This design comes from an exercise in tuning for small area on the open sky130 flow, not from production work.
RTL that was checked went through simulation tests only; none was proved equivalent to the original.
The series may have gaps, and a smaller design here may also do less where the tests do not look.
For runs 6 to 9, only the layout was checked, not whether the RTL still works.
No activity file was given, so power comes from the tool's default toggle rates.

`config.mk`:
```
export PLATFORM = sky130hd
export DESIGN_NAME = VendingAlle
export DESIGN_NICKNAME = VendingAlle
export VERILOG_FILES = /design/flow/design.v
export SDC_FILE = /design/flow/constraint.sdc
export NUM_CORES = 4
export LEC_CHECK = 0
export CAP_MARGIN = 20
export CORE_MARGIN = 2
export CORE_UTILIZATION = 40
export SLEW_MARGIN = 20
```
`constraint.sdc`:
```
create_clock -name core_clock -period 10.0 [get_ports {clk}]
set_input_delay 2.0000 -clock core_clock [delete_from_list [all_inputs] [get_ports {clk}]]
set_output_delay 2.0000 -clock core_clock [all_outputs]
set_load 0.01 [all_outputs]
```
`design.v`:
```
module VendingAlle (
    input wire clk,             
    input wire reset,			 
    input wire boton_moneda,
	 input wire boton_p1,		
	 input wire boton_p2,
	 input wire boton_p3,
	 input wire boton_p4,
    output reg [6:0] seg,       
    output reg [1:0] an,         
	 output reg [3:0] motor
);
reg [10:0] clk_divider;        
reg [16:0] multiplex_div;      
reg [6:0] contador;
reg [7:0] prueba;
reg [7:0] prueba1;
reg [7:0] prueba2;
reg [7:0] prueba3;
reg [7:0] prueba4;
reg [3:0] digit;
reg boton_moneda_prev;                
reg boton_prev_1; 
reg boton_prev_2; 
reg boton_prev_3; 
reg boton_prev_4;
reg [15:0] contador1;  
reg [15:0] contador2;
reg [15:0] contador3;
reg [15:0] contador4;
always @(posedge clk or posedge reset) begin
    if (reset) begin
        clk_divider <= 0;
        multiplex_div <= 0;
        contador <= 0;
        prueba <= 0;
        prueba1 <= 0;
        prueba2 <= 0;
        prueba3 <= 0;
        prueba4 <= 0;
        boton_moneda_prev <= 1'b0;  
		  boton_prev_1 <= 1'b0;  
		  boton_prev_2 <= 1'b0;  
		  boton_prev_3 <= 1'b0;  
		  boton_prev_4 <= 1'b0;  
		  motor <=0;
    end else begin
        clk_divider <= clk_divider + 1;
        multiplex_div <= multiplex_div + 1;
		  if (contador1 > 0) begin   
								contador1 <= contador1 - 1;
							end else begin
								motor[0] <= 0;    
							end
			if (contador2 > 0) begin   
								contador2 <= contador2 - 1;
							end else begin
								motor[1] <= 0;    
							end
			if (contador3 > 0) begin   
								contador3 <= contador3 - 1;
							end else begin
								motor[2] <= 0;    
							end
			if (contador4 > 0) begin   
					contador4 <= contador4 - 1;
				end else begin
					motor[3] <= 0;    
				end
        if(boton_moneda != boton_moneda_prev) begin
            if(boton_moneda && !boton_moneda_prev) begin
                prueba <= prueba + 1;
            end
            boton_moneda_prev <= boton_moneda;
        end
		   if(boton_p1 != boton_prev_1) begin
            if(boton_p1 && !boton_prev_1) begin
                prueba1 <= prueba1 + 1;
					 prueba2 <= 0;
					 prueba3 <= 0;
					 prueba4 <= 0;
            end
            boton_prev_1 <= boton_p1;
        end else if(boton_p2 != boton_prev_2) begin
            if(boton_p2 && !boton_prev_2) begin
                prueba2 <= prueba2 + 1;
					 prueba1 <= 0;
					 prueba3 <= 0;
					 prueba4 <= 0;
            end
            boton_prev_2 <= boton_p2;
        end else if(boton_p3 != boton_prev_3) begin
            if(boton_p3 && !boton_prev_3) begin
                prueba3 <= prueba3 + 1;
					 prueba1 <= 0;
					 prueba2 <= 0;
					 prueba4 <= 0;
            end
            boton_prev_3 <= boton_p3;
        end else if(boton_p4 != boton_prev_4) begin
            if(boton_p4 && !boton_prev_4) begin
                prueba4 <= prueba4 + 1;
					 prueba1 <= 0;
					 prueba2 <= 0;
					 prueba3 <= 0;
            end
            boton_prev_4 <= boton_p4;
        end
        if (clk_divider == 2000 - 1) begin
            clk_divider <= 0;
            if (prueba != 0) begin  
                prueba <= 0;
                if (boton_moneda) begin  
							if(contador !=95) begin 
                    contador <= contador + 5;
						  end
                end
            end
				if (prueba1 != 0 && motor==0) begin  
                prueba1 <= 0;
                if (boton_p1) begin  
							if(contador >= 5) begin 
                    contador <= contador - 5;
						  contador1 <=50000;
						  motor[0] <= 1;   
						  end
                end
            end else if (prueba2 != 0 && motor==0) begin  
                prueba2 <= 0;
                if (boton_p2) begin  
							if(contador >= 5) begin 
                    contador <= contador - 5;
						  contador2 <=50000;
						  motor[1] <= 1;
						  end
                end
            end else if (prueba3 != 0 && motor==0) begin  
                prueba3 <= 0;
                if (boton_p3) begin  
							if(contador >= 15) begin 
                    contador <= contador - 15;
						  contador3 <=50000;
						  motor[2] <= 1;
						  end
                end
            end else if (prueba4 != 0 && motor==0) begin  
                prueba4 <= 0;
                if (boton_p4) begin  
							if(contador >= 20) begin 
                    contador <= contador - 20;
						  contador4 <=50000;
						  motor[3] <= 1;
						  end
                end
            end
        end
        if (multiplex_div == 100000 - 1) begin   
            multiplex_div <= 0;
        end
    end
end
function [6:0] decodificar_7segmentos;
    input [3:0] digit;
    case (digit)
        4'd0: decodificar_7segmentos = 7'b0111111;
        4'd1: decodificar_7segmentos = 7'b0000110;
        4'd2: decodificar_7segmentos = 7'b1011011;
        4'd3: decodificar_7segmentos = 7'b1001111;
        4'd4: decodificar_7segmentos = 7'b1100110;
        4'd5: decodificar_7segmentos = 7'b1101101;
        4'd6: decodificar_7segmentos = 7'b1111101;
        4'd7: decodificar_7segmentos = 7'b0000111;
        4'd8: decodificar_7segmentos = 7'b1111111;
        4'd9: decodificar_7segmentos = 7'b1101111;
        default: decodificar_7segmentos = 7'b0000000;   
    endcase
endfunction
always @(posedge clk or posedge reset) begin
    if (reset) begin
        digit <= 4'd0;
        an <= 2'b00;   
        seg <= 7'b0000000;   
    end else begin
        an <= 2'b00;
        seg <= 7'b0000000;
        case (multiplex_div[16])   
            1'b0: begin
                an <= 2'b10;   
                digit <= contador / 10;
                seg <= decodificar_7segmentos(digit);   
           end
            1'b1: begin
                an <= 2'b01;   
                digit <= contador % 10;
                seg <= decodificar_7segmentos(digit);   
            end
        endcase
    end
end
endmodule
```
`run.sh`:
```
#!/bin/bash
# synth_recipe.tcl (not shown) runs the flow's synth.tcl, then flattens the netlist and writes it again
# the make line also repeats each setting of config.mk as NAME=value (left out here)
make -C /OpenROAD-flow-scripts/flow DESIGN_CONFIG=/design/flow/config.mk WORK_HOME=/design/flow/orfs CLKGATE_MAP_FILE= SYNTH_SCRIPT=/design/flow/synth_recipe.tcl finish
```
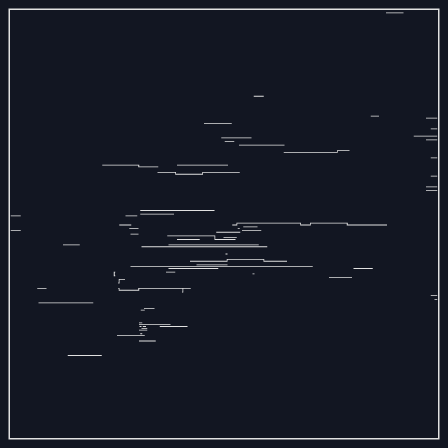
*Metal 3, run 1*
wire length on this layer = 728 um
share of all routed wire = 3.5%
longest straight run = 68.1 um
nets with wire on the layer = 51
via count: 7,562
met3 Use GR: 3.31%
detailed-route wire length: 20,800 um

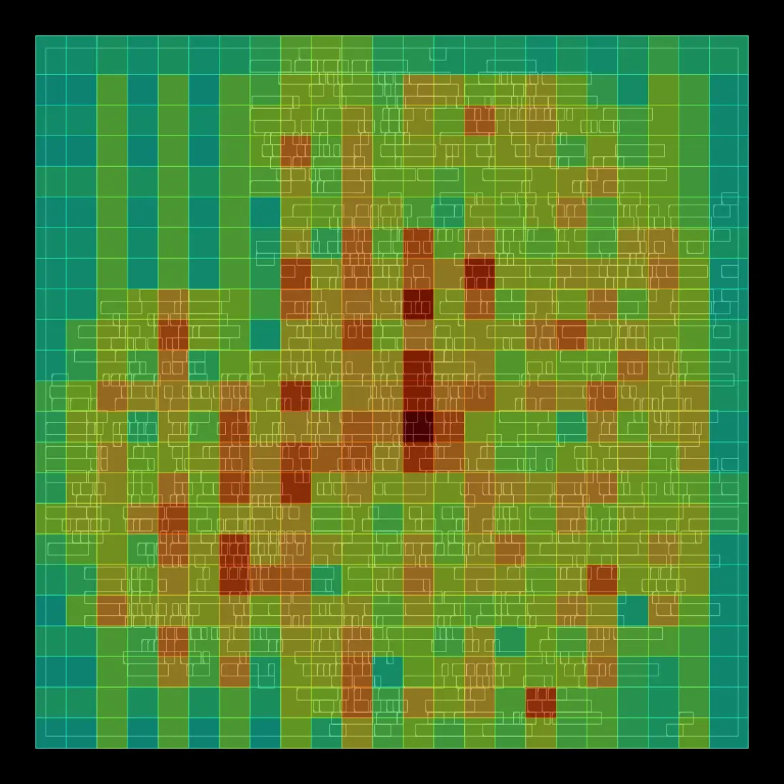
*Track usage over the die, run 1*
global routing's busiest layer: met2
post-detailed-route wirelength per cell: 14.8 um
GRT met1 Usage: 24.4%
Util after Layout: 44.7%
met2 Track Usage GR: 26.3%

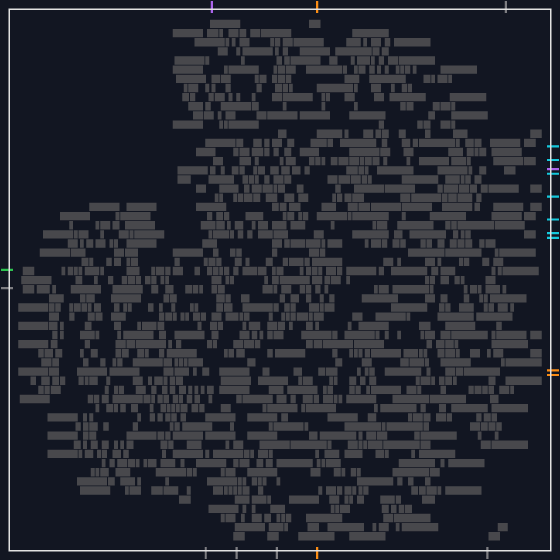
*I/O pins on the die edge, run 1*
Pins as bars across the die edge, other pins in gray.
`boton_p1` -> green  # pins 1, direction input, edge left
`an` -> purple  # pins 2, direction output, edge 1 top, 1 right
`motor` -> orange  # pins 4, direction output, edge 2 right, 1 bottom, 1 top
`seg` -> cyan  # pins 7, direction output, edge right
die width: 161 um
die height: 161 um
Port Buffers: 19

run 1: power breakdown:
group          total [W]  leakage, nW  internal [W]  switching, W
Sequential      0.000793         1.86      0.000746     0.0000474
Combinational   0.000335         2.14      0.000123      0.000212
Clock           0.000626        0.275      0.000327      0.000300
Total            0.00175         4.28       0.00119      0.000559
run 1: path summary, 6_finish.rpt:
kind / startpoint / endpoint / slack [ns] / cells after the start
max reg2reg: contador[2] / digit[2] / 5.74 / 16
max in group asynchronous: reset / prueba1[6] / 6.43 / 3
min: clk_divider[0] / clk_divider[0] / 0.46 / 1
min reg2reg: clk_divider[0] / clk_divider[0] / 0.46 / 1
max: boton_p1 / prueba3[6] / 5.69 / 7
min in group asynchronous: reset / boton_moneda_prev / 2.08 / 2
run 1: layout make-up:
class / instances / area, um^2
Clock inverter: 15 / 123
Tap cell: 324 / 405
Inverter: 50 / 193
Clock buffer: 17 / 425
Timing Repair Buffer: 22 / 213
Sequential cell: 161 / 4350
Fill cell: 2360 / 13400
Multi-Input combinational cell: 822 / 5090
==> results.txt, run 1 <==
FP Rows 57; crit path time final 4.31 ns; Crit Path Category input pin to register; Die ar. 0.0258 mm^2; final std cells w/o fill 1,411; # setup viols final 0; actual slew at the worst max-slew pin 0.975 ns; main combinational cell family by area after synthesis simple AND/OR/NAND/NOR gates; Synth Area in Compound Gates 13.7%; most frequent cells in the layout nor2_1, nand2_1, dfrtp_1, a21oi_1, edfxtp_1; Critical Path Fanout Max 17; critical path launch point type input pin; dpl cell area 0.0103 mm^2; Avg Cell Area, Syn 9.20 um^2; global-route wire length before repair 35,900 um; area of the core 0.0242 mm^2; Worst Hold Class register to register; f_max 232 MHz; Final ANT Viol Nets 0; Final WS setup 5.69 ns; Met1 Routed Length 10,600 um; Largest delay share family, worst path simple AND/OR/NAND/NOR gates; Post-synth top flop dfrtp_1; post-synthesis sequential area ratio 44.4%; clock skew 0.0118 ns; Synth top area share 24.8%; CTS clk-pin slew, worst paths 0.07 ns; Synth-to-Final Area Change 10.2%; met2 WL 9270 um; Largest register FFs 17; synth cell count leaders nor2_1, nand2_1, dfrtp_1; 1st-iter DRT viols 507; Root Driver clkbuf_16; Sink Count 161; Most flops, register multiplex_div; Crit. End Element register; XOR/XNOR share of the synthesized area 7.76%; # DRC 0; clk latency of the worst-skew pair 0.43 ns; max_cap viols 0; status complete, no violations; fin area 0.0108 mm^2; Num CTS Buffers 17; crit-path cells clkdlybuf4s50_1, ha_1, nand2_1, nor2_1, nand4_1, or3_1, a21oi_1; drt first pass iters 7; CP max-delay cell ha_1; CTS H-tree depth 4; post-detail-place hpwl 14,400 um; number of global-route vias before repair 7,206; cell area after synthesis 0.00980 mm^2; initial core utilization 40.5%; GRT Total Usage 16.9%; highest routed metal layer met4; placed insts 1,379; Rel. slew slack 34.5%; post-synthesis instance total 1,065; cell type with the largest total area after synthesis dfrtp_1; Ant. Diodes 0; fin nets 1,126; Synth area leaders dfrtp_1, edfxtp_1, ha_1; simple-gate share of the synthesized area 23.4%; WL met3 727 um; Max VDD drop 83.2 uV; final hold vios 0; Synth async-reset ratio 60.2%; WHS 0.462 ns; initial antenna violation count 0; Seq cells post-synth 161; Ys Warns 1; most common cell after layout, fill and taps aside nor2_1; setup TNS 0 ns; period utilization 43.1%; P_leak 4.28 nW; final RePlAce weighted congestion 0.923; total power 0.00175 W; TritonCTS clock tree built; post-cts resize count 0; worst-case clock buffer depth 2; synth unique cells 75; GRT overflow 0; Setup Buffers After CTS 0; vias per inst 5.36; number of synthesized flops with an enable pin 64; fraction of the mapped netlist area in adder cells 5.74%; largest net degree at the start of global routing 86; Post-CTS Hold Fix Bufs 0; unrepaired setup endpoints after global routing false; power per standard cell area 162 mW/mm^2; worst path bufs/invs 1; Data required, critical path 10.35 ns; layout cells sized above 1 5.80%; Critical Path AT 4.66 ns; cell with the most instances after synthesis nor2_1; Placement Setup Slack 5.31 ns; multiplexer share of the synthesized area 1.26%; crit-path max cell delay 0.69 ns; syn nets 1,117; IO Count 20; Final Max Tran Viols 0
### Finished layout with every layer on, run 1

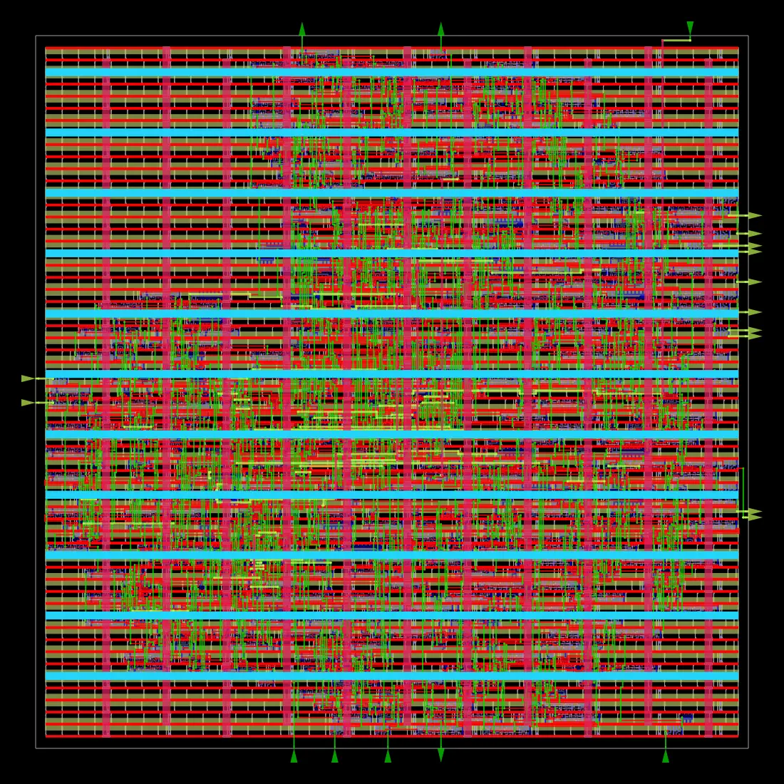

==> run 2, diff against run 1 <==
==> design.v (replaced) <==
module VendingAlle (
    input wire clk,
    input wire reset,
    input wire boton_moneda,
    input wire boton_p1,
    input wire boton_p2,
    input wire boton_p3,
    input wire boton_p4,
    output reg [6:0] seg,
    output reg [1:0] an,
    output reg [3:0] motor
);
reg [10:0] cd;
reg [5:0]  k;
reg [4:0]  credit;
reg        coin_prev, coin_pend, coin_go;
reg [3:0]  prev;
reg        sel_v;
reg [1:0]  sel;
reg [4:0]  tmr;         
reg [1:0]  midx;
reg        b16_d2;      
wire tick   = (cd == 11'd1999);
wire cd0    = (cd == 11'd0);
wire cd1    = (cd == 11'd1);
wire b16    = (k > 6'd32) | ((k == 6'd32) & cd[10] & cd[9]);
wire run    = (tmr != 5'd0);
wire coin_edge = boton_moneda & ~coin_prev;
wire [3:0] btn = {boton_p4, boton_p3, boton_p2, boton_p1};
wire [3:0] chg = btn ^ prev;
wire [3:0] first = chg & ~{chg[2:0] | {chg[1:0], 1'b0} | {chg[0], 2'b0}, 1'b0};
wire [3:0] pedge = first & btn;
wire       pe_any = |pedge;
wire [1:0] pe_idx = {pedge[3] | pedge[2], pedge[3] | pedge[1]};
wire consume = tick & sel_v & ~run;
reg  [2:0] price;
always @(*) begin
    case (sel)
        2'd0: price = 3'd1;
        2'd1: price = 3'd1;
        2'd2: price = 3'd3;
        default: price = 3'd4;
    endcase
end
wire buy = consume & btn[sel] & (credit >= {2'b00, price});
reg [2:0] mprice;
always @(*) begin
    case (midx)
        2'd0: mprice = 3'd1;
        2'd1: mprice = 3'd1;
        2'd2: mprice = 3'd3;
        default: mprice = 3'd4;
    endcase
end
wire bought = cd1 & (tmr == 5'd25);
always @(posedge clk or posedge reset) begin
    if (reset) begin
        cd <= 0;
        k <= 0;
        credit <= 0;
        coin_prev <= 0;
        coin_pend <= 0;
        coin_go <= 0;
        prev <= 0;
        sel_v <= 0;
        tmr <= 0;
        an <= 2'b00;
        b16_d2 <= 0;
    end else begin
        if (tick) begin
            cd <= 0;
            k <= (k == 6'd49) ? 6'd0 : k + 1'b1;
        end else begin
            cd <= cd + 1'b1;
        end
        an <= b16 ? 2'b01 : 2'b10;
        b16_d2 <= an[0];
        coin_prev <= boton_moneda;
        if (tick) begin
            coin_pend <= coin_pend ? 1'b0 : coin_edge;
            coin_go <= coin_pend & boton_moneda;
        end else begin
            coin_pend <= coin_pend | coin_edge;
        end
        prev <= prev ^ first;
        if (pe_any)
            sel_v <= ~(consume & (pe_idx == sel));
        else if (consume)
            sel_v <= 1'b0;
        if (buy)
            tmr <= 5'd26;
        else if (cd0 & run)
            tmr <= tmr - 1'b1;
        if (cd1) begin
            if (bought)
                credit <= credit - {2'b00, mprice};
            else if (coin_go & (credit != 5'd19))
                credit <= credit + 1'b1;
        end
    end
end
always @(posedge clk) begin
    if (pe_any) sel <= pe_idx;
    if (buy) midx <= sel;
end
function [6:0] decodificar_7segmentos;
    input [3:0] digit;
    case (digit)
        4'd0: decodificar_7segmentos = 7'b0111111;
        4'd1: decodificar_7segmentos = 7'b0000110;
        4'd2: decodificar_7segmentos = 7'b1011011;
        4'd3: decodificar_7segmentos = 7'b1001111;
        4'd4: decodificar_7segmentos = 7'b1100110;
        4'd5: decodificar_7segmentos = 7'b1101101;
        4'd6: decodificar_7segmentos = 7'b1111101;
        4'd7: decodificar_7segmentos = 7'b0000111;
        4'd8: decodificar_7segmentos = 7'b1111111;
        4'd9: decodificar_7segmentos = 7'b1101111;
        default: decodificar_7segmentos = 7'b0000000;
    endcase
endfunction
wire [3:0] digit = b16_d2 ? {1'b0, credit[0], 1'b0, credit[0]} : credit[4:1];
always @(*) begin
    seg = (an == 2'b00) ? 7'b0000000 : decodificar_7segmentos(digit);
    motor = run ? (4'b0001 << midx) : 4'b0000;
end
endmodule
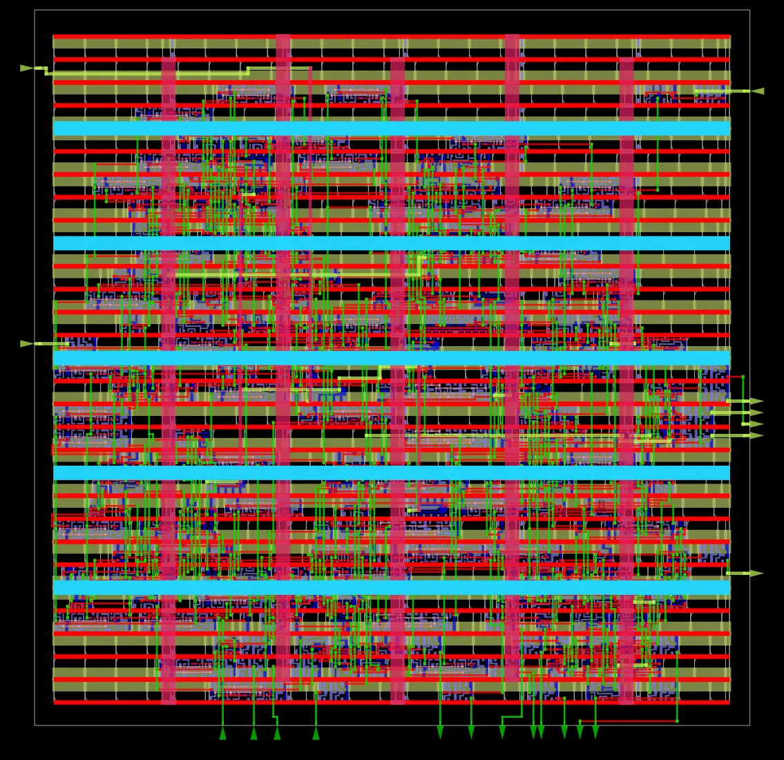
*Finished layout with every layer on, run 2*
fin area: 0.00297 mm^2
Die ar.: 0.00718 mm^2
detailed-route wire length: 5120 um

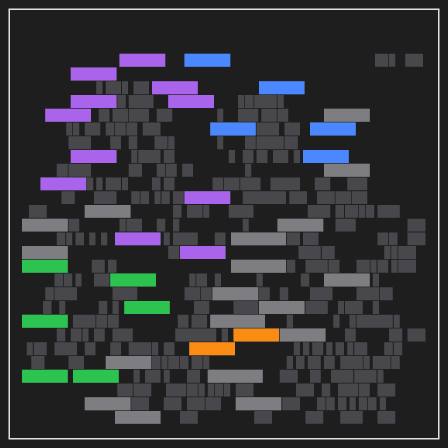
*Where the registers sit, run 2*
Other sequential cells in the stronger gray, the rest of the logic in the fainter gray.
`tmr` -> blue  # placed flops 5
`k` -> green  # placed flops 6
`an` -> orange  # placed flops 2
`cd` -> purple  # placed flops 11
not colored = 18
FF+latch area: 0.00107 mm^2
sequential power: 0.000201 W
sequential share of cell area: 36.1%

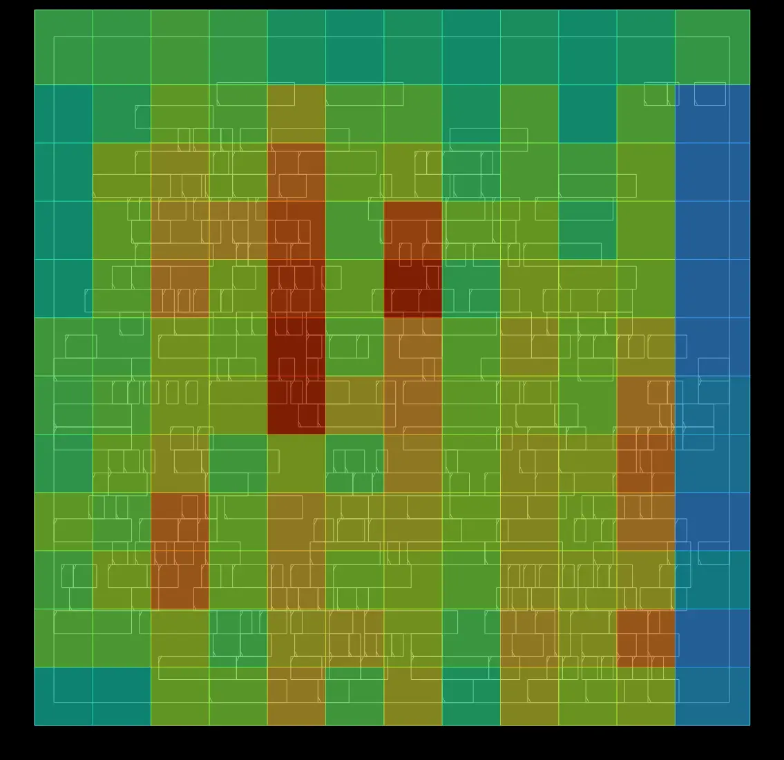
*Track usage over the die, run 2*
Util after Layout: 47.0%
met3 Use GR: 2.75%
post-detailed-route wirelength per cell: 13.9 um

==> run 2 against run 1 <==
Sequential share of layout area is 4.2 points lower. Core utilization rose by 2.3 points. Clock-buffer cell count down 11. Sequential power fell by 75%. Synthesized cell count shrank 75%. Wire length shrank 75%. Largest power group unchanged. Setup slack better by 0.0057 ns. Register-to-register slack better by 1.3 ns. Global-route usage shrank 1.1 points. Largest cell class unchanged. Still clean.
==> results.txt, run 2 <==
status complete, no violations; CTS H-tree depth 2 (-2); area of the core 0.00631 mm^2 (-74%); Synth Area in Compound Gates 11.4% (-2.3 points); launch instance of the worst register-to-register path cd[4]; crit path time final 4.31 ns (-0.00573 ns); GRT overflow 0 (unchanged); Synth top area share 36.5% (+12 points); Post-CTS Hold Fix Bufs 0 (unchanged); Worst Hold Class register to register; Critical Path Fanout Max 5 (-12); Max VDD drop 63.9 uV (-23%); number of synthesized flops with an enable pin 4 (-94%); P_leak 1.25 nW (-71%); final hold vios 0 (unchanged); layout cells sized above 1 6.87% (+1.1 points); FP Rows 29 (-49%); clock power share 28.2% (-7.5 points); Comb pwr share 18.4% (-0.7 points); Flop pwr share 53.5% (+8.3 points); XOR/XNOR share of the synthesized area 6.04% (-1.7 points); Ys Warns 1 (unchanged); clock skew 0.0101 ns (-0.00170 ns); die width 84.8 um (-47%); nonclk buf count 21 (-4.5%); final RePlAce weighted congestion 0.802 (-13%); Avg Cell Area, Syn 9.70 um^2 (+5.4%); post-synthesis instance total 269 (-75%); clock-cell share of area 2.74% (-2.3 points); Port Buffers 19 (unchanged); simple-gate share of the synthesized area 22.3% (-1.1 points); Post-synth top flop dfrtp_1; max_cap viols 0 (unchanged); Hold Startpoint coin_prev; cell area after synthesis 0.00261 mm^2 (-73%); Root Driver clkbuf_8; Rel. slew slack 42.6% (+8.1 points); Seq Cell Count 42 (-74%); via count 1,957 (-74%); IO Count 20 (unchanged); Placement Setup Slack 6.02 ns (+0.705 ns); WHS 0.431 ns (-0.0311 ns); footprint of the multi-input gates 0.00144 mm^2 (-72%); f_max 232 MHz (+0.13%); synth cell count leaders dfrtp_1, nand2_1, nor2_1; Critical Path AT 2.31 ns (-2.35 ns); fraction of the mapped netlist area in adder cells 10.7% (+5.0 points); fraction of area in multi-input gates 48.4% (+1.3 points); Data required, critical path 8.00 ns (-2.35 ns); most frequent cells in the layout dfrtp_1, nand2_1, nor2_1, inv_1, ha_1; post-synthesis sequential area ratio 41.1% (-3.3 points); Sink Count 42 (-74%); # setup viols final 0 (unchanged); switching share of total power 27.6% (-4.3 points); n_taps 77 (-76%); unrepaired setup endpoints after global routing false; Setup Buffers After CTS 0 (unchanged); cell with the most instances after synthesis dfrtp_1; setup TNS 0 ns (unchanged); worst-case clock buffer depth 2 (unchanged); worst hold path depth 1 (unchanged); largest net degree at the start of global routing 39 (-55%); reg2reg end credit[4]; Synth async-reset ratio 90.5% (+30 points); count of non-CTS inverters in the layout 20 (-60%); initial antenna violation count 0 (unchanged); post-detail-place hpwl 3740 um (-74%); Largest delay share family, worst path buffers and inverters; R2R cell count 10 (-6); #MultiIn Comb 200 (-76%); power per standard cell area 127 mW/mm^2 (-22%)
[run 2: cell types whose count changed after synthesis, moves of 25 or more]
cell and change:
nor2_1 -112, nand2_1 -88, edfxtp_1 -60, dfrtp_1 -59, a21oi_1 -54, o21ai_0 -49, xnor2_1 -41, nor3_1 -37
inv_1 -30, nand3_1 -30, xor2_1 -26, ha_1 -25
[run 2: metal layers]
metal	wire length, um	GRT usage (%)	vias to the layer above
li1	-	-	993
met1	2490	22.0	928
met2	2370	24.6	29
met3	165	2.75	7
met4	90	6.20	0
met5	0	0	-
[run 2: worst reg2reg max path, stage by stage, from the launching register on]
cell	delay, ns
dfrtp_1	0.51
or4_4	0.58
nor4b_4	0.44
nand3_1	0.15
ha_1	0.23
fa_1	0.42
inv_1	0.07
a21o_1	0.10
a21oi_1	0.07
mux2i_1	0.13
xnor2_1	0.15
[run 2: power groups by stage]
stage,registers (W),logic [W],clock network (W)
after floorplan,0.000201,0.0000556,0
after global placement,0.000204,0.0000687,0
after detailed placement,0.000205,0.0000704,0
after CTS,0.000201,0.0000705,0.000111
after global routing,0.000204,0.0000807,0.000119
final,0.000201,0.0000690,0.000106
### Metal 3, run 2

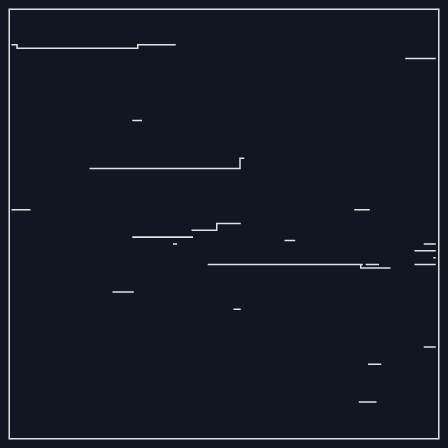

==> run 3, diff against run 2 <==
==> design.v (replaced) <==
module VendingAlle (
    input wire clk,
    input wire reset,
    input wire boton_moneda,
    input wire boton_p1,
    input wire boton_p2,
    input wire boton_p3,
    input wire boton_p4,
    output reg [6:0] seg,
    output reg [1:0] an,
    output reg [3:0] motor
);
reg [10:0] cd;
reg [5:0]  k;
reg [4:0]  credit;
reg        coin_prev, coin_pend, coin_go;
reg [3:0]  prev;
reg        sel_v;
reg [1:0]  sel;
reg [4:0]  tmr;         
reg [1:0]  midx;
reg        b16_d2;      
wire [11:0] cdn = cd + 1'b1;
wire tick   = cdn[11];
wire [6:0] kn = k + tick;
wire cd0    = (cd == 11'd48);
wire cd1    = (cd == 11'd49);
wire b16    = (k >= 6'd47) | ((k == 6'd46) & (cd >= 11'd1584));
wire run    = (tmr != 5'd0);
wire coin_edge = boton_moneda & ~coin_prev;
wire [3:0] btn = {boton_p4, boton_p3, boton_p2, boton_p1};
wire [3:0] chg = btn ^ prev;
wire [3:0] first = chg & ~{chg[2:0] | {chg[1:0], 1'b0} | {chg[0], 2'b0}, 1'b0};
wire [3:0] pedge = first & btn;
wire       pe_any = |pedge;
wire [1:0] pe_idx = {pedge[3] | pedge[2], pedge[3] | pedge[1]};
wire consume = tick & sel_v & ~run;
wire ge1 = |credit;
wire ge4 = credit[4] | credit[3] | credit[2];
wire ge3 = ge4 | (credit[1] & credit[0]);
wire afford = sel[1] ? (sel[0] ? ge4 : ge3) : ge1;
wire buy = consume & btn[sel] & afford;
wire bought = cd1 & (tmr == 5'd25);
wire coin_add = cd1 & coin_go & (credit != 5'd19);
wire [4:0] delta = bought ? (midx[1] ? (midx[0] ? 5'b11100 : 5'b11101) : 5'b11111)
                          : {4'b0000, coin_add};
always @(posedge clk or posedge reset) begin
    if (reset) begin
        cd <= 11'd48;
        k <= 6'd14;
        credit <= 0;
        coin_prev <= 0;
        coin_pend <= 0;
        coin_go <= 0;
        prev <= 0;
        sel_v <= 0;
        tmr <= 0;
        an <= 2'b00;
        b16_d2 <= 0;
    end else begin
        cd <= cdn[10:0] | {5'b0, tick, tick, 4'b0};
        k <= kn[5:0] | {2'b0, kn[6], kn[6], kn[6], 1'b0};
        an <= b16 ? 2'b01 : 2'b10;
        b16_d2 <= an[0];
        coin_prev <= boton_moneda;
        if (tick) begin
            coin_pend <= coin_pend ? 1'b0 : coin_edge;
            coin_go <= coin_pend & boton_moneda;
        end else begin
            coin_pend <= coin_pend | coin_edge;
        end
        prev <= prev ^ first;
        if (pe_any)
            sel_v <= ~(consume & (pe_idx == sel));
        else if (consume)
            sel_v <= 1'b0;
        if (buy)
            tmr <= 5'd26;
        else if (cd0 & run)
            tmr <= tmr - 1'b1;
        credit <= credit + delta;
    end
end
always @(posedge clk) begin
    if (pe_any) sel <= pe_idx;
    if (buy) midx <= sel;
end
wire       alive = an[1] | an[0];
wire       u = credit[0];
wire [3:0] t = credit[4:1];
wire sa = b16_d2 | t[3] | t[1] | ~(t[2] ^ t[0]);
wire sb = b16_d2 ? ~u : (~t[2] | ~(t[1] ^ t[0]));
wire sc = b16_d2 | t[2] | ~t[1] | t[0];
wire sd = b16_d2 | t[3] | (~t[2] & ~t[0]) | (t[1] & ~t[0]) | (~t[2] & t[1]) | (t[2] & ~t[1] & t[0]);
wire se = b16_d2 ? ~u : ((~t[2] & ~t[0]) | (t[1] & ~t[0]));
wire sf = b16_d2 | t[3] | (~t[1] & ~t[0]) | (t[2] & ~t[1]) | (t[2] & ~t[0]);
wire sg = b16_d2 ? u : (t[3] | (t[2] ^ t[1]) | (t[1] & ~t[0]));
always @(*) begin
    seg = {sg, sf, se, sd, sc, sb, sa} & {7{alive}};
    motor = run ? (4'b0001 << midx) : 4'b0000;
end
endmodule
--- a/config.mk
+++ b/config.mk
@@ -10,2 +10,3 @@
 export CORE_UTILIZATION = 40
+export CTS_BUF_LIST = sky130_fd_sc_hd__clkbuf_4
 export SLEW_MARGIN = 20
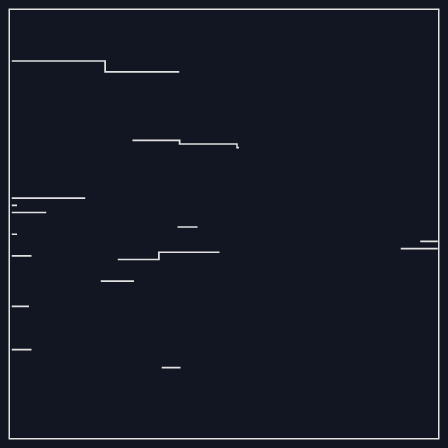
*Metal 3, run 3*
share of all routed wire = 3.0%
main direction = horizontal
met3 Use GR: 4.27%
via count: 1,628
detailed-route wire length: 4240 um

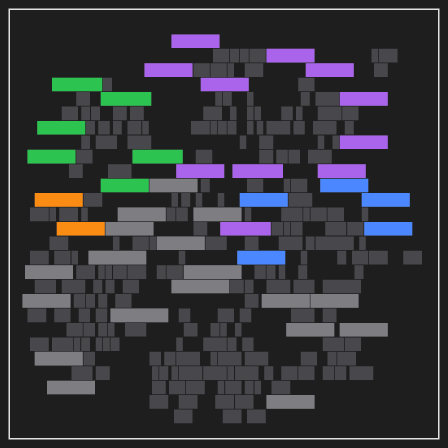
*Where the registers sit, run 3*
Other sequential cells in the stronger gray, the rest of the logic in the fainter gray.
`tmr` -> blue  # placed flops 5, where right middle
`cd` -> purple  # placed flops 11
`an` -> orange  # placed flops 2
`k` -> green  # placed flops 6
not colored = 18
FF+latch area: 0.00108 mm^2
Util after Layout: 48.0%

==> run 3 against run 2 <==
Critical path type unchanged. Critical endpoint is now motor[3]. Wire length fell by 17%. Final area fell by 9.3%. Still clean on timing, DRC and antenna. Largest power group unchanged. Cell count fell by 13%.
==> results.txt, run 3 <==
status complete, no violations; GRT met1 Usage 20.5% (-1.5 points); largest net degree at the start of global routing 39 (unchanged); post-synthesis sequential area ratio 45.8% (+4.7 points); GRT overflow 0 (unchanged); Logic power comb 0.0000661 W (-4.2%); Worst Hold Class register to register; Critical Path Fanout Max 7 (+2); most frequent cells in the layout dfrtp_1, clkdlybuf4s50_1, ha_1, nor2_1; Rel. slew slack 66.4% (+24 points); initial antenna violation count 0 (unchanged); Data required, critical path 8.00 ns (about the same); highest routed metal layer met4; post-synthesis instance total 222 (-17%); P_leak 1.21 nW (-3.3%); cell area after synthesis 0.00235 mm^2 (-9.8%); Synth Area in Compound Gates 8.19% (-3.2 points); power per standard cell area 131 mW/mm^2 (+3.7%); FP Rows 27 (-6.9%); Top power group registers; simple-gate share of the synthesized area 20.9% (-1.5 points); Post-synth top flop dfrtp_1; Met1 Routed Length 2260 um (-9.2%); WL met3 128 um (-22%); global routing's busiest layer met2; cell with the most instances after synthesis dfrtp_1; Port Buffers 19 (unchanged); crit path time final 4.23 ns (-0.0751 ns); count of non-CTS inverters in the layout 16 (-20%); Comb pwr share 18.7% (+0.3 points); fraction of the mapped netlist area in adder cells 10.9% (+0.16 points); sequential power 0.000204 W (about the same); synth cell count leaders dfrtp_1, ha_1, nor2_1; Synth async-reset ratio 90.5% (unchanged); unrepaired setup endpoints after global routing false; fraction of area in multi-input gates 45.0% (-3.5 points); Post-CTS Hold Fix Bufs 0 (unchanged); Die ar. 0.00651 mm^2 (-9.4%); IO Count 20 (unchanged); post-detailed-route wirelength per cell 13.2 um (-5.0%); clock skew 0.00643 ns (-0.00363 ns); final hold vios 0 (unchanged); clk pwr 0.0000838 W (-21%); layout cells sized above 1 11.2% (+4.4 points); nonclk buf count 20 (-4.8%); footprint of the multi-input gates 0.00121 mm^2 (-16%); Critical Path AT 2.23 ns (-0.08 ns); CTS H-tree depth 2 (unchanged)
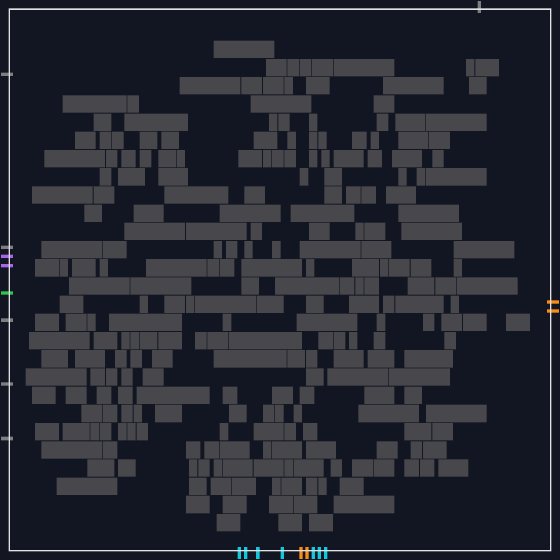
*I/O pins on the die edge, run 3*
Pins as bars across the die edge, other pins in gray.
`motor` -> orange  # pins 4, direction output, edge 2 right, 2 bottom
`boton_p1` -> green  # pins 1, direction input, edge left
`seg` -> cyan  # pins 7, direction output, edge bottom
`an` -> purple  # pins 2, direction output, edge left
all pins by edge = 9 bottom, 8 left, 2 right, 1 top
die height: 80.7 um
die width: 80.7 um

run 3: changes by cell type in the layout (fill, tap and decap cells not counted), moves of 6 or more:
cell	delta
clkbuf_4	+6
a21oi_1	-6
nand2b_1	-7
nand2_1	-6
run 3: through the flow:
stage | worst slack [ns] | instance area, um^2 | total power (W)
floorplan | 6.67 | 2350 | 0.000258
global placement | 6.19 | 2640 | 0.000273
detailed placement | 6.16 | 2640 | 0.000273
CTS | 5.75 | 2690 | 0.000359
global route | 5.65 | 2690 | 0.000375
finish | 5.77 | 2690 | 0.000353
run 3: final timing paths:
kind / start / endpoint / slack [ns] / cells past startpoint
max in group asynchronous: reset / cd[4] / 7.59 / 3
min reg2reg: an[0] / b16_d2 / 0.42 / 0
min in group asynchronous: reset / cd[2] / 2.06 / 3
min: an[0] / b16_d2 / 0.42 / 0
max reg2reg: credit[2] / credit[4] / 7.43 / 11
max: tmr[0] / motor[3] / 5.77 / 6
run 3: critical path: stages (launching register included):
cell and delay (ns):
dfrtp_1 0.41, inv_1 0.10, ha_1 0.17, or3b_4 0.42
nor2_8 0.14, and3b_1 0.18, clkdlybuf4s50_1 0.47
### Track usage over the die, run 3

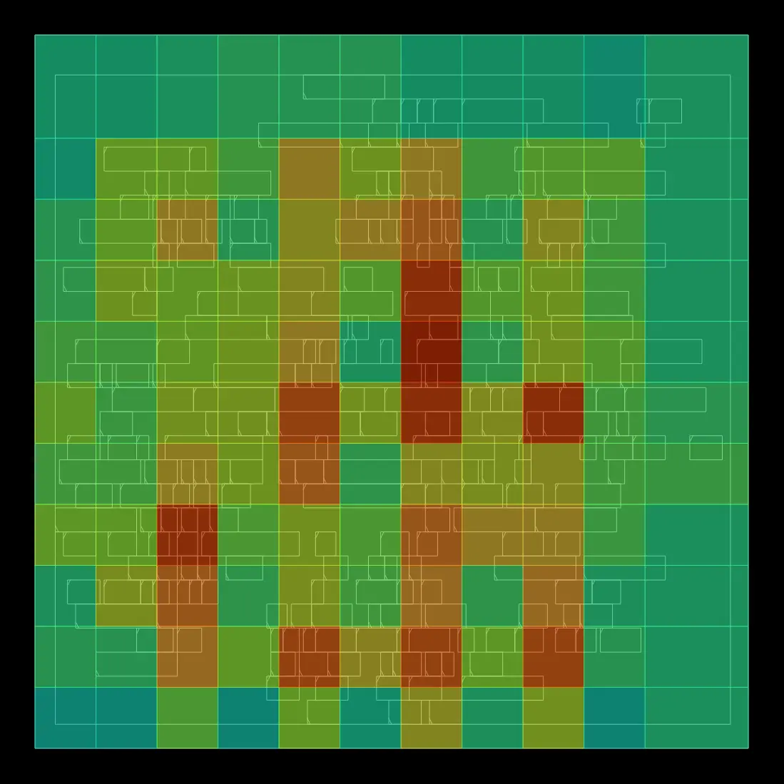

==> run 4, diff against run 3 <==
--- a/config.mk
+++ b/config.mk
@@ -10,3 +10,2 @@
 export CORE_UTILIZATION = 40
-export CTS_BUF_LIST = sky130_fd_sc_hd__clkbuf_4
 export SLEW_MARGIN = 20
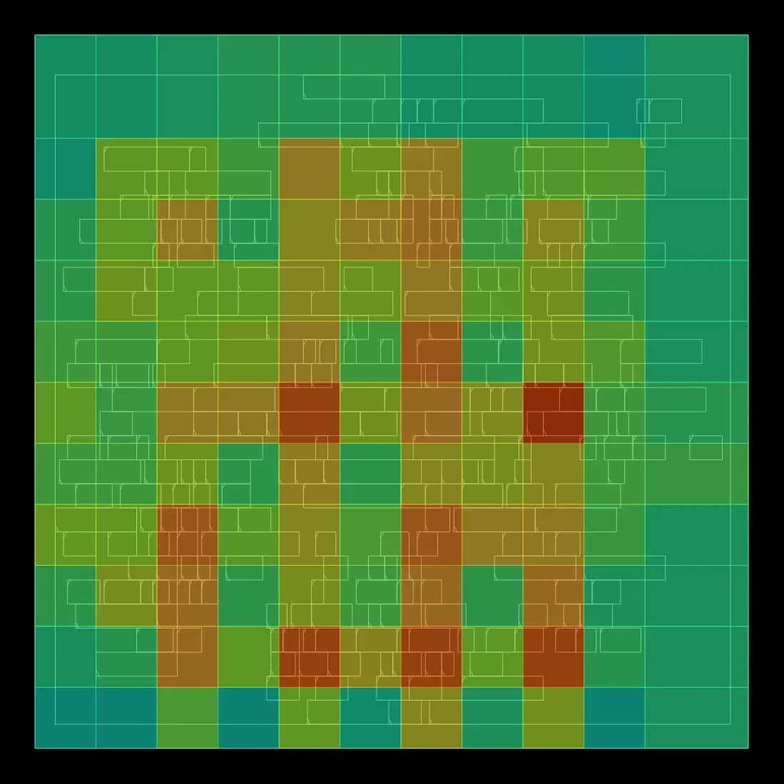
*Track usage over the die, run 4*
Util after Layout: 48.6%
GRT met1 Usage: 20.7%

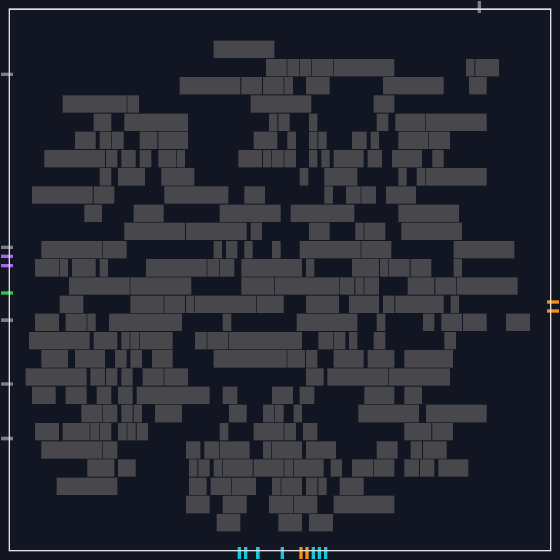
*I/O pins on the die edge, run 4*
Pins as bars across the die edge, other pins in gray.
`boton_p1` -> green  # pins 1, direction input, edge left
`motor` -> orange  # pins 4, direction output, edge 2 right, 2 bottom
`an` -> purple  # pins 2, direction output, edge left
`seg` -> cyan  # pins 7, direction output, edge bottom

==> run 4 against run 3 <==
Largest cell class unchanged. Global-route usage about the same. Clock-buffer cell count is 1 higher. Via count decreased by 0.31%. Sequential share of layout area shrank 0.55 points. Synthesized cell count is the same. Critical endpoint unchanged. First-iteration DRC count is 15% lower. Still clean on timing, DRC and antenna. Non-clock buffer count did not move. Highest routed layer unchanged. Combinational power about the same. Clock power rose by 36%. Wire length about the same.
==> results.txt, run 4 <==
via count 1,623 (-0.31%); reg2reg end credit[4]; post-detailed-route wirelength per cell 13.2 um (about the same); R2R cell count 11 (unchanged); Rel. slew slack 66.5% (+0.15 points); total power 0.000383 W (+8.4%); largest net degree at the start of global routing 39 (unchanged); Reg2Reg Setup Slack 7.44 ns (about the same); die width 80.7 um (unchanged); cell area after synthesis 0.00235 mm^2 (unchanged); layout cells sized above 1 11.2% (unchanged); detailed-route wire length 4240 um (about the same); Top power group registers; Synth async-reset ratio 90.5% (unchanged); clk pwr 0.000114 W (+36%); launch instance of the worst register-to-register path credit[2]; Data required, critical path 8.00 ns (about the same); status complete, no violations; Post-synth top flop dfrtp_1; CTS H-tree depth 2 (unchanged); IO Count 20 (unchanged); final hold vios 0 (unchanged); most frequent cells in the layout dfrtp_1, clkdlybuf4s50_1, ha_1, nor2_1; FP Rows 27 (unchanged); worst setup path start tmr[0]; worst hold path depth 0 (unchanged); crit path time final 4.16 ns (-0.0715 ns); Post-CTS Hold Fix Bufs 0 (unchanged); dpl cell area 0.00264 mm^2 (unchanged); fin area 0.00273 mm^2 (+1.4%); Logic power comb 0.0000660 W (about the same); post-synthesis sequential area ratio 45.8% (unchanged); synth cell count leaders dfrtp_1, ha_1, nor2_1; Hold Path End b16_d2; Critical Path Fanout Max 7 (unchanged); P_leak 1.22 nW (+1.3%); initial antenna violation count 0 (unchanged); Critical Path AT 2.16 ns (-0.07 ns); setup TNS 0 ns; cell with the most instances after synthesis dfrtp_1; met3 Use GR 4.27% (unchanged); power per standard cell area 140 mW/mm^2 (+6.9%); Final WS setup 5.84 ns (+0.0715 ns); post-synthesis instance total 222 (unchanged); unrepaired setup endpoints after global routing false; Die ar. 0.00651 mm^2 (unchanged); Placement Setup Slack 6.16 ns (unchanged); Port Buffers 19 (unchanged); GRT Total Usage 14.7%; CP Capture Point motor[3]; Comb pwr share 17.2% (-1.5 points); Worst Hold Class register to register; global routing's busiest layer met2
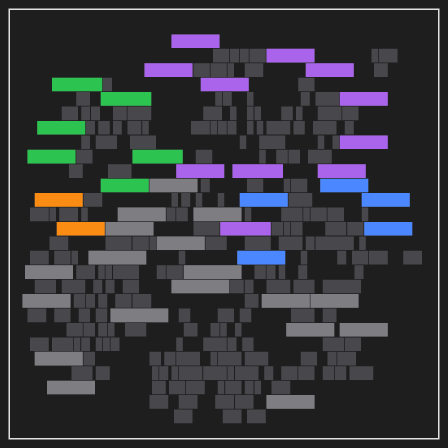
*Where the registers sit, run 4*
Other sequential cells in the stronger gray, the rest of the logic in the fainter gray.
`cd` -> purple  # placed flops 11
`an` -> orange  # placed flops 2
`k` -> green  # placed flops 6
`tmr` -> blue  # placed flops 5, where right middle
sequential power: 0.000203 W
sequential share of cell area: 39.5%

-- run 4: logic make-up after synthesis --
| kind of cell | after synthesis | share of synthesized area [%] |
|---|---|---|
| simple gates | 85 | 20.9 |
| flops | 42 | 45.8 |
| buf+inv | 17 | 2.77 |
| fa+ha+maj | 20 | 10.9 |
| xor+xnor | 21 | 7.82 |
| mux | 8 | 3.67 |
| compound gates | 29 | 8.19 |
-- run 4: layout make-up --
class | count | area, um^2
flip-flops and latches | 42 | 1080
clock inverters | 1 | 5.00
well taps | 72 | 90.1
clock buffers | 7 | 86.3
multi-input cells | 163 | 1210
fillers | 538 | 2880
repair buffers | 20 | 198
inverters | 16 | 61.3
-- run 4: worst max-delay path: stages (launching register included) --
cell             delay [ns]
dfrtp_1                0.39
inv_1                  0.10
ha_1                   0.17
or3b_4                 0.42
nor2_8                 0.14
and3b_1                0.18
clkdlybuf4s50_1        0.47
-- run 4: metal layers --
| metal | up-vias | part of all wire, % |
|---|---|---|
| li1 | 839 | - |
| met1 | 763 | 53 |
| met2 | 19 | 42 |
| met3 | 2 | 3.5 |
| met4 | 0 | 0.64 |
| met5 | - | 0 |
### Cell classes on the final placement, run 4

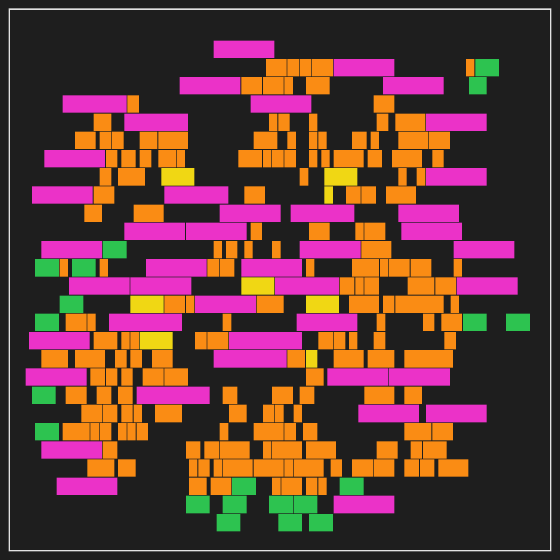

==> run 5, diff against run 4 <==
==> flow/run.sh (new file) <==
#!/bin/bash
# Own layout flow: the standard flow (standard.sh) with two changes:
#  - synthesis maps the logic with an area-oriented ABC script (flow/abc_area.script)
#    instead of ORFS's speed script; registers are mapped exactly as in the standard synthesis;
#  - port buffers use the smallest buffer cell.
set -euo pipefail
W=$(pwd)
{
  echo 'proc abc {args} {'
  echo '  set i [lsearch $args -script]'
  echo "  if {\$i >= 0} { lset args [expr {\$i+1}] $W/flow/abc_area.script }"
  echo '  yosys abc {*}$args'
  echo '}'
  cat "$W/synth_recipe.tcl"
} > "$W/own_synth.tcl"
bash "$W/standard.sh" "SYNTH_SCRIPT=$W/own_synth.tcl" \
  "BUFFER_PORTS_ARGS=-buffer_cell sky130_fd_sc_hd__buf_1" finish > "$W/flow.log" 2>&1
==> flow/abc_area.script (new file) <==
strash
&get -n
&st
&dch -f
&nf -a -R 1000
&put
topo
==> standard.sh (new file) <==
#!/bin/bash
# synth_recipe.tcl (not shown) runs the flow's synth.tcl, then flattens the netlist and writes it again
# the make line also repeats each setting of config.mk as NAME=value (left out here)
make -C /OpenROAD-flow-scripts/flow DESIGN_CONFIG=/design/flow/config.mk WORK_HOME=/design/flow/orfs CLKGATE_MAP_FILE= SYNTH_SCRIPT=/design/flow/synth_recipe.tcl "${@:-finish}"
removed: run.sh
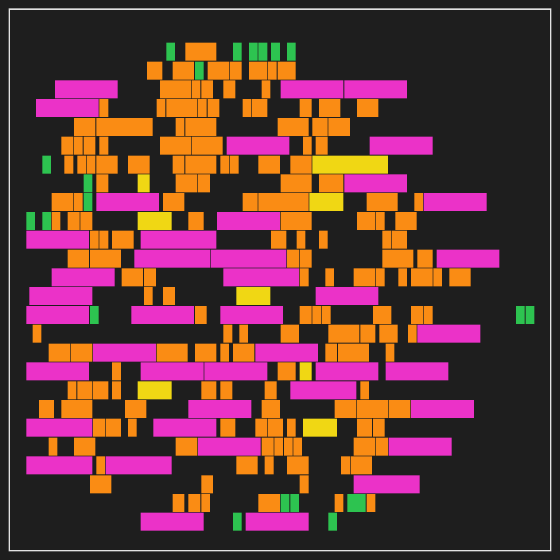
*Cell classes on the final placement, run 5*
clock drivers and dummy loads -> yellow  # cells 8, share of their area 4.6%
remaining buffers and delay cells -> green  # cells 20, share of their area 3.3%
sequential cells -> magenta  # cells 42, share of their area 45%
remaining logic cells -> orange  # cells 169, share of their area 47%
fin area: 0.00247 mm^2
Util after Layout: 47.5%
sequential share of cell area: 43.6%
area of the core: 0.00520 mm^2

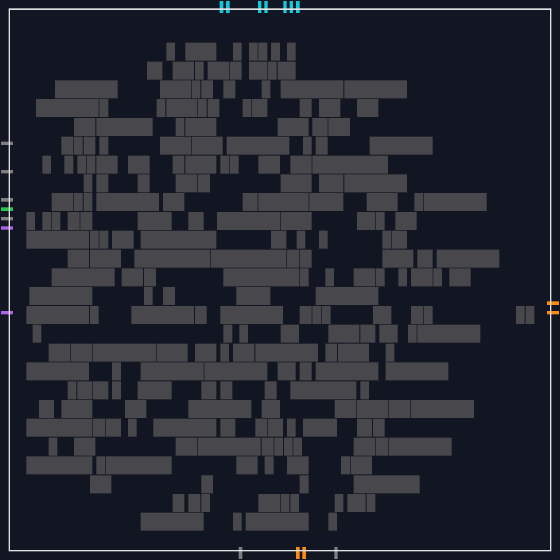
*I/O pins on the die edge, run 5*
Pins as bars across the die edge, other pins in gray.
`an` -> purple  # pins 2, direction output, edge left
`seg` -> cyan  # pins 7, direction output, edge top
`boton_p1` -> green  # pins 1, direction input, edge left
`motor` -> orange  # pins 4, direction output, edge 2 right, 2 bottom
die width: 78.1 um
die height: 78.1 um

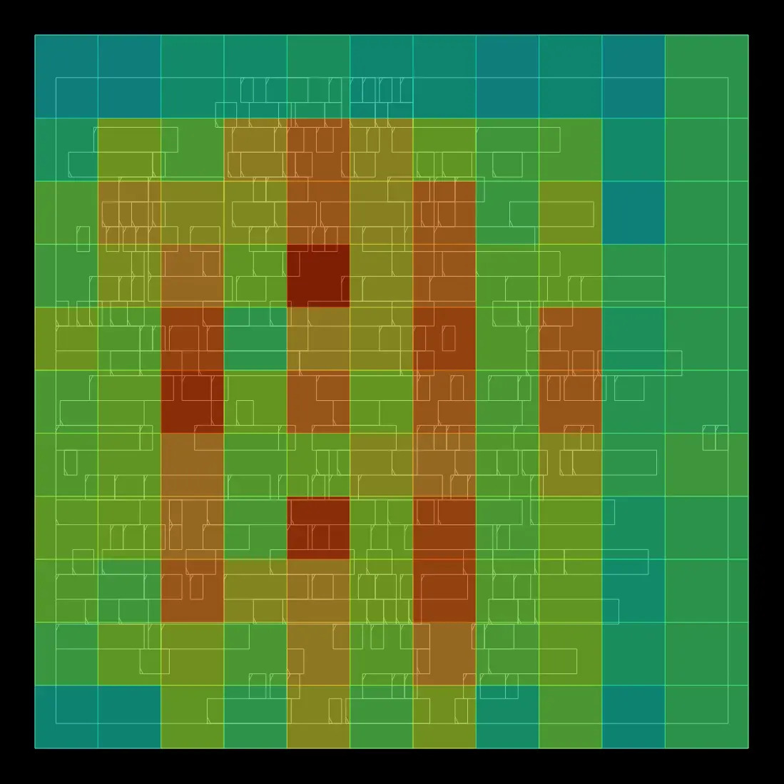
*Track usage over the die, run 5*
GRT Total Usage: 15.3%
met2 Track Usage GR: 24.8%

==> run 5 against run 4 <==
Still clean on timing, DRC and antenna. Combinational power fell by 27%. Synthesized area fell by 6.6%. Hold slack improved by 0.042 ns. First-iteration DRC count fell by 8.3%. Flip-flop and latch count did not move. Fmax rose by 3.8%. Highest routed layer unchanged.
==> results.txt, run 5 <==
status complete, no violations; Crit. End Element primary output; post-detailed-route wirelength per cell 13.5 um (+2.0%); worst setup path start credit[1]; largest class registers; initial antenna violation count 0 (unchanged); WL met3 123 um (-17%); #MultiIn Comb 152 (-6.7%); crit-path max cell delay 0.47 ns (about the same); syn nets 237; Largest register FFs 11; Num CTS Buffers 5; Synth async-reset ratio 90.5% (unchanged); FF+latch area 0.00108 mm^2 (unchanged); Port Buffers 19 (unchanged); via count 1,581 (-2.6%); layout cells sized above 1 6.28% (-5.0 points); clk latency of the worst-skew pair 0.30 ns; Top Registers cd (11), k (6); non-clock buffer share of cell area 3.19% (-4.1 points); unrepaired setup endpoints after global routing false; crit-path cells clkinv_1, ha_1, a2111oi_0, a21oi_1, buf_1; CP Capture Point seg[3]; power per standard cell area 155 mW/mm^2 (+10%); Placement Setup Slack 6.37 ns (+0.209 ns); Die ar. 0.00610 mm^2 (-6.3%); largest net degree at the start of global routing 39 (unchanged); simple-gate share of the synthesized area 17.3% (-3.6 points); # setup viols final 0; setup TNS 0 ns (unchanged); Synth Area in Compound Gates 8.26% (+0.066 points); drt first pass iters 4; most frequent cells in the layout dfrtp_1, nand2_1, buf_1, ha_1, clkinv_1; Synth-to-Final Area Change 12.5%; met2 WL 1940 um (+7.6%); clock buffer count 5 (-2); Post-CTS Hold Fix Bufs 0 (unchanged); synth cell count leaders dfrtp_1, nand2_1, ha_1; count of non-CTS inverters in the layout 17 (+1); most common cell after layout, fill and taps aside dfrtp_1; cell area after synthesis 0.00220 mm^2 (-6.6%); Sink Count 42; filler cell count 512 (-4.8%); final RePlAce weighted congestion 0.865; post-detail-place hpwl 3060 um; Post-synth top flop dfrtp_1; # DRC 0; Final Max Tran Viols 0; main combinational cell family by area after synthesis simple AND/OR/NAND/NOR gates; Ys Warns 1; fraction of area in multi-input gates 42.7% (-1.6 points); XOR/XNOR share of the synthesized area 10.4% (+2.5 points); CTS H-tree depth 2 (unchanged); Reg2Reg Setup Slack 7.41 ns (-0.03 ns); clock-cell share of area 4.40% (+1.1 points); final std cells w/o fill 309; WHS 0.457 ns; Critical Path Fanout Max 7 (unchanged); Met1 Routed Length 2030 um (-10%); P_leak 1.08 nW (-11%); worst path bufs/invs 2 (unchanged); critical path launch point type register; nonclk buf count 20 (unchanged); WP depth 5 (-1); footprint of the multi-input gates 0.00106 mm^2 (-13%); crit path time final 4.01 ns (-0.152 ns); dpl cell area 0.00236 mm^2 (-10%); Seq cells post-synth 42; CP max-delay cell dfrtp_1; fraction of the mapped netlist area in adder cells 11.2% (+0.26 points); cell with the most instances after synthesis dfrtp_1; Synth top area share 37.6%; Worst Hold Class register to register; Final WS setup 5.99 ns (+0.152 ns); IO Count 20 (unchanged); R2R cell count 8 (-3); met3 Use GR 2.76% (-1.5 points); global routing's busiest layer met2; Avg Cell Area, Syn 10.4 um^2; Rel. slew slack 64.3% (-2.2 points); reg2reg end credit[4]; fin nets 264; total power 0.000383 W (-0.16%); Largest delay share family, worst path compound AO/OA/AOI/OAI gates; n_taps 70 (-2.8%); Seq Cell Count 42 (unchanged); post-synthesis instance total 211 (-5.0%); post-synthesis sequential area ratio 49.0% (+3.2 points); Critical Path AT 2.01 ns (-0.15 ns); FP Rows 26 (-3.7%); GRT met1 Usage 20.5% (-0.15 points); detailed-route wire length 4160 um (-1.8%); final hold vios 0 (unchanged); Data required, critical path 8.00 ns (about the same); highest routed metal layer met4; clock skew 0.00708 ns; multiplexer share of the synthesized area 1.03% (-2.6 points); launch instance of the worst register-to-register path cd[5]
-- run 5: cell types whose count changed in the layout (fill, tap and decap cells not counted), moves of 3 or more --
cell             before  now
buf_1                 0   19
clkdlybuf4s50_1      19    0
clkinv_1              0   17
inv_1                15    0
nand2_1              15   24
xor2_1                6   14
mux2_2                4    0
nand3_1              13    9
mux2i_1               3    0
nand3b_1              0    3
o21a_1                3    0
xnor2_1              15   12
-- run 5: worst min-delay path by stage --
| stage | to | depth (start not counted) | slack (ns) | start |
|---|---|---|---|---|
| 2_1_floorplan | b16_d2 | 0 | 0.44 | an[0] |
| 3_3_place_gp | b16_d2 | 0 | 0.43 | an[0] |
| 3_5_place_dp | b16_d2 | 0 | 0.42 | an[0] |
| 4_1_cts | b16_d2 | 0 | 0.44 | an[0] |
| 5_1_grt | b16_d2 | 0 | 0.46 | an[0] |
| 6_report | b16_d2 | 0 | 0.46 | an[0] |
-- run 5: where the power goes --
part / switching [W] / leakage [nW] / internal (W)
Clock: 0.0000598 / 0.0579 / 0.0000735
Sequential: 0.0000124 / 0.502 / 0.000189
Combinational: 0.0000263 / 0.523 / 0.0000220
### Where the registers sit, run 5

Other sequential cells in the stronger gray, the rest of the logic in the fainter gray.
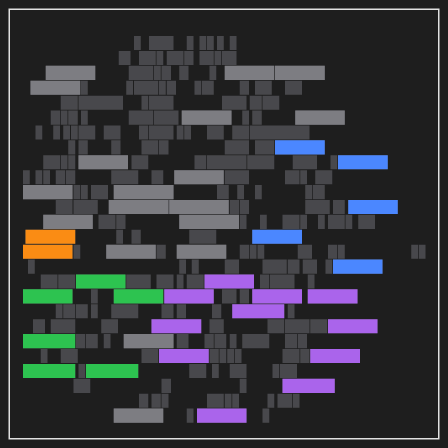

==> run 6, diff against run 5 <==
--- a/design.v
+++ b/design.v
@@ -22,8 +22,9 @@
 reg        b16_d2;      
-wire [11:0] cdn = cd + 1'b1;
-wire tick   = cdn[11];
+wire z49    = ~|cd[9:4];
+wire tick   = z49 & ~cd[3] & ~cd[2] & ~cd[1] & ~cd[0];             
+wire cd0    = z49 & ~cd[10] & ~cd[3] & ~cd[1] & ~cd[0];            
+wire cd1    = z49 & ~cd[10] & ~cd[2] & ~cd[1] & cd[0];             
+wire cd1536 = (cd == 11'b10010010001);                             
 wire [6:0] kn = k + tick;
-wire cd0    = (cd == 11'd48);
-wire cd1    = (cd == 11'd49);
-wire b16    = (k >= 6'd47) | ((k == 6'd46) & (cd >= 11'd1584));
+wire b16    = (k > 6'd46) | ((k == 6'd46) & (an[0] | cd1536));
 wire run    = (tmr != 5'd0);
@@ -48,3 +49,3 @@
     if (reset) begin
-        cd <= 11'd48;
+        cd <= 11'b00000000100;
         k <= 6'd14;
@@ -60,3 +61,3 @@
     end else begin
-        cd <= cdn[10:0] | {5'b0, tick, tick, 4'b0};
+        cd <= {cd[9:0], ~(cd[10] ^ cd[8])} | {8'b0, tick, 2'b0};
         k <= kn[5:0] | {2'b0, kn[6], kn[6], kn[6], 1'b0};
==> flow/run.sh (replaced) <==
#!/bin/bash
# Own layout flow: the standard flow (standard.sh) with these changes:
#  - synthesis maps the logic with an area-oriented ABC script (flow/abc_area.script)
#    instead of ORFS's speed script; registers are mapped exactly as in the standard synthesis;
#  - port buffers use the smallest buffer cell;
#  - clock tree synthesis options (CTS_ARGS below).
# Each tool's output goes to flow.log in the work folder (ORFS's own logs stay under orfs/logs).
set -euo pipefail
W=$(pwd)
{
  echo 'proc abc {args} {'
  echo '  set i [lsearch $args -script]'
  echo "  if {\$i >= 0} { lset args [expr {\$i+1}] $W/flow/abc_area.script }"
  echo '  yosys abc {*}$args'
  echo '}'
  cat "$W/synth_recipe.tcl"
} > "$W/own_synth.tcl"
bash "$W/standard.sh" "SYNTH_SCRIPT=$W/own_synth.tcl" \
  "BUFFER_PORTS_ARGS=-buffer_cell sky130_fd_sc_hd__buf_1" \
  "CTS_ARGS=-sink_clustering_enable -repair_clock_nets -dont_use_dummy_load -buf_list sky130_fd_sc_hd__clkbuf_4" finish > "$W/flow.log" 2>&1
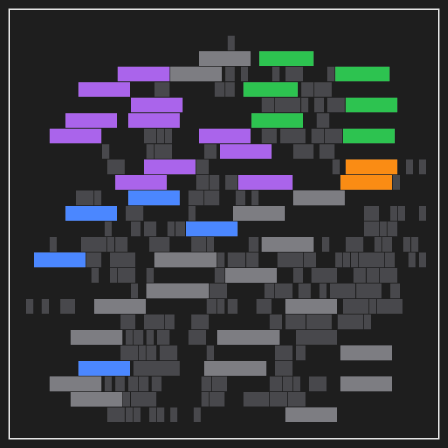
*Where the registers sit, run 6*
Other sequential cells in the stronger gray, the rest of the logic in the fainter gray.
`k` -> green  # placed flops 6, where top right
`cd` -> purple  # placed flops 11
`an` -> orange  # placed flops 2
`tmr` -> blue  # placed flops 5, where left middle
not colored = 18
sequential share of cell area: 48.3%
Util after Layout: 46.2%

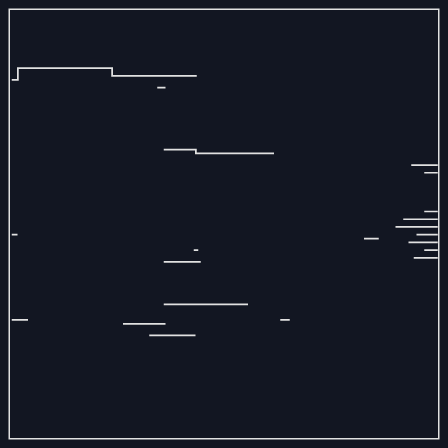
*Metal 3, run 6*
wire length on this layer = 135 um
share of all routed wire = 4.0%
main direction = horizontal
nets with wire on the layer = 16
met3 Use GR: 4.82%
detailed-route wire length: 3410 um
via count: 1,368

==> run 6 against run 5 <==
Register-to-register slack got worse by 0.37 ns. Still clean on timing, DRC and antenna. Combinational power rose by 4.1%. Critical path type unchanged. Highest routed layer unchanged. Core utilization fell by 1.3 points. First-iteration DRC count fell by 40%. Flip-flop and latch count did not move. Clock power fell by 46%.
==> results.txt, run 6 <==
Switching Power 0.0000889 W (-9.8%); R2R cell count 9 (+1); main combinational cell family by area after synthesis simple AND/OR/NAND/NOR gates; Post-synth top flop dfrtp_1; period utilization 40.1%; Seq cells post-synth 42 (unchanged); power per standard cell area 146 mW/mm^2 (-5.7%); Final WS setup 5.99 ns (-0.00608 ns); CP max-delay cell dfrtp_1; P_leak 0.877 nW (-19%); CP Capture Point seg[3]; Post-CTS Hold Fix Bufs 0 (unchanged); total power 0.000325 W (-15%); crit-path cells clkinv_1, ha_1, a2111oi_0, a21oi_1, buf_1; Crit. End Element primary output; sequential power 0.000202 W (about the same); launch instance of the worst register-to-register path cd[7]; Hold Startpoint cd[9]; post-detail-place hpwl 2520 um (-18%); worst setup path start credit[2]; setup TNS 0 ns (unchanged); multiplexer share of the synthesized area 1.11% (+0.087 points); fin area 0.00223 mm^2 (-10%); clock power share 22.2% (-13 points); area of the core 0.00482 mm^2 (-7.5%); number of global-route vias before repair 1,206; Top Registers cd (11), k (6); final hold vios 0 (unchanged); Final Max Tran Viols 0 (unchanged); Port Buffers 19 (unchanged); FP Rows 25 (-3.8%); Logic power comb 0.0000503 W (+4.1%); layout cells sized above 1 5.31% (-0.96 points); crit path time final 4.01 ns (+0.00608 ns); global routing's busiest layer met2; Ys Warns 1 (unchanged); fin nets 232 (-12%); worst-case clock buffer depth 2; WHS 0.396 ns (-0.0609 ns); Top power group registers; CTS H-tree depth 2 (unchanged); Worst Hold Class register to register; Num CTS Buffers 5 (unchanged); Flop pwr share 62.3% (+9.8 points); cell area after synthesis 0.00203 mm^2 (-7.8%); GRT overflow 0; drt first pass iters 4 (unchanged); most frequent cells in the layout dfrtp_1, buf_1, clkinv_1, ha_1, nand2_1; worst hold path depth 0 (unchanged); crit-path max cell delay 0.53 ns (+0.06 ns); dpl cell area 0.00219 mm^2 (-7.4%); status complete, no violations; # setup viols final 0 (unchanged); clk latency of the worst-skew pair 0.35 ns (+0.05 ns); Comb pwr share 15.5% (+2.9 points); syn nets 205 (-14%); Avg Cell Area, Syn 11.1 um^2 (+6.9%); final RePlAce weighted congestion 0.745 (-14%); unrepaired setup endpoints after global routing false; switching share of total power 27.4% (+1.6 points); reg2reg end credit[3]; Critical Path Fanout Max 9 (+2); Data required, critical path 8.00 ns (about the same); GRT met1 Usage 19.4% (-1.1 points); Rel. slew slack 59.6% (-4.7 points); post-synthesis sequential area ratio 53.1% (+4.1 points); # DRC 0 (unchanged); GRT Total Usage 14.0% (-1.3 points); Synth Area in Compound Gates 10.6% (+2.4 points); XOR/XNOR share of the synthesized area 6.92% (-3.4 points); final std cells w/o fill 274 (-11%); Hold Path End cd[10]; largest net degree at the start of global routing 39 (unchanged); Sink Count 42 (unchanged); post-detailed-route wirelength per cell 12.5 um (-7.4%); synth cell count leaders dfrtp_1, clkinv_1, ha_1; Die ar. 0.00565 mm^2 (-7.4%); Placement Setup Slack 6.29 ns (-0.0748 ns); Synth-to-Final Area Change 9.88%; actual slew at the worst max-slew pin 0.601 ns; Largest register FFs 11 (unchanged); Reg2Reg Setup Slack 7.04 ns (-0.37 ns); post-synthesis instance total 182 (-14%); met2 Track Usage GR 19.8% (-5.0 points); Critical Path AT 2.01 ns (about the same); Synth top area share 42.0% (+4.4 points); Cell Int Power 0.000236 W (-17%); simple-gate share of the synthesized area 15.2% (-2.1 points); critical path launch point type register; cell with the most instances after synthesis dfrtp_1; IO Count 20 (unchanged); filler cell count 490 (-4.3%); fraction of the mapped netlist area in adder cells 10.3% (-0.91 points); most common cell after layout, fill and taps aside dfrtp_1; Synth async-reset ratio 90.5% (unchanged); initial antenna violation count 0 (unchanged); clk pwr 0.0000722 W (-46%); clock skew 0.0278 ns (+0.0208 ns)
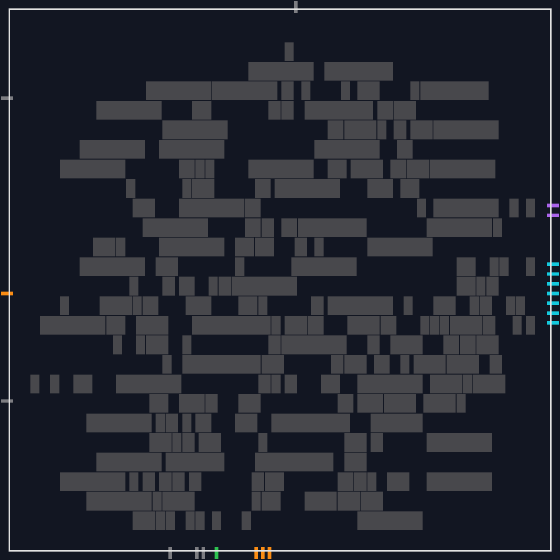
*I/O pins on the die edge, run 6*
Pins as bars across the die edge, other pins in gray.
`boton_p1` -> green  # pins 1, direction input, edge bottom
`seg` -> cyan  # pins 7, direction output, edge right
`motor` -> orange  # pins 4, direction output, edge 3 bottom, 1 left
`an` -> purple  # pins 2, direction output, edge right
die width: 75.2 um
die height: 75.2 um

-- run 6: cell count changes in the layout (fill, tap and decap cells not counted), moves of 3 or more --
cell      change
clkbuf_4      +5
ha_1          -3
nor2_1        -4
clkbuf_8      -5
nand3_1       -4
nand3b_1      -3
nand2_1      -11
xor2_1       -10
-- run 6: worst max-delay path: cells and delay by family (launching register included) --
kind | cells | cell delay (ns)
AO/OA/AOI/OAI | 2 | 0.54
buffers and inverters | 2 | 0.34
flip-flops | 1 | 0.53
adder cells (fa/ha/maj) | 1 | 0.25
-- run 6: layout make-up --
| type | count | area [um^2] | share of cell area [%] |
|---|---|---|---|
| inverter | 15 | 56.3 | 2.53 |
| multi-input combinational | 125 | 893 | 40.1 |
| sequential | 42 | 1080 | 48.3 |
| tap | 67 | 83.8 | 3.77 |
| timing repair buffer | 20 | 78.8 | 3.54 |
| clock buffer | 5 | 37.5 | 1.69 |
-- run 6: metal layers --
layer  vias to the layer above  share of wire, %  wire (um)
li1                        706                 -          -
met1                       632                49       1680
met2                        23                45       1530
met3                         7               3.9        134
met4                         0               2.1         72
met5                         -                 0          0
### Finished layout with every layer on, run 6

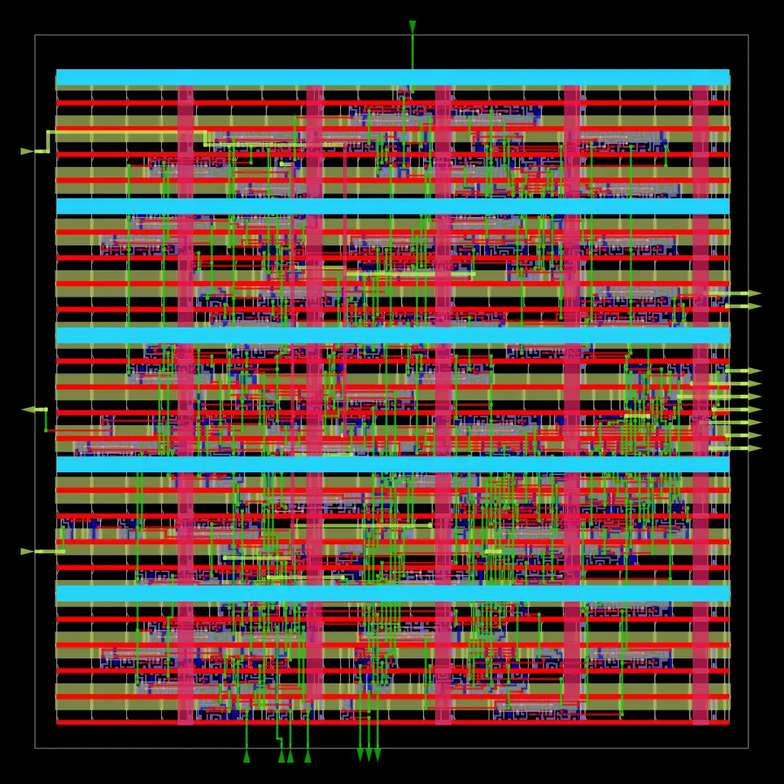

==> run 7, diff against run 6 <==
--- a/flow/run.sh
+++ b/flow/run.sh
@@ -19,2 +19,2 @@
   "BUFFER_PORTS_ARGS=-buffer_cell sky130_fd_sc_hd__buf_1" \
-  "CTS_ARGS=-sink_clustering_enable -repair_clock_nets -dont_use_dummy_load -buf_list sky130_fd_sc_hd__clkbuf_4" finish > "$W/flow.log" 2>&1
+  "CTS_ARGS=-repair_clock_nets -dont_use_dummy_load -buf_list sky130_fd_sc_hd__clkbuf_8" finish > "$W/flow.log" 2>&1
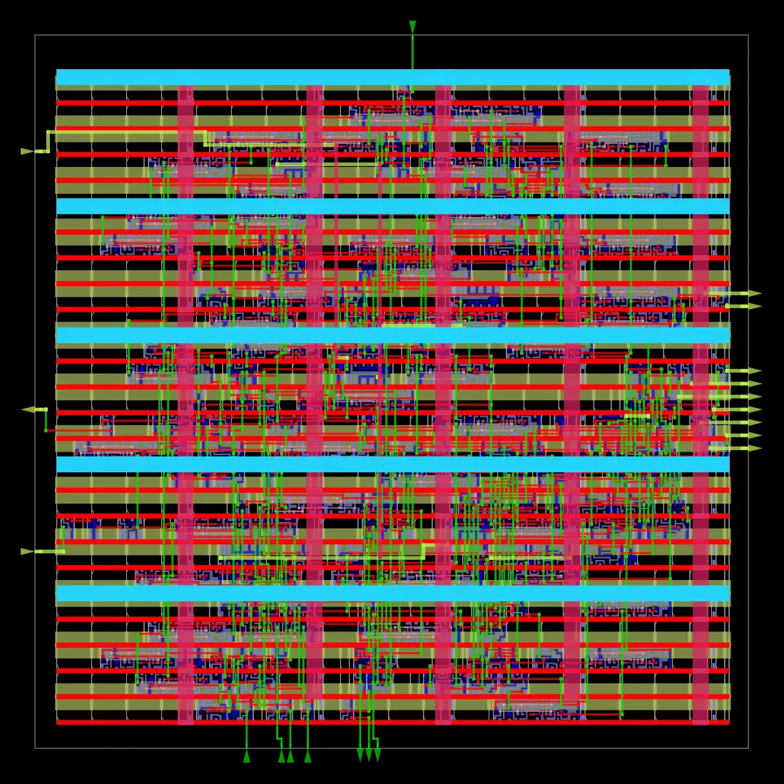
*Finished layout with every layer on, run 7*
FP Rows: 25
fin area: 0.00226 mm^2
Util after Layout: 46.9%
IO Count: 20

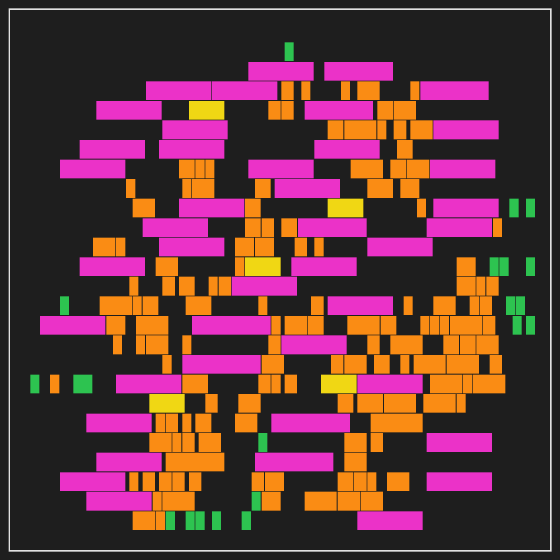
*Cell classes on the final placement, run 7*
sequential cells -> magenta  # cells 42, share of their area 50%
clock-net drivers -> yellow  # cells 5, share of their area 3.2%
remaining logic cells -> orange  # cells 140, share of their area 44%
remaining buffers and delay cells -> green  # cells 20, share of their area 3.6%
sequential share of cell area: 47.7%
area of the core: 0.00482 mm^2

==> run 7 against run 6 <==
Largest cell class unchanged. Hold slack worse by 0.0086 ns. Core utilization grew 0.65 points. Critical endpoint unchanged. Sequential share of layout area down 0.67 points. Setup slack better by 0.061 ns. Via count decreased by 0.29%.
==> results.txt, run 7 <==
status complete, no violations; reg2reg end credit[3]; Reg2Reg Setup Slack 7.07 ns (+0.03 ns); simple-gate share of the synthesized area 15.2% (unchanged); die height 75.2 um (unchanged); Post-CTS Hold Fix Bufs 0 (unchanged); CTS H-tree depth 2 (unchanged); CP max-delay cell dfrtp_1; cell area after synthesis 0.00203 mm^2 (unchanged); Worst Hold Class register to register; most common cell after layout, fill and taps aside dfrtp_1; final std cells w/o fill 274 (unchanged); initial antenna violation count 0 (unchanged); post-synthesis sequential area ratio 53.1% (unchanged); final RePlAce weighted congestion 0.745 (unchanged); final hold vios 0 (unchanged); clk latency of the worst-skew pair 0.29 ns (-0.06 ns); worst-case clock buffer depth 2 (unchanged); crit path time final 3.95 ns (-0.0607 ns); R2R cell count 9 (unchanged); highest routed metal layer met4; clock power share 27.6% (+5.4 points); Port Buffers 19 (unchanged); main combinational cell family by area after synthesis simple AND/OR/NAND/NOR gates; Hold Path End cd[10]; Critical Path Fanout Max 9 (unchanged); max_cap viols 0; Num CTS Buffers 5 (unchanged); global routing's busiest layer met2; WL met3 130 um (-3.0%); Die ar. 0.00565 mm^2 (unchanged); dpl cell area 0.00219 mm^2 (unchanged); Cell Int Power 0.000258 W (+9.1%); Sink Count 42 (unchanged); Avg Cell Area, Syn 11.1 um^2 (unchanged); worst path bufs/invs 2 (unchanged); syn nets 205 (unchanged); Comb pwr share 14.4% (-1.1 points); Met1 Routed Length 1700 um (+1.5%); power per standard cell area 155 mW/mm^2 (+6.0%); setup TNS 0 ns (unchanged); most frequent cells in the layout dfrtp_1, buf_1, clkinv_1, ha_1, nand2_1; # DRC 0 (unchanged); fraction of the mapped netlist area in adder cells 10.3% (unchanged); period utilization 39.5% (-0.61 points); critical path launch point type register; clock skew 0.0154 ns (-0.0125 ns); Placement Setup Slack 6.29 ns (unchanged); worst setup path start credit[2]; Synth top area share 42.0% (unchanged); filler cell count 483 (-1.4%); XOR/XNOR share of the synthesized area 6.92% (unchanged); f_max 253 MHz; layout cells sized above 1 5.31% (unchanged); Ys Warns 1 (unchanged); number of global-route vias before repair 1,206 (unchanged); Top Registers cd (11), k (6); crit-path cells clkinv_1, ha_1, a2111oi_0, a21oi_1, buf_1; Most flops, register cd; met2 WL 1530 um (about the same); Largest register FFs 11 (unchanged); via count 1,364 (-0.29%); detailed-route wire length 3430 um (+0.32%); GRT overflow 0 (unchanged); CP Capture Point seg[3]; # setup viols final 0 (unchanged); Hold Startpoint cd[9]; worst hold path depth 0 (unchanged); Switching Power 0.0000918 W (+3.3%); Seq cells post-synth 42 (unchanged); cell with the most instances after synthesis dfrtp_1; drt first pass iters 4 (unchanged); P_leak 0.890 nW (+1.5%); Synth Area in Compound Gates 10.6% (unchanged); Setup Buffers After CTS 0; unrepaired setup endpoints after global routing false; die width 75.2 um (unchanged); post-synthesis instance total 182 (unchanged); Synth async-reset ratio 90.5% (unchanged); multiplexer share of the synthesized area 1.11% (unchanged); Final Max Tran Viols 0 (unchanged); WHS 0.387 ns (-0.00859 ns); Flop pwr share 57.9% (-4.4 points); Crit. End Element primary output; actual slew at the worst max-slew pin 0.598 ns (-0.00282 ns); largest net degree at the start of global routing 39 (unchanged); total power 0.000349 W (+7.5%); launch instance of the worst register-to-register path cd[7]; switching share of total power 26.3% (-1.1 points); crit-path max cell delay 0.52 ns (about the same); WP depth 5 (unchanged); Critical Path AT 1.95 ns (-0.06 ns); Synth-to-Final Area Change 11.4%; Largest delay share family, worst path compound AO/OA/AOI/OAI gates; synth cell count leaders dfrtp_1, clkinv_1, ha_1; post-detail-place hpwl 2520 um (unchanged); Post-synth top flop dfrtp_1; Final WS setup 6.05 ns (+0.0607 ns); Rel. slew slack 59.8% (+0.19 points); fin nets 232 (unchanged); Data required, critical path 8.00 ns (about the same)
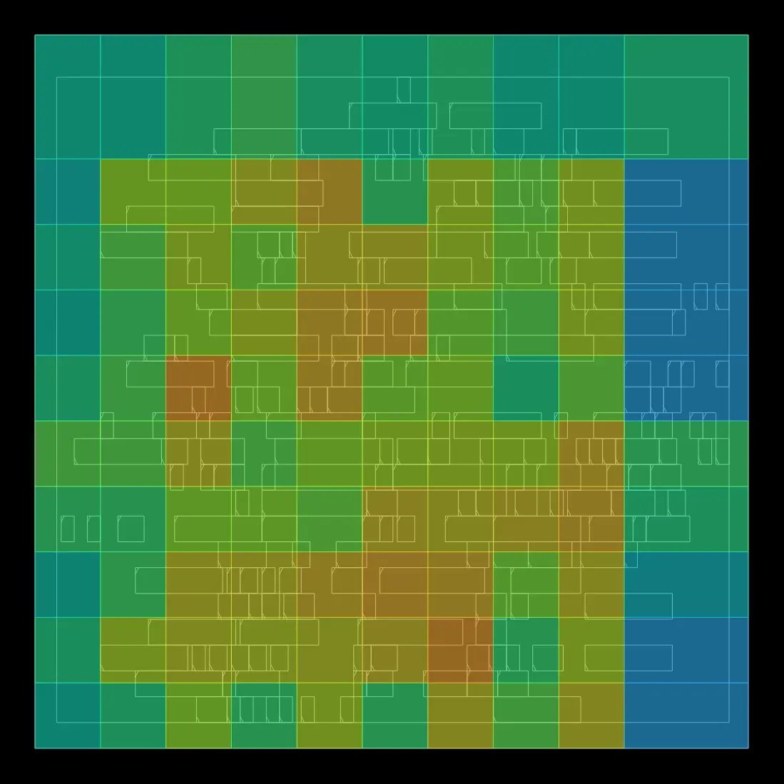
*Track usage over the die, run 7*
met2 Track Usage GR: 20.1%
post-detailed-route wirelength per cell: 12.5 um
GRT met1 Usage: 19.2%
met3 Use GR: 4.42%
GRT Total Usage: 13.8%

[run 7: cell counts after synthesis]
No cell type changed its count.
[run 7: worst register-to-register path: stages, from the launching register on]
cell	delay, ns
dfrtp_1	0.40
nor4_1	0.27
nand2_1	0.12
or4_1	0.51
nor2b_1	0.43
nor2b_1	0.29
ha_1	0.27
a221o_1	0.33
o21ai_0	0.10
xnor2_1	0.14
[run 7: power by group through the flow]
stage	clock network, W	logic, W	registers [W]
floorplan	0	0.0000416	0.000202
global placement	0	0.0000504	0.000205
detailed placement	0	0.0000511	0.000205
CTS	0.000101	0.0000514	0.000202
global route	0.000107	0.0000582	0.000204
finish	0.0000965	0.0000504	0.000202
[run 7: layout make-up]
| cell class | count | area [um^2] | area share (%) |
|---|---|---|---|
| clock buffer | 5 | 68.8 | 3.05 |
| sequential | 42 | 1080 | 47.7 |
| timing repair buffer | 20 | 78.8 | 3.49 |
| inverter | 15 | 56.3 | 2.49 |
| tap | 67 | 83.8 | 3.71 |
| multi-input combinational | 125 | 893 | 39.6 |
==> run 8, diff against run 7 <==
--- a/flow/run.sh
+++ b/flow/run.sh
@@ -19,2 +19,2 @@
   "BUFFER_PORTS_ARGS=-buffer_cell sky130_fd_sc_hd__buf_1" \
-  "CTS_ARGS=-repair_clock_nets -dont_use_dummy_load -buf_list sky130_fd_sc_hd__clkbuf_8" finish > "$W/flow.log" 2>&1
+  "CTS_ARGS=-sink_clustering_enable -repair_clock_nets -dont_use_dummy_load -buf_list sky130_fd_sc_hd__clkbuf_8 -sink_clustering_size 50 -sink_clustering_max_diameter 500" finish > "$W/flow.log" 2>&1
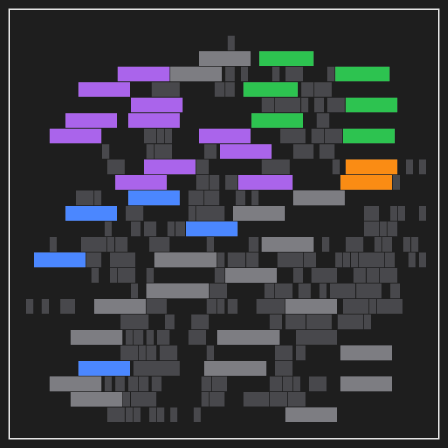
*Where the registers sit, run 8*
Other sequential cells in the stronger gray, the rest of the logic in the fainter gray.
`an` -> orange  # placed flops 2
`tmr` -> blue  # placed flops 5, where left middle
`k` -> green  # placed flops 6, where top right
`cd` -> purple  # placed flops 11
FF+latch area: 0.00108 mm^2
sequential power: 0.000202 W

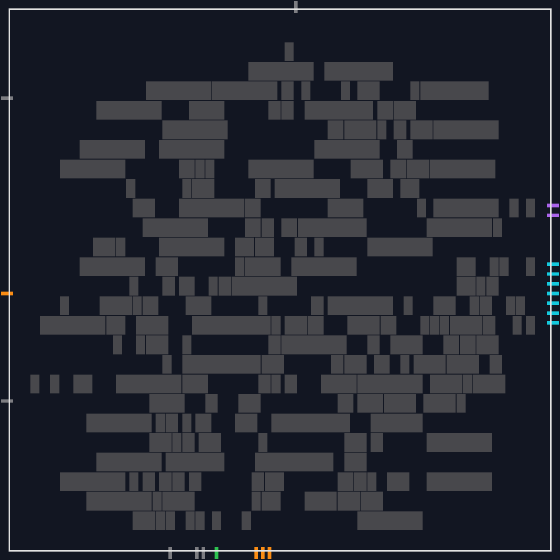
*I/O pins on the die edge, run 8*
Pins as bars across the die edge, other pins in gray.
`boton_p1` -> green  # pins 1, direction input, edge bottom
`motor` -> orange  # pins 4, direction output, edge 3 bottom, 1 left
`seg` -> cyan  # pins 7, direction output, edge right
`an` -> purple  # pins 2, direction output, edge right
all pins by edge = 9 right, 7 bottom, 3 left, 1 top

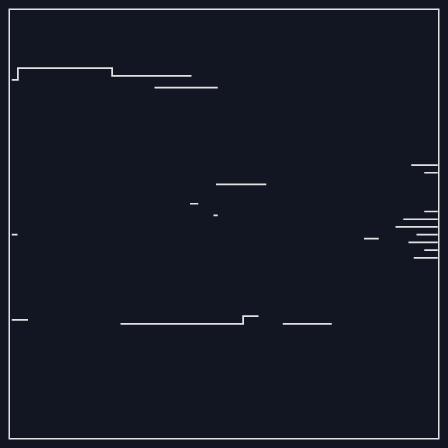
*Metal 3, run 8*
main direction = horizontal
share of all routed wire = 3.8%
longest straight run = 21.4 um
wire length on this layer = 130 um
nets with wire on the layer = 15
via count: 1,364
detailed-route wire length: 3430 um

==> run 8 against run 7 <==
Fmax did not move. Still clean. Final area did not move. Flip-flop and latch count stayed put. Largest power group unchanged.
==> results.txt, run 8 <==
cell with the most instances after synthesis dfrtp_1; largest net degree at the start of global routing 39 (unchanged); final hold vios 0 (unchanged); Avg Cell Area, Syn 11.1 um^2 (unchanged); Most flops, register cd; Post-CTS Hold Fix Bufs 0 (unchanged); crit-path cells clkinv_1, ha_1, a2111oi_0, a21oi_1, buf_1; met2 WL 1530 um (unchanged); Die ar. 0.00565 mm^2 (unchanged); die height 75.2 um (unchanged); Logic power comb 0.0000504 W (about the same); Critical Path AT 1.95 ns (about the same); max_cap viols 0 (unchanged); critical path launch point type register; launch instance of the worst register-to-register path cd[7]; Num CTS Buffers 5 (unchanged); Top Registers cd (11), k (6); Synth-to-Final Area Change 11.4% (unchanged); clock power share 27.6% (about the same); post-detailed-route wirelength per cell 12.5 um (unchanged); Setup Buffers After CTS 0 (unchanged); Flop pwr share 57.9% (about the same); Data required, critical path 8.00 ns (about the same); Hold Startpoint cd[9]; setup TNS 0 ns (unchanged); Crit. End Element primary output; worst path bufs/invs 2 (unchanged); final std cells w/o fill 274 (unchanged); Util after Layout 46.9% (unchanged); actual slew at the worst max-slew pin 0.598 ns (unchanged); Largest delay share family, worst path compound AO/OA/AOI/OAI gates; clock skew 0.0154 ns (unchanged); Met1 Routed Length 1700 um (unchanged); Switching Power 0.0000918 W (unchanged); period utilization 39.5% (unchanged); drt first pass iters 4 (unchanged); FP Rows 25 (unchanged); most frequent cells in the layout dfrtp_1, buf_1, clkinv_1, ha_1, nand2_1; post-detail-place hpwl 2520 um (unchanged); Sink Count 42 (unchanged); Synth top area share 42.0% (unchanged); total power 0.000349 W (unchanged); synth cell count leaders dfrtp_1, clkinv_1, ha_1; highest routed metal layer met4; clk pwr 0.0000965 W (about the same); crit path time final 3.95 ns (unchanged); f_max 253 MHz (unchanged); die width 75.2 um (unchanged); # DRC 0 (unchanged); WHS 0.387 ns (unchanged); Placement Setup Slack 6.29 ns (unchanged); Largest register FFs 11 (unchanged); Seq cells post-synth 42 (unchanged); crit-path max cell delay 0.52 ns (about the same); Rel. slew slack 59.8% (unchanged); IO Count 20 (unchanged); CP max-delay cell dfrtp_1; Cell Int Power 0.000258 W (unchanged); post-synthesis sequential area ratio 53.1% (unchanged); P_leak 0.890 nW (unchanged); fin area 0.00226 mm^2 (unchanged); Ys Warns 1 (unchanged); Post-synth top flop dfrtp_1; CTS H-tree depth 2 (unchanged); # setup viols final 0 (unchanged); status complete, no violations; Final WS setup 6.05 ns (unchanged); Critical Path Fanout Max 9 (unchanged); layout cells sized above 1 5.31% (unchanged); dpl cell area 0.00219 mm^2 (unchanged)
run 8: cell counts in the layout (fill, tap and decap cells not counted):
Identical to the previous run, type by type.
run 8: final cells by class:
class	count	area [um^2]	area share (%)
flip-flops and latches	42	1080	47.7
multi-input cells	125	893	39.6
well taps	67	83.8	3.71
repair buffers	20	78.8	3.49
clock buffers	5	68.8	3.05
inverters	15	56.3	2.49
run 8: final timing paths:
check / to / slack, ns / cells after the start
max: seg[3] / 6.05 / 5
min: cd[10] / 0.39 / 0
max reg2reg: credit[3] / 7.07 / 9
min reg2reg: cd[10] / 0.39 / 0
max in group asynchronous: cd[2] / 7.87 / 3
min in group asynchronous: tmr[2] / 1.78 / 3
run 8: kinds of logic after synthesis:
group / Yosys count / share of synthesized area, %
adders and majority gates: 16 / 10.3
xor gates and xnor gates: 16 / 6.92
DFF: 42 / 53.1
AOI/OAI and AO/OA: 33 / 10.6
and+or+nand+nor: 59 / 15.2
buffers and inverters: 15 / 2.78
muxes: 1 / 1.11
run 8: per-layer routing:
metal	global-route usage [%]	vias up
li1	-	704
met1	19.2	633
met5	0	-
met4	5.85	0
met2	20.1	21
met3	4.42	6
==> run 9, diff against run 8 <==
--- a/flow/run.sh
+++ b/flow/run.sh
@@ -19,2 +19,2 @@
   "BUFFER_PORTS_ARGS=-buffer_cell sky130_fd_sc_hd__buf_1" \
-  "CTS_ARGS=-sink_clustering_enable -repair_clock_nets -dont_use_dummy_load -buf_list sky130_fd_sc_hd__clkbuf_8 -sink_clustering_size 50 -sink_clustering_max_diameter 500" finish > "$W/flow.log" 2>&1
+  "CTS_ARGS=-sink_clustering_enable -sink_clustering_levels 1 -sink_clustering_size 50 -sink_clustering_max_diameter 500 -repair_clock_nets -dont_use_dummy_load -buf_list sky130_fd_sc_hd__clkbuf_8" finish > "$W/flow.log" 2>&1
==> run 9 against run 8 <==
Synthesized area unchanged. Cell count stayed put. Critical path depth stayed put.
==> results.txt, run 9 <==
Util after Layout 46.9% (unchanged); Sink Count 42 (unchanged); Seq cells post-synth 42 (unchanged); Met1 Routed Length 1700 um (unchanged); worst path bufs/invs 2 (unchanged); synth cell count leaders dfrtp_1, clkinv_1, ha_1; launch instance of the worst register-to-register path cd[7]; Max VDD drop 82.2 uV; Switching Power 0.0000918 W (unchanged); Hold Path End cd[10]; Hold Startpoint cd[9]; initial core utilization 42.1%; Data required, critical path 8.00 ns (about the same); Synth top area share 42.0% (unchanged); clk pwr 0.0000965 W (about the same); WP depth 5 (unchanged); crit-path cells clkinv_1, ha_1, a2111oi_0, a21oi_1, buf_1; Cell Int Power 0.000258 W (unchanged); switching share of total power 26.3%; Crit. End Element primary output; met2 WL 1530 um (unchanged); area of the core 0.00482 mm^2; post-cts resize count 0; period utilization 39.5% (unchanged); post-detailed-route wirelength per cell 12.5 um (unchanged); CTS H-tree depth 2 (unchanged); synth unique cells 40; reg2reg end credit[3]; clock skew 0.0154 ns (unchanged); Flop pwr share 57.9% (about the same); actual slew at the worst max-slew pin 0.598 ns (unchanged); crit path time final 3.95 ns (unchanged); status complete, no violations; Most flops, register cd; met3 Use GR 4.42% (unchanged); Top Registers cd (11), k (6); highest routed metal layer met4; # setup viols final 0 (unchanged); clock power share 27.6% (about the same); post-detail-place hpwl 2520 um (unchanged); Final Max Tran Viols 0; final hold vios 0 (unchanged); Critical Path AT 1.95 ns (about the same); drt first pass iters 4 (unchanged); P_leak 0.890 nW (unchanged); Crit Path Category register to primary output; most frequent cells in the layout dfrtp_1, buf_1, clkinv_1, ha_1, nand2_1; Synth-to-Final Area Change 11.4% (unchanged); TritonCTS clock tree built; initial antenna violation count 0; fin area 0.00226 mm^2 (unchanged); Critical Path Fanout Max 9 (unchanged); Setup Buffers After CTS 0 (unchanged); layout cells sized above 1 5.31% (unchanged); f_max 253 MHz (unchanged); cell type with the largest total area after synthesis dfrtp_1; vias per inst 4.98; global routing's busiest layer met2; Die ar. 0.00565 mm^2 (unchanged); max_cap viols 0 (unchanged); setup TNS 0 ns (unchanged); Avg Cell Area, Syn 11.1 um^2 (unchanged); Num CTS Buffers 5 (unchanged); die height 75.2 um (unchanged); largest net degree at the start of global routing 39 (unchanged); Root Driver clkbuf_8; via count 1,364 (unchanged); dpl cell area 0.00219 mm^2 (unchanged); CP Capture Point seg[3]; Rel. slew slack 59.8% (unchanged); sequential power 0.000202 W (about the same); Largest delay share family, worst path compound AO/OA/AOI/OAI gates; R2R cell count 9 (unchanged); Largest register FFs 11 (unchanged); Final ANT Viol Nets 0; CP max-delay cell dfrtp_1; number of synthesized flops with an enable pin 4; FP Rows 25 (unchanged); footprint of the multi-input gates 893 um^2 (unchanged); Post-synth top flop dfrtp_1; post-synthesis sequential area ratio 53.1% (unchanged); Worst Hold Class register to register; Comb pwr share 14.4%; crit-path max cell delay 0.52 ns (about the same); power per standard cell area 155 mW/mm^2; die width 75.2 um (unchanged); Ys Warns 1 (unchanged); critical path launch point type register; cell with the most instances after synthesis dfrtp_1; met2 Track Usage GR 20.1% (unchanged); IO Count 20 (unchanged); Post-CTS Hold Fix Bufs 0 (unchanged); GRT met1 Usage 19.2% (unchanged); Synth async-reset ratio 90.5%; worst hold path depth 0 (unchanged); final RePlAce weighted congestion 0.745; Logic power comb 0.0000504 W (about the same); Reg2Reg Setup Slack 7.07 ns (about the same); GRT overflow 0; detailed-route wire length 3430 um (unchanged); # DRC 0 (unchanged); FF+latch area 0.00108 mm^2 (unchanged)
-- run 9: cell counts in the layout (fill, tap and decap cells not counted) --
Identical to the previous run, type by type.
-- run 9: area by class of cell --
cell class                 count  area share, %
sequential                    42           47.7
multi-input combinational    125           39.6
tap                           67           3.71
timing repair buffer          20           3.49
clock buffer                   5           3.05
inverter                      15           2.49
-- run 9: cells by family (layout without fill, tap and decap cells) --
logic type	Yosys count	after routing	synth area share, %
XOR/XNOR	16	16	6.92
adder cells (fa/ha/maj)	16	16	10.3
buffers and inverters	15	40	2.78
multiplexers	1	1	1.11
AO/OA/AOI/OAI	33	33	10.6
AND/OR/NAND/NOR	59	59	15.2
flip-flops	42	42	53.1
-- run 9: metrics by stage --
| step | hold slack [ns] | std cells | total power [W] | setup WS [ns] |
|---|---|---|---|---|
| CTS | 0.392 | 274 | 0.000354 | 6.04 |
| global placement | 0.362 | 269 | 0.000256 | 6.34 |
| finish | 0.387 | 274 | 0.000349 | 6.05 |
| floorplan | 0.354 | 182 | 0.000243 | 6.55 |
| global route | 0.405 | 274 | 0.000369 | 5.90 |
| detailed placement | 0.373 | 269 | 0.000257 | 6.29 |
==> run 10, diff against run 9 <==
--- a/design.v
+++ b/design.v
@@ -16,3 +16,3 @@
 reg        coin_prev, coin_pend, coin_go;
-reg [3:0]  prev;
+reg        prev1, prev2, prev3, prev4;
 reg        sel_v;
@@ -32,2 +32,3 @@
 wire [3:0] btn = {boton_p4, boton_p3, boton_p2, boton_p1};
+wire [3:0] prev = {prev4, prev3, prev2, prev1};
 wire [3:0] chg = btn ^ prev;
@@ -55,3 +56,6 @@
         coin_go <= 0;
-        prev <= 0;
+        prev1 <= 0;
+        prev2 <= 0;
+        prev3 <= 0;
+        prev4 <= 0;
         sel_v <= 0;
@@ -59,3 +63,2 @@
         an <= 2'b00;
-        b16_d2 <= 0;
     end else begin
@@ -64,3 +67,2 @@
         an <= b16 ? 2'b01 : 2'b10;
-        b16_d2 <= an[0];
         coin_prev <= boton_moneda;
@@ -72,3 +74,6 @@
         end
-        prev <= prev ^ first;
+        if (first[0]) prev1 <= boton_p1;
+        if (first[1]) prev2 <= boton_p2;
+        if (first[2]) prev3 <= boton_p3;
+        if (first[3]) prev4 <= boton_p4;
         if (pe_any)
@@ -87,2 +92,3 @@
     if (buy) midx <= sel;
+    b16_d2 <= an[0];
 end
--- a/flow/run.sh
+++ b/flow/run.sh
@@ -4,2 +4,3 @@
 #    instead of ORFS's speed script; registers are mapped exactly as in the standard synthesis;
+#  - no adder extraction before ABC (ADDER_MAP_FILE empty), so ABC maps all logic;
 #  - port buffers use the smallest buffer cell;
@@ -17,4 +18,4 @@
 } > "$W/own_synth.tcl"
-bash "$W/standard.sh" "SYNTH_SCRIPT=$W/own_synth.tcl" \
+bash "$W/standard.sh" "SYNTH_SCRIPT=$W/own_synth.tcl" "ADDER_MAP_FILE=" \
   "BUFFER_PORTS_ARGS=-buffer_cell sky130_fd_sc_hd__buf_1" \
-  "CTS_ARGS=-sink_clustering_enable -sink_clustering_levels 1 -sink_clustering_size 50 -sink_clustering_max_diameter 500 -repair_clock_nets -dont_use_dummy_load -buf_list sky130_fd_sc_hd__clkbuf_8" finish > "$W/flow.log" 2>&1
+  "CTS_ARGS=-sink_clustering_enable -repair_clock_nets -dont_use_dummy_load -buf_list sky130_fd_sc_hd__clkbuf_8" finish > "$W/flow.log" 2>&1
==> flow/abc_area.script (replaced) <==
strash
&get -n
&st
&deepsyn -T 30
&dch -f
&nf -a -R 1000
&put
topo
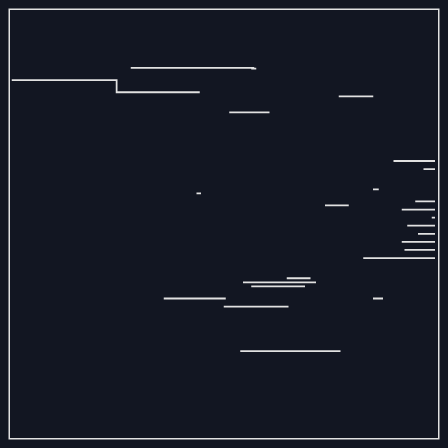
*Metal 3, run 10*
main direction = horizontal
share of all routed wire = 5.1%
longest straight run = 20.5 um
detailed-route wire length: 3520 um
via count: 1,385
met3 Use GR: 5.14%

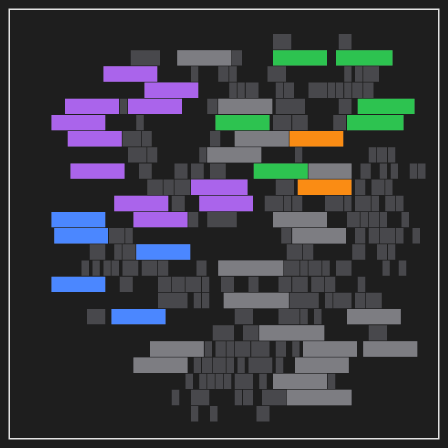
*Where the registers sit, run 10*
Other sequential cells in the stronger gray, the rest of the logic in the fainter gray.
`tmr` -> blue  # placed flops 5, where left middle
`k` -> green  # placed flops 6, where top right
`an` -> orange  # placed flops 2
`cd` -> purple  # placed flops 11
not colored = 18
sequential share of cell area: 51.9%
Util after Layout: 46.8%
sequential power: 0.000185 W

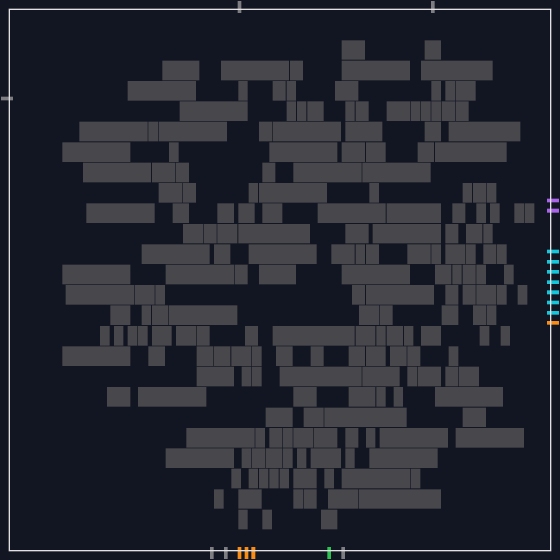
*I/O pins on the die edge, run 10*
Pins as bars across the die edge, other pins in gray.
`seg` -> cyan  # pins 7, direction output, edge right
`motor` -> orange  # pins 4, direction output, edge 3 bottom, 1 right
`an` -> purple  # pins 2, direction output, edge right
`boton_p1` -> green  # pins 1, direction input, edge bottom
all pins by edge = 10 right, 7 bottom, 2 top, 1 left
die width: 72.0 um
die height: 72.0 um

==> run 10 against run 9 <==
Wire length up 2.7%. Die area fell by 8.3%. Power decreased by 13%. Sequential power down 8%. Cell count down 6.6%. First-iteration DRC count up 100%. Register-to-register slack worse by 0.03 ns. Flip-flop and latch count did not move. Critical endpoint is now seg[6]. Largest power group unchanged. Highest routed layer unchanged.
==> results.txt, run 10 <==
status complete, no violations; clock power share 32.0% (+4.4 points); Rel. slew slack 66.4% (+6.6 points); Post-CTS Hold Fix Bufs 0 (unchanged); met2 WL 1640 um (+7.3%); critical path launch point type register; clock skew 0.0172 ns (+0.00185 ns); actual slew at the worst max-slew pin 0.500 ns (-0.0976 ns); post-synthesis instance total 179; CTS clk-pin slew, worst paths 0.07 ns; worst path bufs/invs 1 (-1); cell with the most instances after synthesis dfrtp_1; # setup viols final 0 (unchanged); P_leak 0.813 nW (-8.6%); number of global-route vias before repair 1,332; Reg2Reg Setup Slack 7.04 ns (-0.03 ns); final hold vios 0 (unchanged); Most flops, register cd; global routing's busiest layer met2; Max VDD drop 51.1 uV (-38%); Ys Warns 1 (unchanged); Comb pwr share 6.8% (-7.6 points); launch instance of the worst register-to-register path cd[8]; period utilization 39.6% (+0.10 points); post-detailed-route wirelength per cell 13.7 um (+9.9%); R2R cell count 9 (unchanged); most frequent cells in the layout dfrtp_1, nor2_1, buf_1, nand2_1; number of synthesized flops with an enable pin 4 (unchanged); Sink Count 42 (unchanged); WL met3 179 um; post-cts resize count 0 (unchanged); Seq cells post-synth 42 (unchanged); Synth area leaders dfrtp_1, edfxtp_1, dfstp_2; Logic power comb 0.0000206 W (-59%); worst-case clock buffer depth 2; Cell Int Power 0.000232 W (-9.7%); Crit. End Element primary output; layout cells sized above 1 5.39% (+0.078 points); 1st-iter DRT viols 86; # DRC 0 (unchanged); initial core utilization 41.9% (-0.19 points); switching share of total power 23.1% (-3.2 points); syn nets 186; WP depth 6 (+1); Critical Path AT 1.96 ns (about the same); CTS H-tree depth 2 (unchanged); most common cell after layout, fill and taps aside dfrtp_1; Die ar. 0.00518 mm^2 (-8.3%); GRT Total Usage 15.1%; area of the core 0.00441 mm^2 (-8.4%); power per standard cell area 146 mW/mm^2 (-5.4%); worst hold path depth 0 (unchanged); fin nets 213; Hold Startpoint cd[9]; Top Registers cd (11), k (6); Hold Path End cd[10]; FP Rows 24 (-4.0%); total power 0.000302 W (-13%); CP max-delay cell dfrtp_1; reg2reg end tmr[4]; largest net degree at the start of global routing 38 (-2.6%); IO Count 20 (unchanged); Data required, critical path 8.00 ns (about the same); Synth-to-Final Area Change 11.7%; post-synthesis sequential area ratio 58.0% (+4.8 points); Num CTS Buffers 5 (unchanged); Synth async-reset ratio 88.1% (-2.4 points); Final Max Tran Viols 0 (unchanged); worst setup path start credit[2]; TritonCTS clock tree built; synth unique cells 40 (unchanged); Largest register FFs 11 (unchanged); final RePlAce weighted congestion 0.813 (+9.2%); Port Buffers 19; drt first pass iters 4 (unchanged); GRT overflow 0 (unchanged); Largest delay share family, worst path compound AO/OA/AOI/OAI gates; Final ANT Viol Nets 0 (unchanged); Switching Power 0.0000698 W (-24%); CP Capture Point seg[6]; Avg Cell Area, Syn 10.3 um^2 (-7.2%); Post-synth top flop dfrtp_1; initial antenna violation count 0 (unchanged); max_cap viols 0 (unchanged); post-detail-place hpwl 2600 um (+3.2%); Ant. Diodes 0; f_max 252 MHz (-0.25%); crit-path cells nand2b_1, nand3_1, o21a_1, a2111oi_0, nor3_1, buf_1; Top power group registers; Crit Path Category register to primary output; cell type with the largest total area after synthesis dfrtp_1; Critical Path Fanout Max 8 (-1); highest routed metal layer met4; vias per inst 5.41 (+8.7%); met2 Track Usage GR 22.8% (+2.8 points); Synth top area share 44.7% (+2.7 points); cell area after synthesis 0.00185 mm^2; clk pwr 0.0000966 W (about the same); Root Driver clkbuf_8; setup TNS 0 ns (unchanged); Met1 Routed Length 1660 um (-2.3%); GRT met1 Usage 20.1% (+0.90 points); Worst Hold Class register to register; crit-path max cell delay 0.48 ns (-0.04 ns); Setup Buffers After CTS 0 (unchanged); unrepaired setup endpoints after global routing false; synth cell count leaders dfrtp_1, nor2_1, nand2_1; Flop pwr share 61.2% (+3.3 points); crit path time final 3.96 ns (+0.0101 ns)
[run 10: cell types whose count changed after synthesis, sizes merged, moves of 3 or more]
| cell | change |
|---|---|
| nand2b | +3 |
| o21a | +3 |
| nand2 | +5 |
| xnor2 | -4 |
| nor3 | +3 |
| nor2 | +10 |
| a21o | +3 |
| clkinv | -8 |
| o21ai | -5 |
| a21oi | +3 |
| ha | -15 |
[run 10: cell type report]
type                    count  area [um^2]
fillers                   403         2350
flip-flops and latches     42         1070
multi-input cells         129          747
repair buffers             21         86.3
clock buffers               5         68.8
well taps                  52         65.1
inverters                   7         26.3
[run 10: through the flow]
stage | setup slack (ns) | hold slack (ns) | instance area (um^2) | cells
after CTS | 6.05 | 0.377 | 2060 | 256
final | 6.04 | 0.378 | 2060 | 256
after global routing | 5.83 | 0.396 | 2060 | 256
after global placement | 6.07 | 0.362 | 2000 | 251
after detailed placement | 5.87 | 0.359 | 2000 | 251
after floorplan | 6.33 | 0.354 | 1850 | 179
[run 10: cell families after synthesis]
family | synth area share (%)
AOI/OAI and AO/OA | 12.1
xor gates and xnor gates | 5.21
buffers and inverters | 1.62
DFF | 58.0
muxes | 1.76
and+or+nand+nor | 21.4
### Finished layout with every layer on, run 10

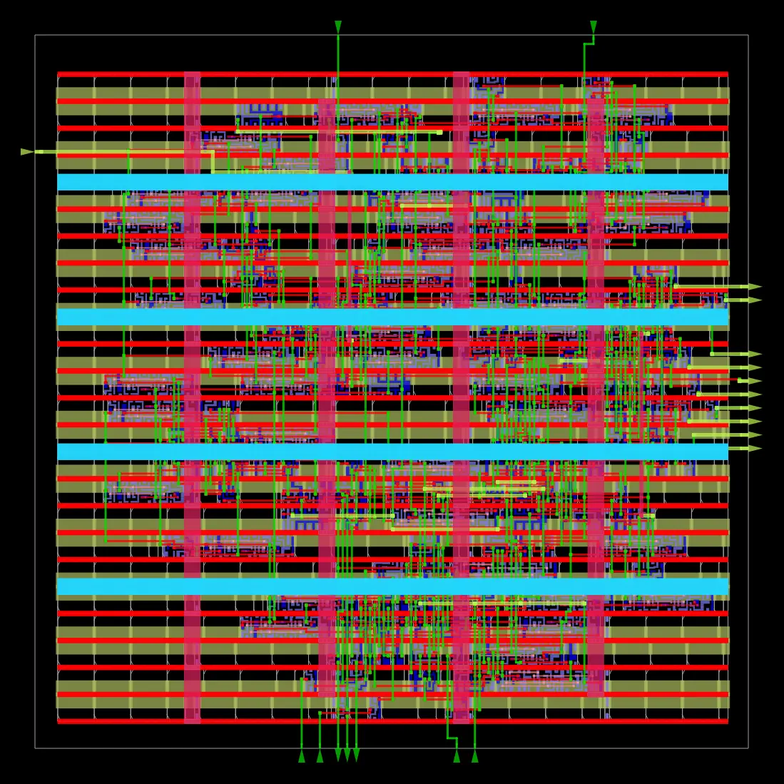

==> run 11, diff against run 10 <==
==> run.sh (new file) <==
#!/bin/bash
# synth_recipe.tcl (not shown) runs the flow's synth.tcl, then flattens the netlist and writes it again
# the make line also repeats each setting of config.mk as NAME=value (left out here)
make -C /OpenROAD-flow-scripts/flow DESIGN_CONFIG=/design/flow/config.mk WORK_HOME=/design/flow/orfs CLKGATE_MAP_FILE= SYNTH_SCRIPT=/design/flow/synth_recipe.tcl finish
removed: flow/run.sh
removed: flow/abc_area.script
removed: standard.sh
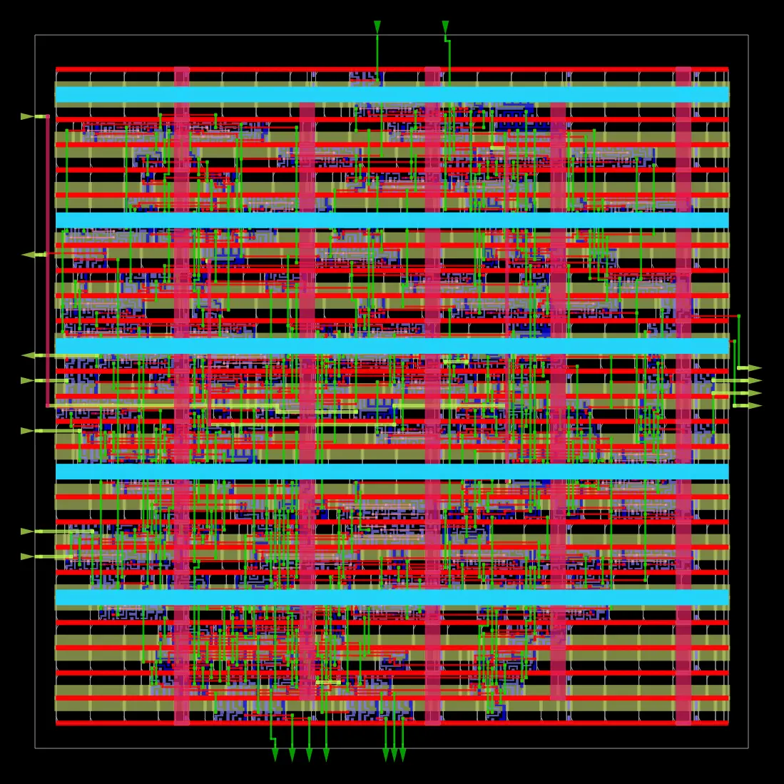
*Finished layout with every layer on, run 11*
final std cells w/o fill: 285
FP Rows: 26
die width: 77.2 um

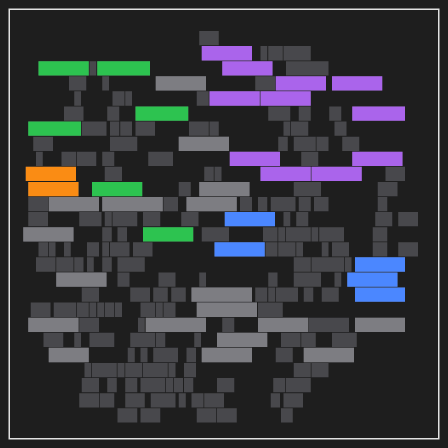
*Where the registers sit, run 11*
Other sequential cells in the stronger gray, the rest of the logic in the fainter gray.
`tmr` -> blue  # placed flops 5, where right middle
`k` -> green  # placed flops 6
`cd` -> purple  # placed flops 11
`an` -> orange  # placed flops 2
sequential power: 0.000199 W
sequential share of cell area: 42.7%
Util after Layout: 48.9%

==> run 11 against run 10 <==
Still clean. Die area up 15%. Wire length up 13%. Setup slack lost 0.23 ns. Power grew 24%. First-iteration DRC count increased by 15%. Global-route usage decreased by 0.34 points. Hold slack gained 0.0015 ns. Synthesized cell count rose by 6.1%. Via count grew 5.6%. Final area rose by 22%. Flip-flop and latch count did not move. Highest routed layer unchanged.
==> results.txt, run 11 <==
Synth-to-Final Area Change 17.3%; vias per inst 5.13 (-5.2%); detailed-route wire length 3980 um (+13%); largest class registers; clock skew 0.00694 ns (-0.0103 ns); via count 1,462 (+5.6%); actual slew at the worst max-slew pin 0.572 ns (+0.0715 ns); Sink Count 42 (unchanged); Post-CTS Hold Fix Bufs 0 (unchanged); GRT overflow 0 (unchanged); WHS 0.379 ns (+0.00152 ns); clk pwr 0.000113 W (+17%); Synth async-reset ratio 88.1% (unchanged); critical path launch point type register; FF+latch area 0.00107 mm^2 (unchanged); Final WS setup 5.81 ns (-0.228 ns); setup TNS 0 ns (unchanged); CTS H-tree depth 2 (unchanged); f_max 239 MHz (-5.4%); Cell Int Power 0.000274 W (+18%); R2R cell count 7 (-2); worst hold path depth 0 (unchanged); number of global-route vias before repair 1,497 (+12%); fraction of area in multi-input gates 40.1% (+3.9 points); GRT Total Usage 14.8% (-0.34 points); power per standard cell area 149 mW/mm^2 (+1.9%); drt first pass iters 4 (unchanged); post-synthesis sequential area ratio 50.0% (-7.9 points); clock-cell share of area 3.64% (+0.30 points); Setup Buffers After CTS 0 (unchanged); launch instance of the worst register-to-register path cd[8]; area of the core 0.00514 mm^2 (+16%); Seq cells post-synth 42 (unchanged); cell type with the largest total area after synthesis dfrtp_1; P_leak 1.04 nW (+28%); met2 WL 1720 um (+5.0%); initial core utilization 41.7% (-0.21 points); Reg2Reg Setup Slack 7.08 ns (+0.04 ns); final RePlAce weighted congestion 0.834 (+2.5%); status complete, no violations; Switching Power 0.000101 W (+45%); Logic power comb 0.0000630 W (+210%); post-synthesis instance total 190 (+6.1%); Crit. End Element primary output; Data required, critical path 8.00 ns (about the same); largest net degree at the start of global routing 38 (unchanged); final hold vios 0 (unchanged); Met1 Routed Length 2060 um (+24%); dpl cell area 0.00241 mm^2 (+21%); Flop pwr share 53.1% (-8.1 points); Synth area leaders dfrtp_1, ha_1, edfxtp_1; GRT met1 Usage 21.5% (+1.4 points); Final ANT Viol Nets 0 (unchanged); Critical Path Fanout Max 8 (unchanged); count of non-CTS inverters in the layout 15 (+8); Ys Warns 1 (unchanged); Die ar. 0.00595 mm^2 (+15%); initial antenna violation count 0 (unchanged); met3 Use GR 3.53% (-1.6 points); Seq Cell Count 42 (unchanged); nonclk buf count 20 (-4.8%); Most flops, register cd; highest routed metal layer met4; most frequent cells in the layout dfrtp_1, clkdlybuf4s50_1, inv_1, ha_1, nor2_1; Crit Path Category register to primary output; Port Buffers 19 (unchanged); clock buffer count 7 (+2); # setup viols final 0 (unchanged); total power 0.000375 W (+24%); IO Count 20 (unchanged); Hold Startpoint cd[6]; fin area 0.00251 mm^2 (+22%); synth cell count leaders dfrtp_1, ha_1, inv_1; clock power share 30.1% (-1.9 points); Critical Path AT 2.19 ns (+0.23 ns); post-detail-place hpwl 2930 um (+13%); reg2reg end credit[3]; Rel. slew slack 61.6% (-4.8 points); Final Max Tran Viols 0 (unchanged); Hold Path End cd[7]; Worst Hold Class register to register; period utilization 41.9% (+2.3 points); # DRC 0 (unchanged)
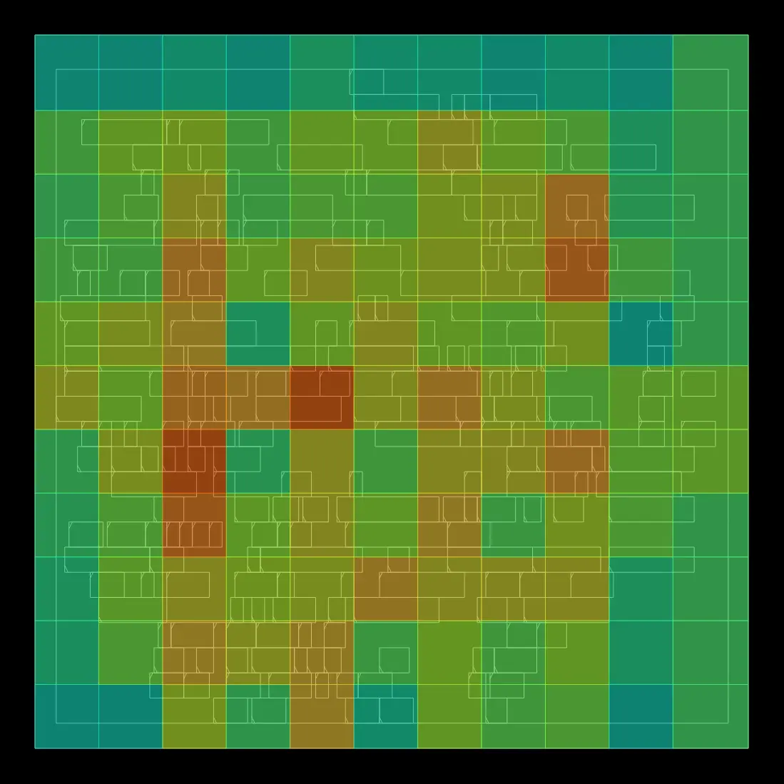
*Track usage over the die, run 11*
global routing's busiest layer: met1
met2 Track Usage GR: 20.9%

==> run 11: how the worst max path moves through the flow <==
stage          slack [ns]  cells past startpoint  startpoint  endpoint
2_1_floorplan        6.49                      5      tmr[0]  motor[3]
3_3_place_gp         5.94                      6      tmr[0]  motor[3]
3_5_place_dp         5.83                      6      tmr[0]  motor[3]
4_1_cts              5.49                      6      tmr[0]  motor[3]
5_1_grt              5.58                      6      tmr[0]  motor[3]
6_report             5.81                      6      tmr[0]  motor[3]
==> run 11: critical path: cells and delay by family, from the launching register on <==
kind                       cells  cell delay (ns)
and+or+nand+nor                2             0.74
adders and majority gates      1             0.13
buffers and inverters          3             0.61
DFF                            1             0.42
==> run 11: kinds of logic (layout without fill, tap and decap cells) <==
| kind of cell | count (synthesis) | after routing | synth area share [%] |
|---|---|---|---|
| multiplexers | 7 | 7 | 3.39 |
| flip-flops | 42 | 42 | 50.0 |
| XOR/XNOR | 14 | 14 | 5.73 |
| AND/OR/NAND/NOR | 59 | 59 | 16.4 |
| buffers and inverters | 18 | 43 | 3.21 |
| AO/OA/AOI/OAI | 31 | 31 | 10.2 |
| adder cells (fa/ha/maj) | 19 | 19 | 11.1 |
### Cell classes on the final placement, run 11

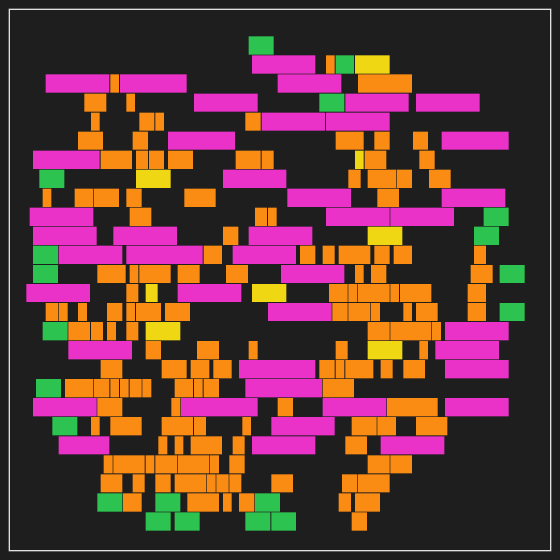

==> run 12, diff against run 11 <==
--- a/design.v
+++ b/design.v
@@ -12,4 +12,6 @@
 );
-reg [10:0] cd;
-reg [5:0]  k;
+reg [10:0] cds;       
+reg [5:0]  ks;        
+wire [10:0] cd = cds ^ 11'b00000000100;
+wire [5:0]  k = ks ^ 6'b001110;
 reg [4:0]  credit;
@@ -34,4 +36,4 @@
 wire [3:0] chg = btn ^ prev;
-wire [3:0] first = chg & ~{chg[2:0] | {chg[1:0], 1'b0} | {chg[0], 2'b0}, 1'b0};
-wire [3:0] pedge = first & btn;
+wire [3:0] later = {chg[2] | chg[1] | chg[0], chg[1] | chg[0], chg[0], 1'b0};
+wire [3:0] pedge = btn & ~prev & ~later;
 wire       pe_any = |pedge;
@@ -50,4 +52,4 @@
     if (reset) begin
-        cd <= 11'b00000000100;
-        k <= 6'd14;
+        cds <= 0;
+        ks <= 0;
         credit <= 0;
@@ -64,4 +66,4 @@
     end else begin
-        cd <= {cd[9:0], ~(cd[10] ^ cd[8])} | {8'b0, tick, 2'b0};
-        k <= kn[5:0] | {2'b0, kn[6], kn[6], kn[6], 1'b0};
+        cds <= ({cd[9:0], ~(cd[10] ^ cd[8])} | {8'b0, tick, 2'b0}) ^ 11'b00000000100;
+        ks <= (kn[5:0] | {2'b0, kn[6], kn[6], kn[6], 1'b0}) ^ 6'b001110;
         an <= b16 ? 2'b01 : 2'b10;
@@ -74,6 +76,6 @@
         end
-        if (first[0]) prev1 <= boton_p1;
-        if (first[1]) prev2 <= boton_p2;
-        if (first[2]) prev3 <= boton_p3;
-        if (first[3]) prev4 <= boton_p4;
+        prev1 <= boton_p1;
+        if (~later[1]) prev2 <= boton_p2;
+        if (~later[2]) prev3 <= boton_p3;
+        if (~later[3]) prev4 <= boton_p4;
         if (pe_any)
==> flow/run.sh (new file) <==
#!/bin/bash
# Own layout flow: the standard flow (standard.sh) with these changes:
#  - synthesis maps the logic with an area-oriented ABC script (flow/abc_area.script)
#    instead of ORFS's speed script; registers are mapped exactly as in the standard synthesis;
#  - no adder extraction before ABC (ADDER_MAP_FILE empty), so ABC maps all logic;
#  - port buffers use the smallest buffer cell;
#  - clock tree synthesis options (CTS_ARGS below).
# Each tool's output goes to flow.log in the work folder (ORFS's own logs stay under orfs/logs).
set -euo pipefail
W=$(pwd)
{
  echo 'proc abc {args} {'
  echo '  set i [lsearch $args -script]'
  echo "  if {\$i >= 0} { lset args [expr {\$i+1}] $W/flow/abc_area.script }"
  echo '  yosys abc {*}$args'
  echo '}'
  cat "$W/synth_recipe.tcl"
} > "$W/own_synth.tcl"
bash "$W/standard.sh" "SYNTH_SCRIPT=$W/own_synth.tcl" "ADDER_MAP_FILE=" \
  "BUFFER_PORTS_ARGS=-buffer_cell sky130_fd_sc_hd__buf_1" \
  "CTS_ARGS=-sink_clustering_enable -repair_clock_nets -dont_use_dummy_load -buf_list sky130_fd_sc_hd__clkbuf_8" finish > "$W/flow.log" 2>&1
==> flow/abc_area.script (new file) <==
strash
&get -n
&st
&deepsyn -T 30
&dch -f
&nf -a -R 1000
&put
topo
==> standard.sh (new file) <==
#!/bin/bash
# synth_recipe.tcl (not shown) runs the flow's synth.tcl, then flattens the netlist and writes it again
# the make line also repeats each setting of config.mk as NAME=value (left out here)
make -C /OpenROAD-flow-scripts/flow DESIGN_CONFIG=/design/flow/config.mk WORK_HOME=/design/flow/orfs CLKGATE_MAP_FILE= SYNTH_SCRIPT=/design/flow/synth_recipe.tcl "${@:-finish}"
removed: run.sh
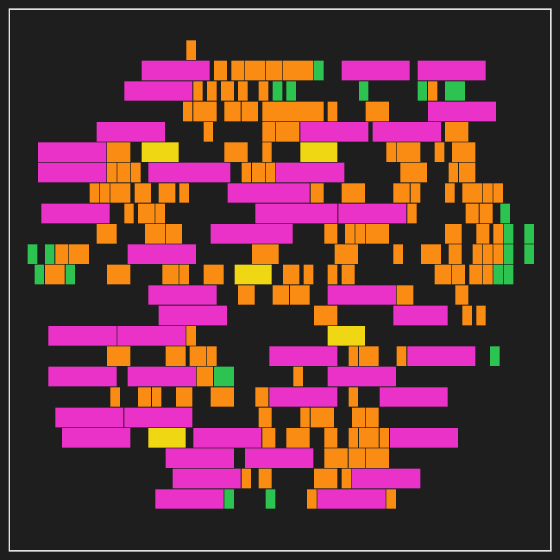
*Cell classes on the final placement, run 12*
remaining logic cells -> orange  # cells 137, share of their area 39%
sequential cells -> magenta  # cells 42, share of their area 53%
remaining buffers and delay cells -> green  # cells 21, share of their area 4.3%
clock-net drivers -> yellow  # cells 5, share of their area 3.4%
sequential share of cell area: 51.5%
area of the core: 0.00441 mm^2
fin area: 0.00207 mm^2
Util after Layout: 46.9%
FP Rows: 24

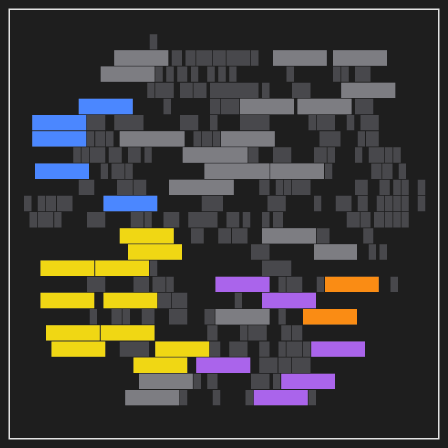
*Where the registers sit, run 12*
Other sequential cells in the stronger gray, the rest of the logic in the fainter gray.
`an` -> orange  # placed flops 2
`ks` -> purple  # placed flops 6
`cds` -> yellow  # placed flops 11
`tmr` -> blue  # placed flops 5
sequential power: 0.000183 W
FF+latch area: 0.00107 mm^2

==> run 12 against run 11 <==
Clock skew increased by 0.0046 ns. Largest cell class unchanged. Cell count fell by 9.8%. Clock power is 15% lower. Highest routed layer unchanged. Wire length shrank 13%. Power down 20%. Combinational power fell by 66%. Non-clock buffer count rose by 1. Clock-buffer cell count is 2 lower.
==> results.txt, run 12 <==
Crit. End Element primary output; f_max 258 MHz (+7.9%); Met1 Routed Length 1770 um (-14%); Port Buffers 19 (unchanged); GRT overflow 0 (unchanged); clk pwr 0.0000955 W (-15%); fraction of area in multi-input gates 36.2% (-3.9 points); Worst Hold Class register to register; period utilization 38.8% (-3.1 points); Sink Count 42 (unchanged); largest net degree at the start of global routing 38 (unchanged); met2 WL 1510 um (-12%); Logic power comb 0.0000217 W (-66%); P_leak 0.842 nW (-19%); IO Count 20 (unchanged); Synth async-reset ratio 88.1% (unchanged); GRT met1 Usage 21.5% (about the same); via count 1,322 (-9.6%); # setup viols final 0 (unchanged); detailed-route wire length 3460 um (-13%); Synth area leaders dfrtp_1, edfxtp_1, nor2_1; cell type with the largest total area after synthesis dfrtp_1; Flop pwr share 61.0% (+7.9 points); clock-cell share of area 3.33% (-0.31 points); post-synthesis instance total 179 (-5.8%); most frequent cells in the layout dfrtp_1, nor2_1, nand2_1, buf_1; Data required, critical path 8.00 ns (about the same); count of non-CTS inverters in the layout 9 (-6); Switching Power 0.0000680 W (-33%); Most flops, register cds; largest class registers; final hold vios 0 (unchanged); actual slew at the worst max-slew pin 0.469 ns (-0.103 ns); Seq Cell Count 42 (unchanged); Crit Path Category register to primary output; highest routed metal layer met4; synth cell count leaders dfrtp_1, nor2_1, nand2_1; Ys Warns 1 (unchanged); post-synthesis sequential area ratio 57.6% (+7.6 points); Critical Path Fanout Max 8 (unchanged); power per standard cell area 145 mW/mm^2 (-2.7%); Final Max Tran Viols 0 (unchanged); vias per inst 5.14 (+0.28%); number of global-route vias before repair 1,300 (-13%); Largest delay share family, worst path simple AND/OR/NAND/NOR gates; worst path bufs/invs 1 (-2); clock power share 31.8% (+1.7 points); Final ANT Viol Nets 0 (unchanged); clock buffer count 5 (-2); Critical Path AT 1.88 ns (-0.31 ns); status complete, no violations; Die ar. 0.00518 mm^2 (-13%); clock skew 0.0115 ns (+0.00457 ns)
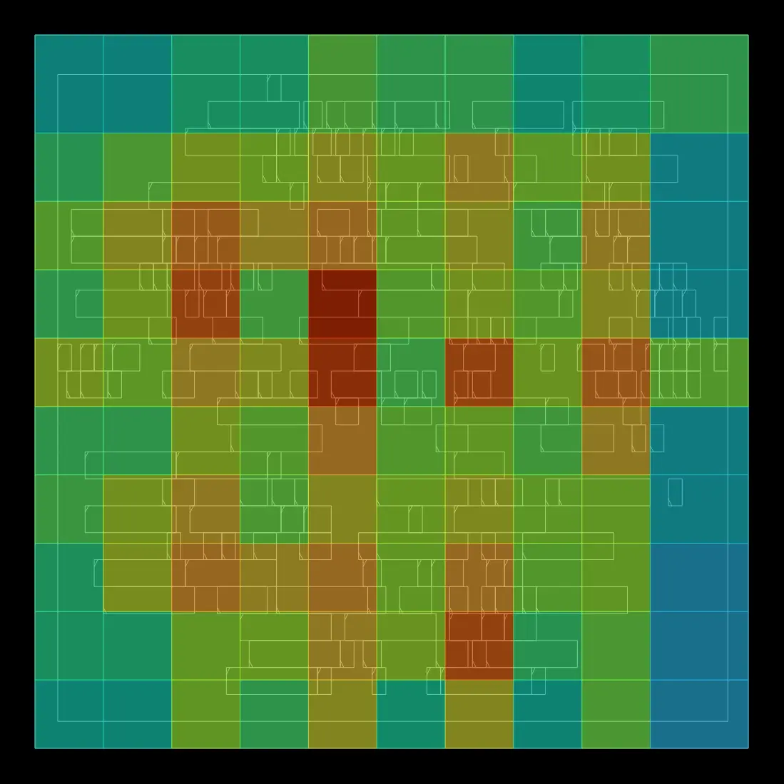
*Track usage over the die, run 12*
post-detailed-route wirelength per cell: 13.5 um
GRT Total Usage: 15.1%
met2 Track Usage GR: 22.2%
global routing's busiest layer: met2
met3 Use GR: 4.58%

## run 12: changes by cell type after synthesis, sizes merged, moves of 4 or more
cell and change:
clkinv +9, dfrtp +4, nand2 +12, a31oi -8, inv -15, nor2 +13, dfstp -4, mux2i -4
ha -15
## run 12: stage by stage
step,std cells,total power (W),hold WS (ns),cell area [um^2],util [%]
2_1_floorplan,179,0.000202,0.354,1850,-
5_1_grt,257,0.000317,0.386,2070,46.9
3_5_place_dp,252,0.000209,0.366,2000,45.3
3_3_place_gp,252,0.000208,0.361,2000,45.3
4_1_cts,257,0.000304,0.381,2070,46.9
6_report,257,0.000301,0.378,2070,46.9
## run 12: final timing paths
path / startpoint / end / slack (ns) / cells after the start
min reg2reg: cds[6] / cds[7] / 0.38 / 0
min in group asynchronous: reset / credit[4] / 1.77 / 3
min: cds[6] / cds[7] / 0.38 / 0
max reg2reg: tmr[2] / credit[4] / 7.01 / 10
max: credit[3] / seg[6] / 6.12 / 8
max in group asynchronous: reset / tmr[0] / 7.89 / 3
## run 12: kinds of logic after synthesis
logic type / synth area share, %
multiplexers: 2.37
AND/OR/NAND/NOR: 22.0
flip-flops: 57.6
buffers and inverters: 1.83
XOR/XNOR: 7.10
AO/OA/AOI/OAI: 9.07

==> afterwards: timing with drivers on the ports <==
No port has a modelled driver above. Below, the same layouts with a new extraction and two added sets of constraints.
Step 1 assumes that a clkbuf_16 drives the clock port and a buf_2 every other input.
Step 2, shift: input delay + t, output delay - t, t = (earliest + latest rising clock arrival at the registers) / 2. This alone moves slack from input paths to output paths.
Three values: ideal ports, drivers, drivers and shift; two values: the first two.
| run | t (ns) | setup WS [ns] | worst data-port slew with drivers (ns) |
|---|---|---|---|
| run 1 | 0.473 | 5.689 / 5.716 / 5.243 | 0.03 |
| run 2 | 0.319 | 5.694 / 5.666 / 5.985 | 0.03 |
| run 3 | 0.367 | 5.769 / 5.744 / 6.111 | 0.03 |
| run 4 | 0.316 | 5.841 / 5.814 / 6.129 | 0.03 |
| run 5 | 0.321 | 5.993 / 5.966 / 6.287 | 0.03 |
| run 6 | 0.366 | 5.987 / 5.962 / 6.296 | 0.03 |
| run 7 | 0.310 | 6.047 / 6.022 / 6.292 | 0.03 |
| run 8 | 0.310 | 6.047 / 6.022 / 6.292 | 0.03 |
| run 9 | 0.310 | 6.047 / 6.022 / 6.292 | 0.03 |
| run 10 | 0.311 | 6.037 / 6.010 / 5.880 | 0.03 |
| run 11 | 0.319 | 5.809 / 5.783 / 6.101 | 0.03 |
| run 12 | 0.308 | 6.117 / 6.091 / 5.868 | 0.03 |
After both steps setup and hold are still met in every run listed. For run 1, which loses most, drivers alone change the setup slack by +0.027 ns; drivers and shift together by -0.446 ns.
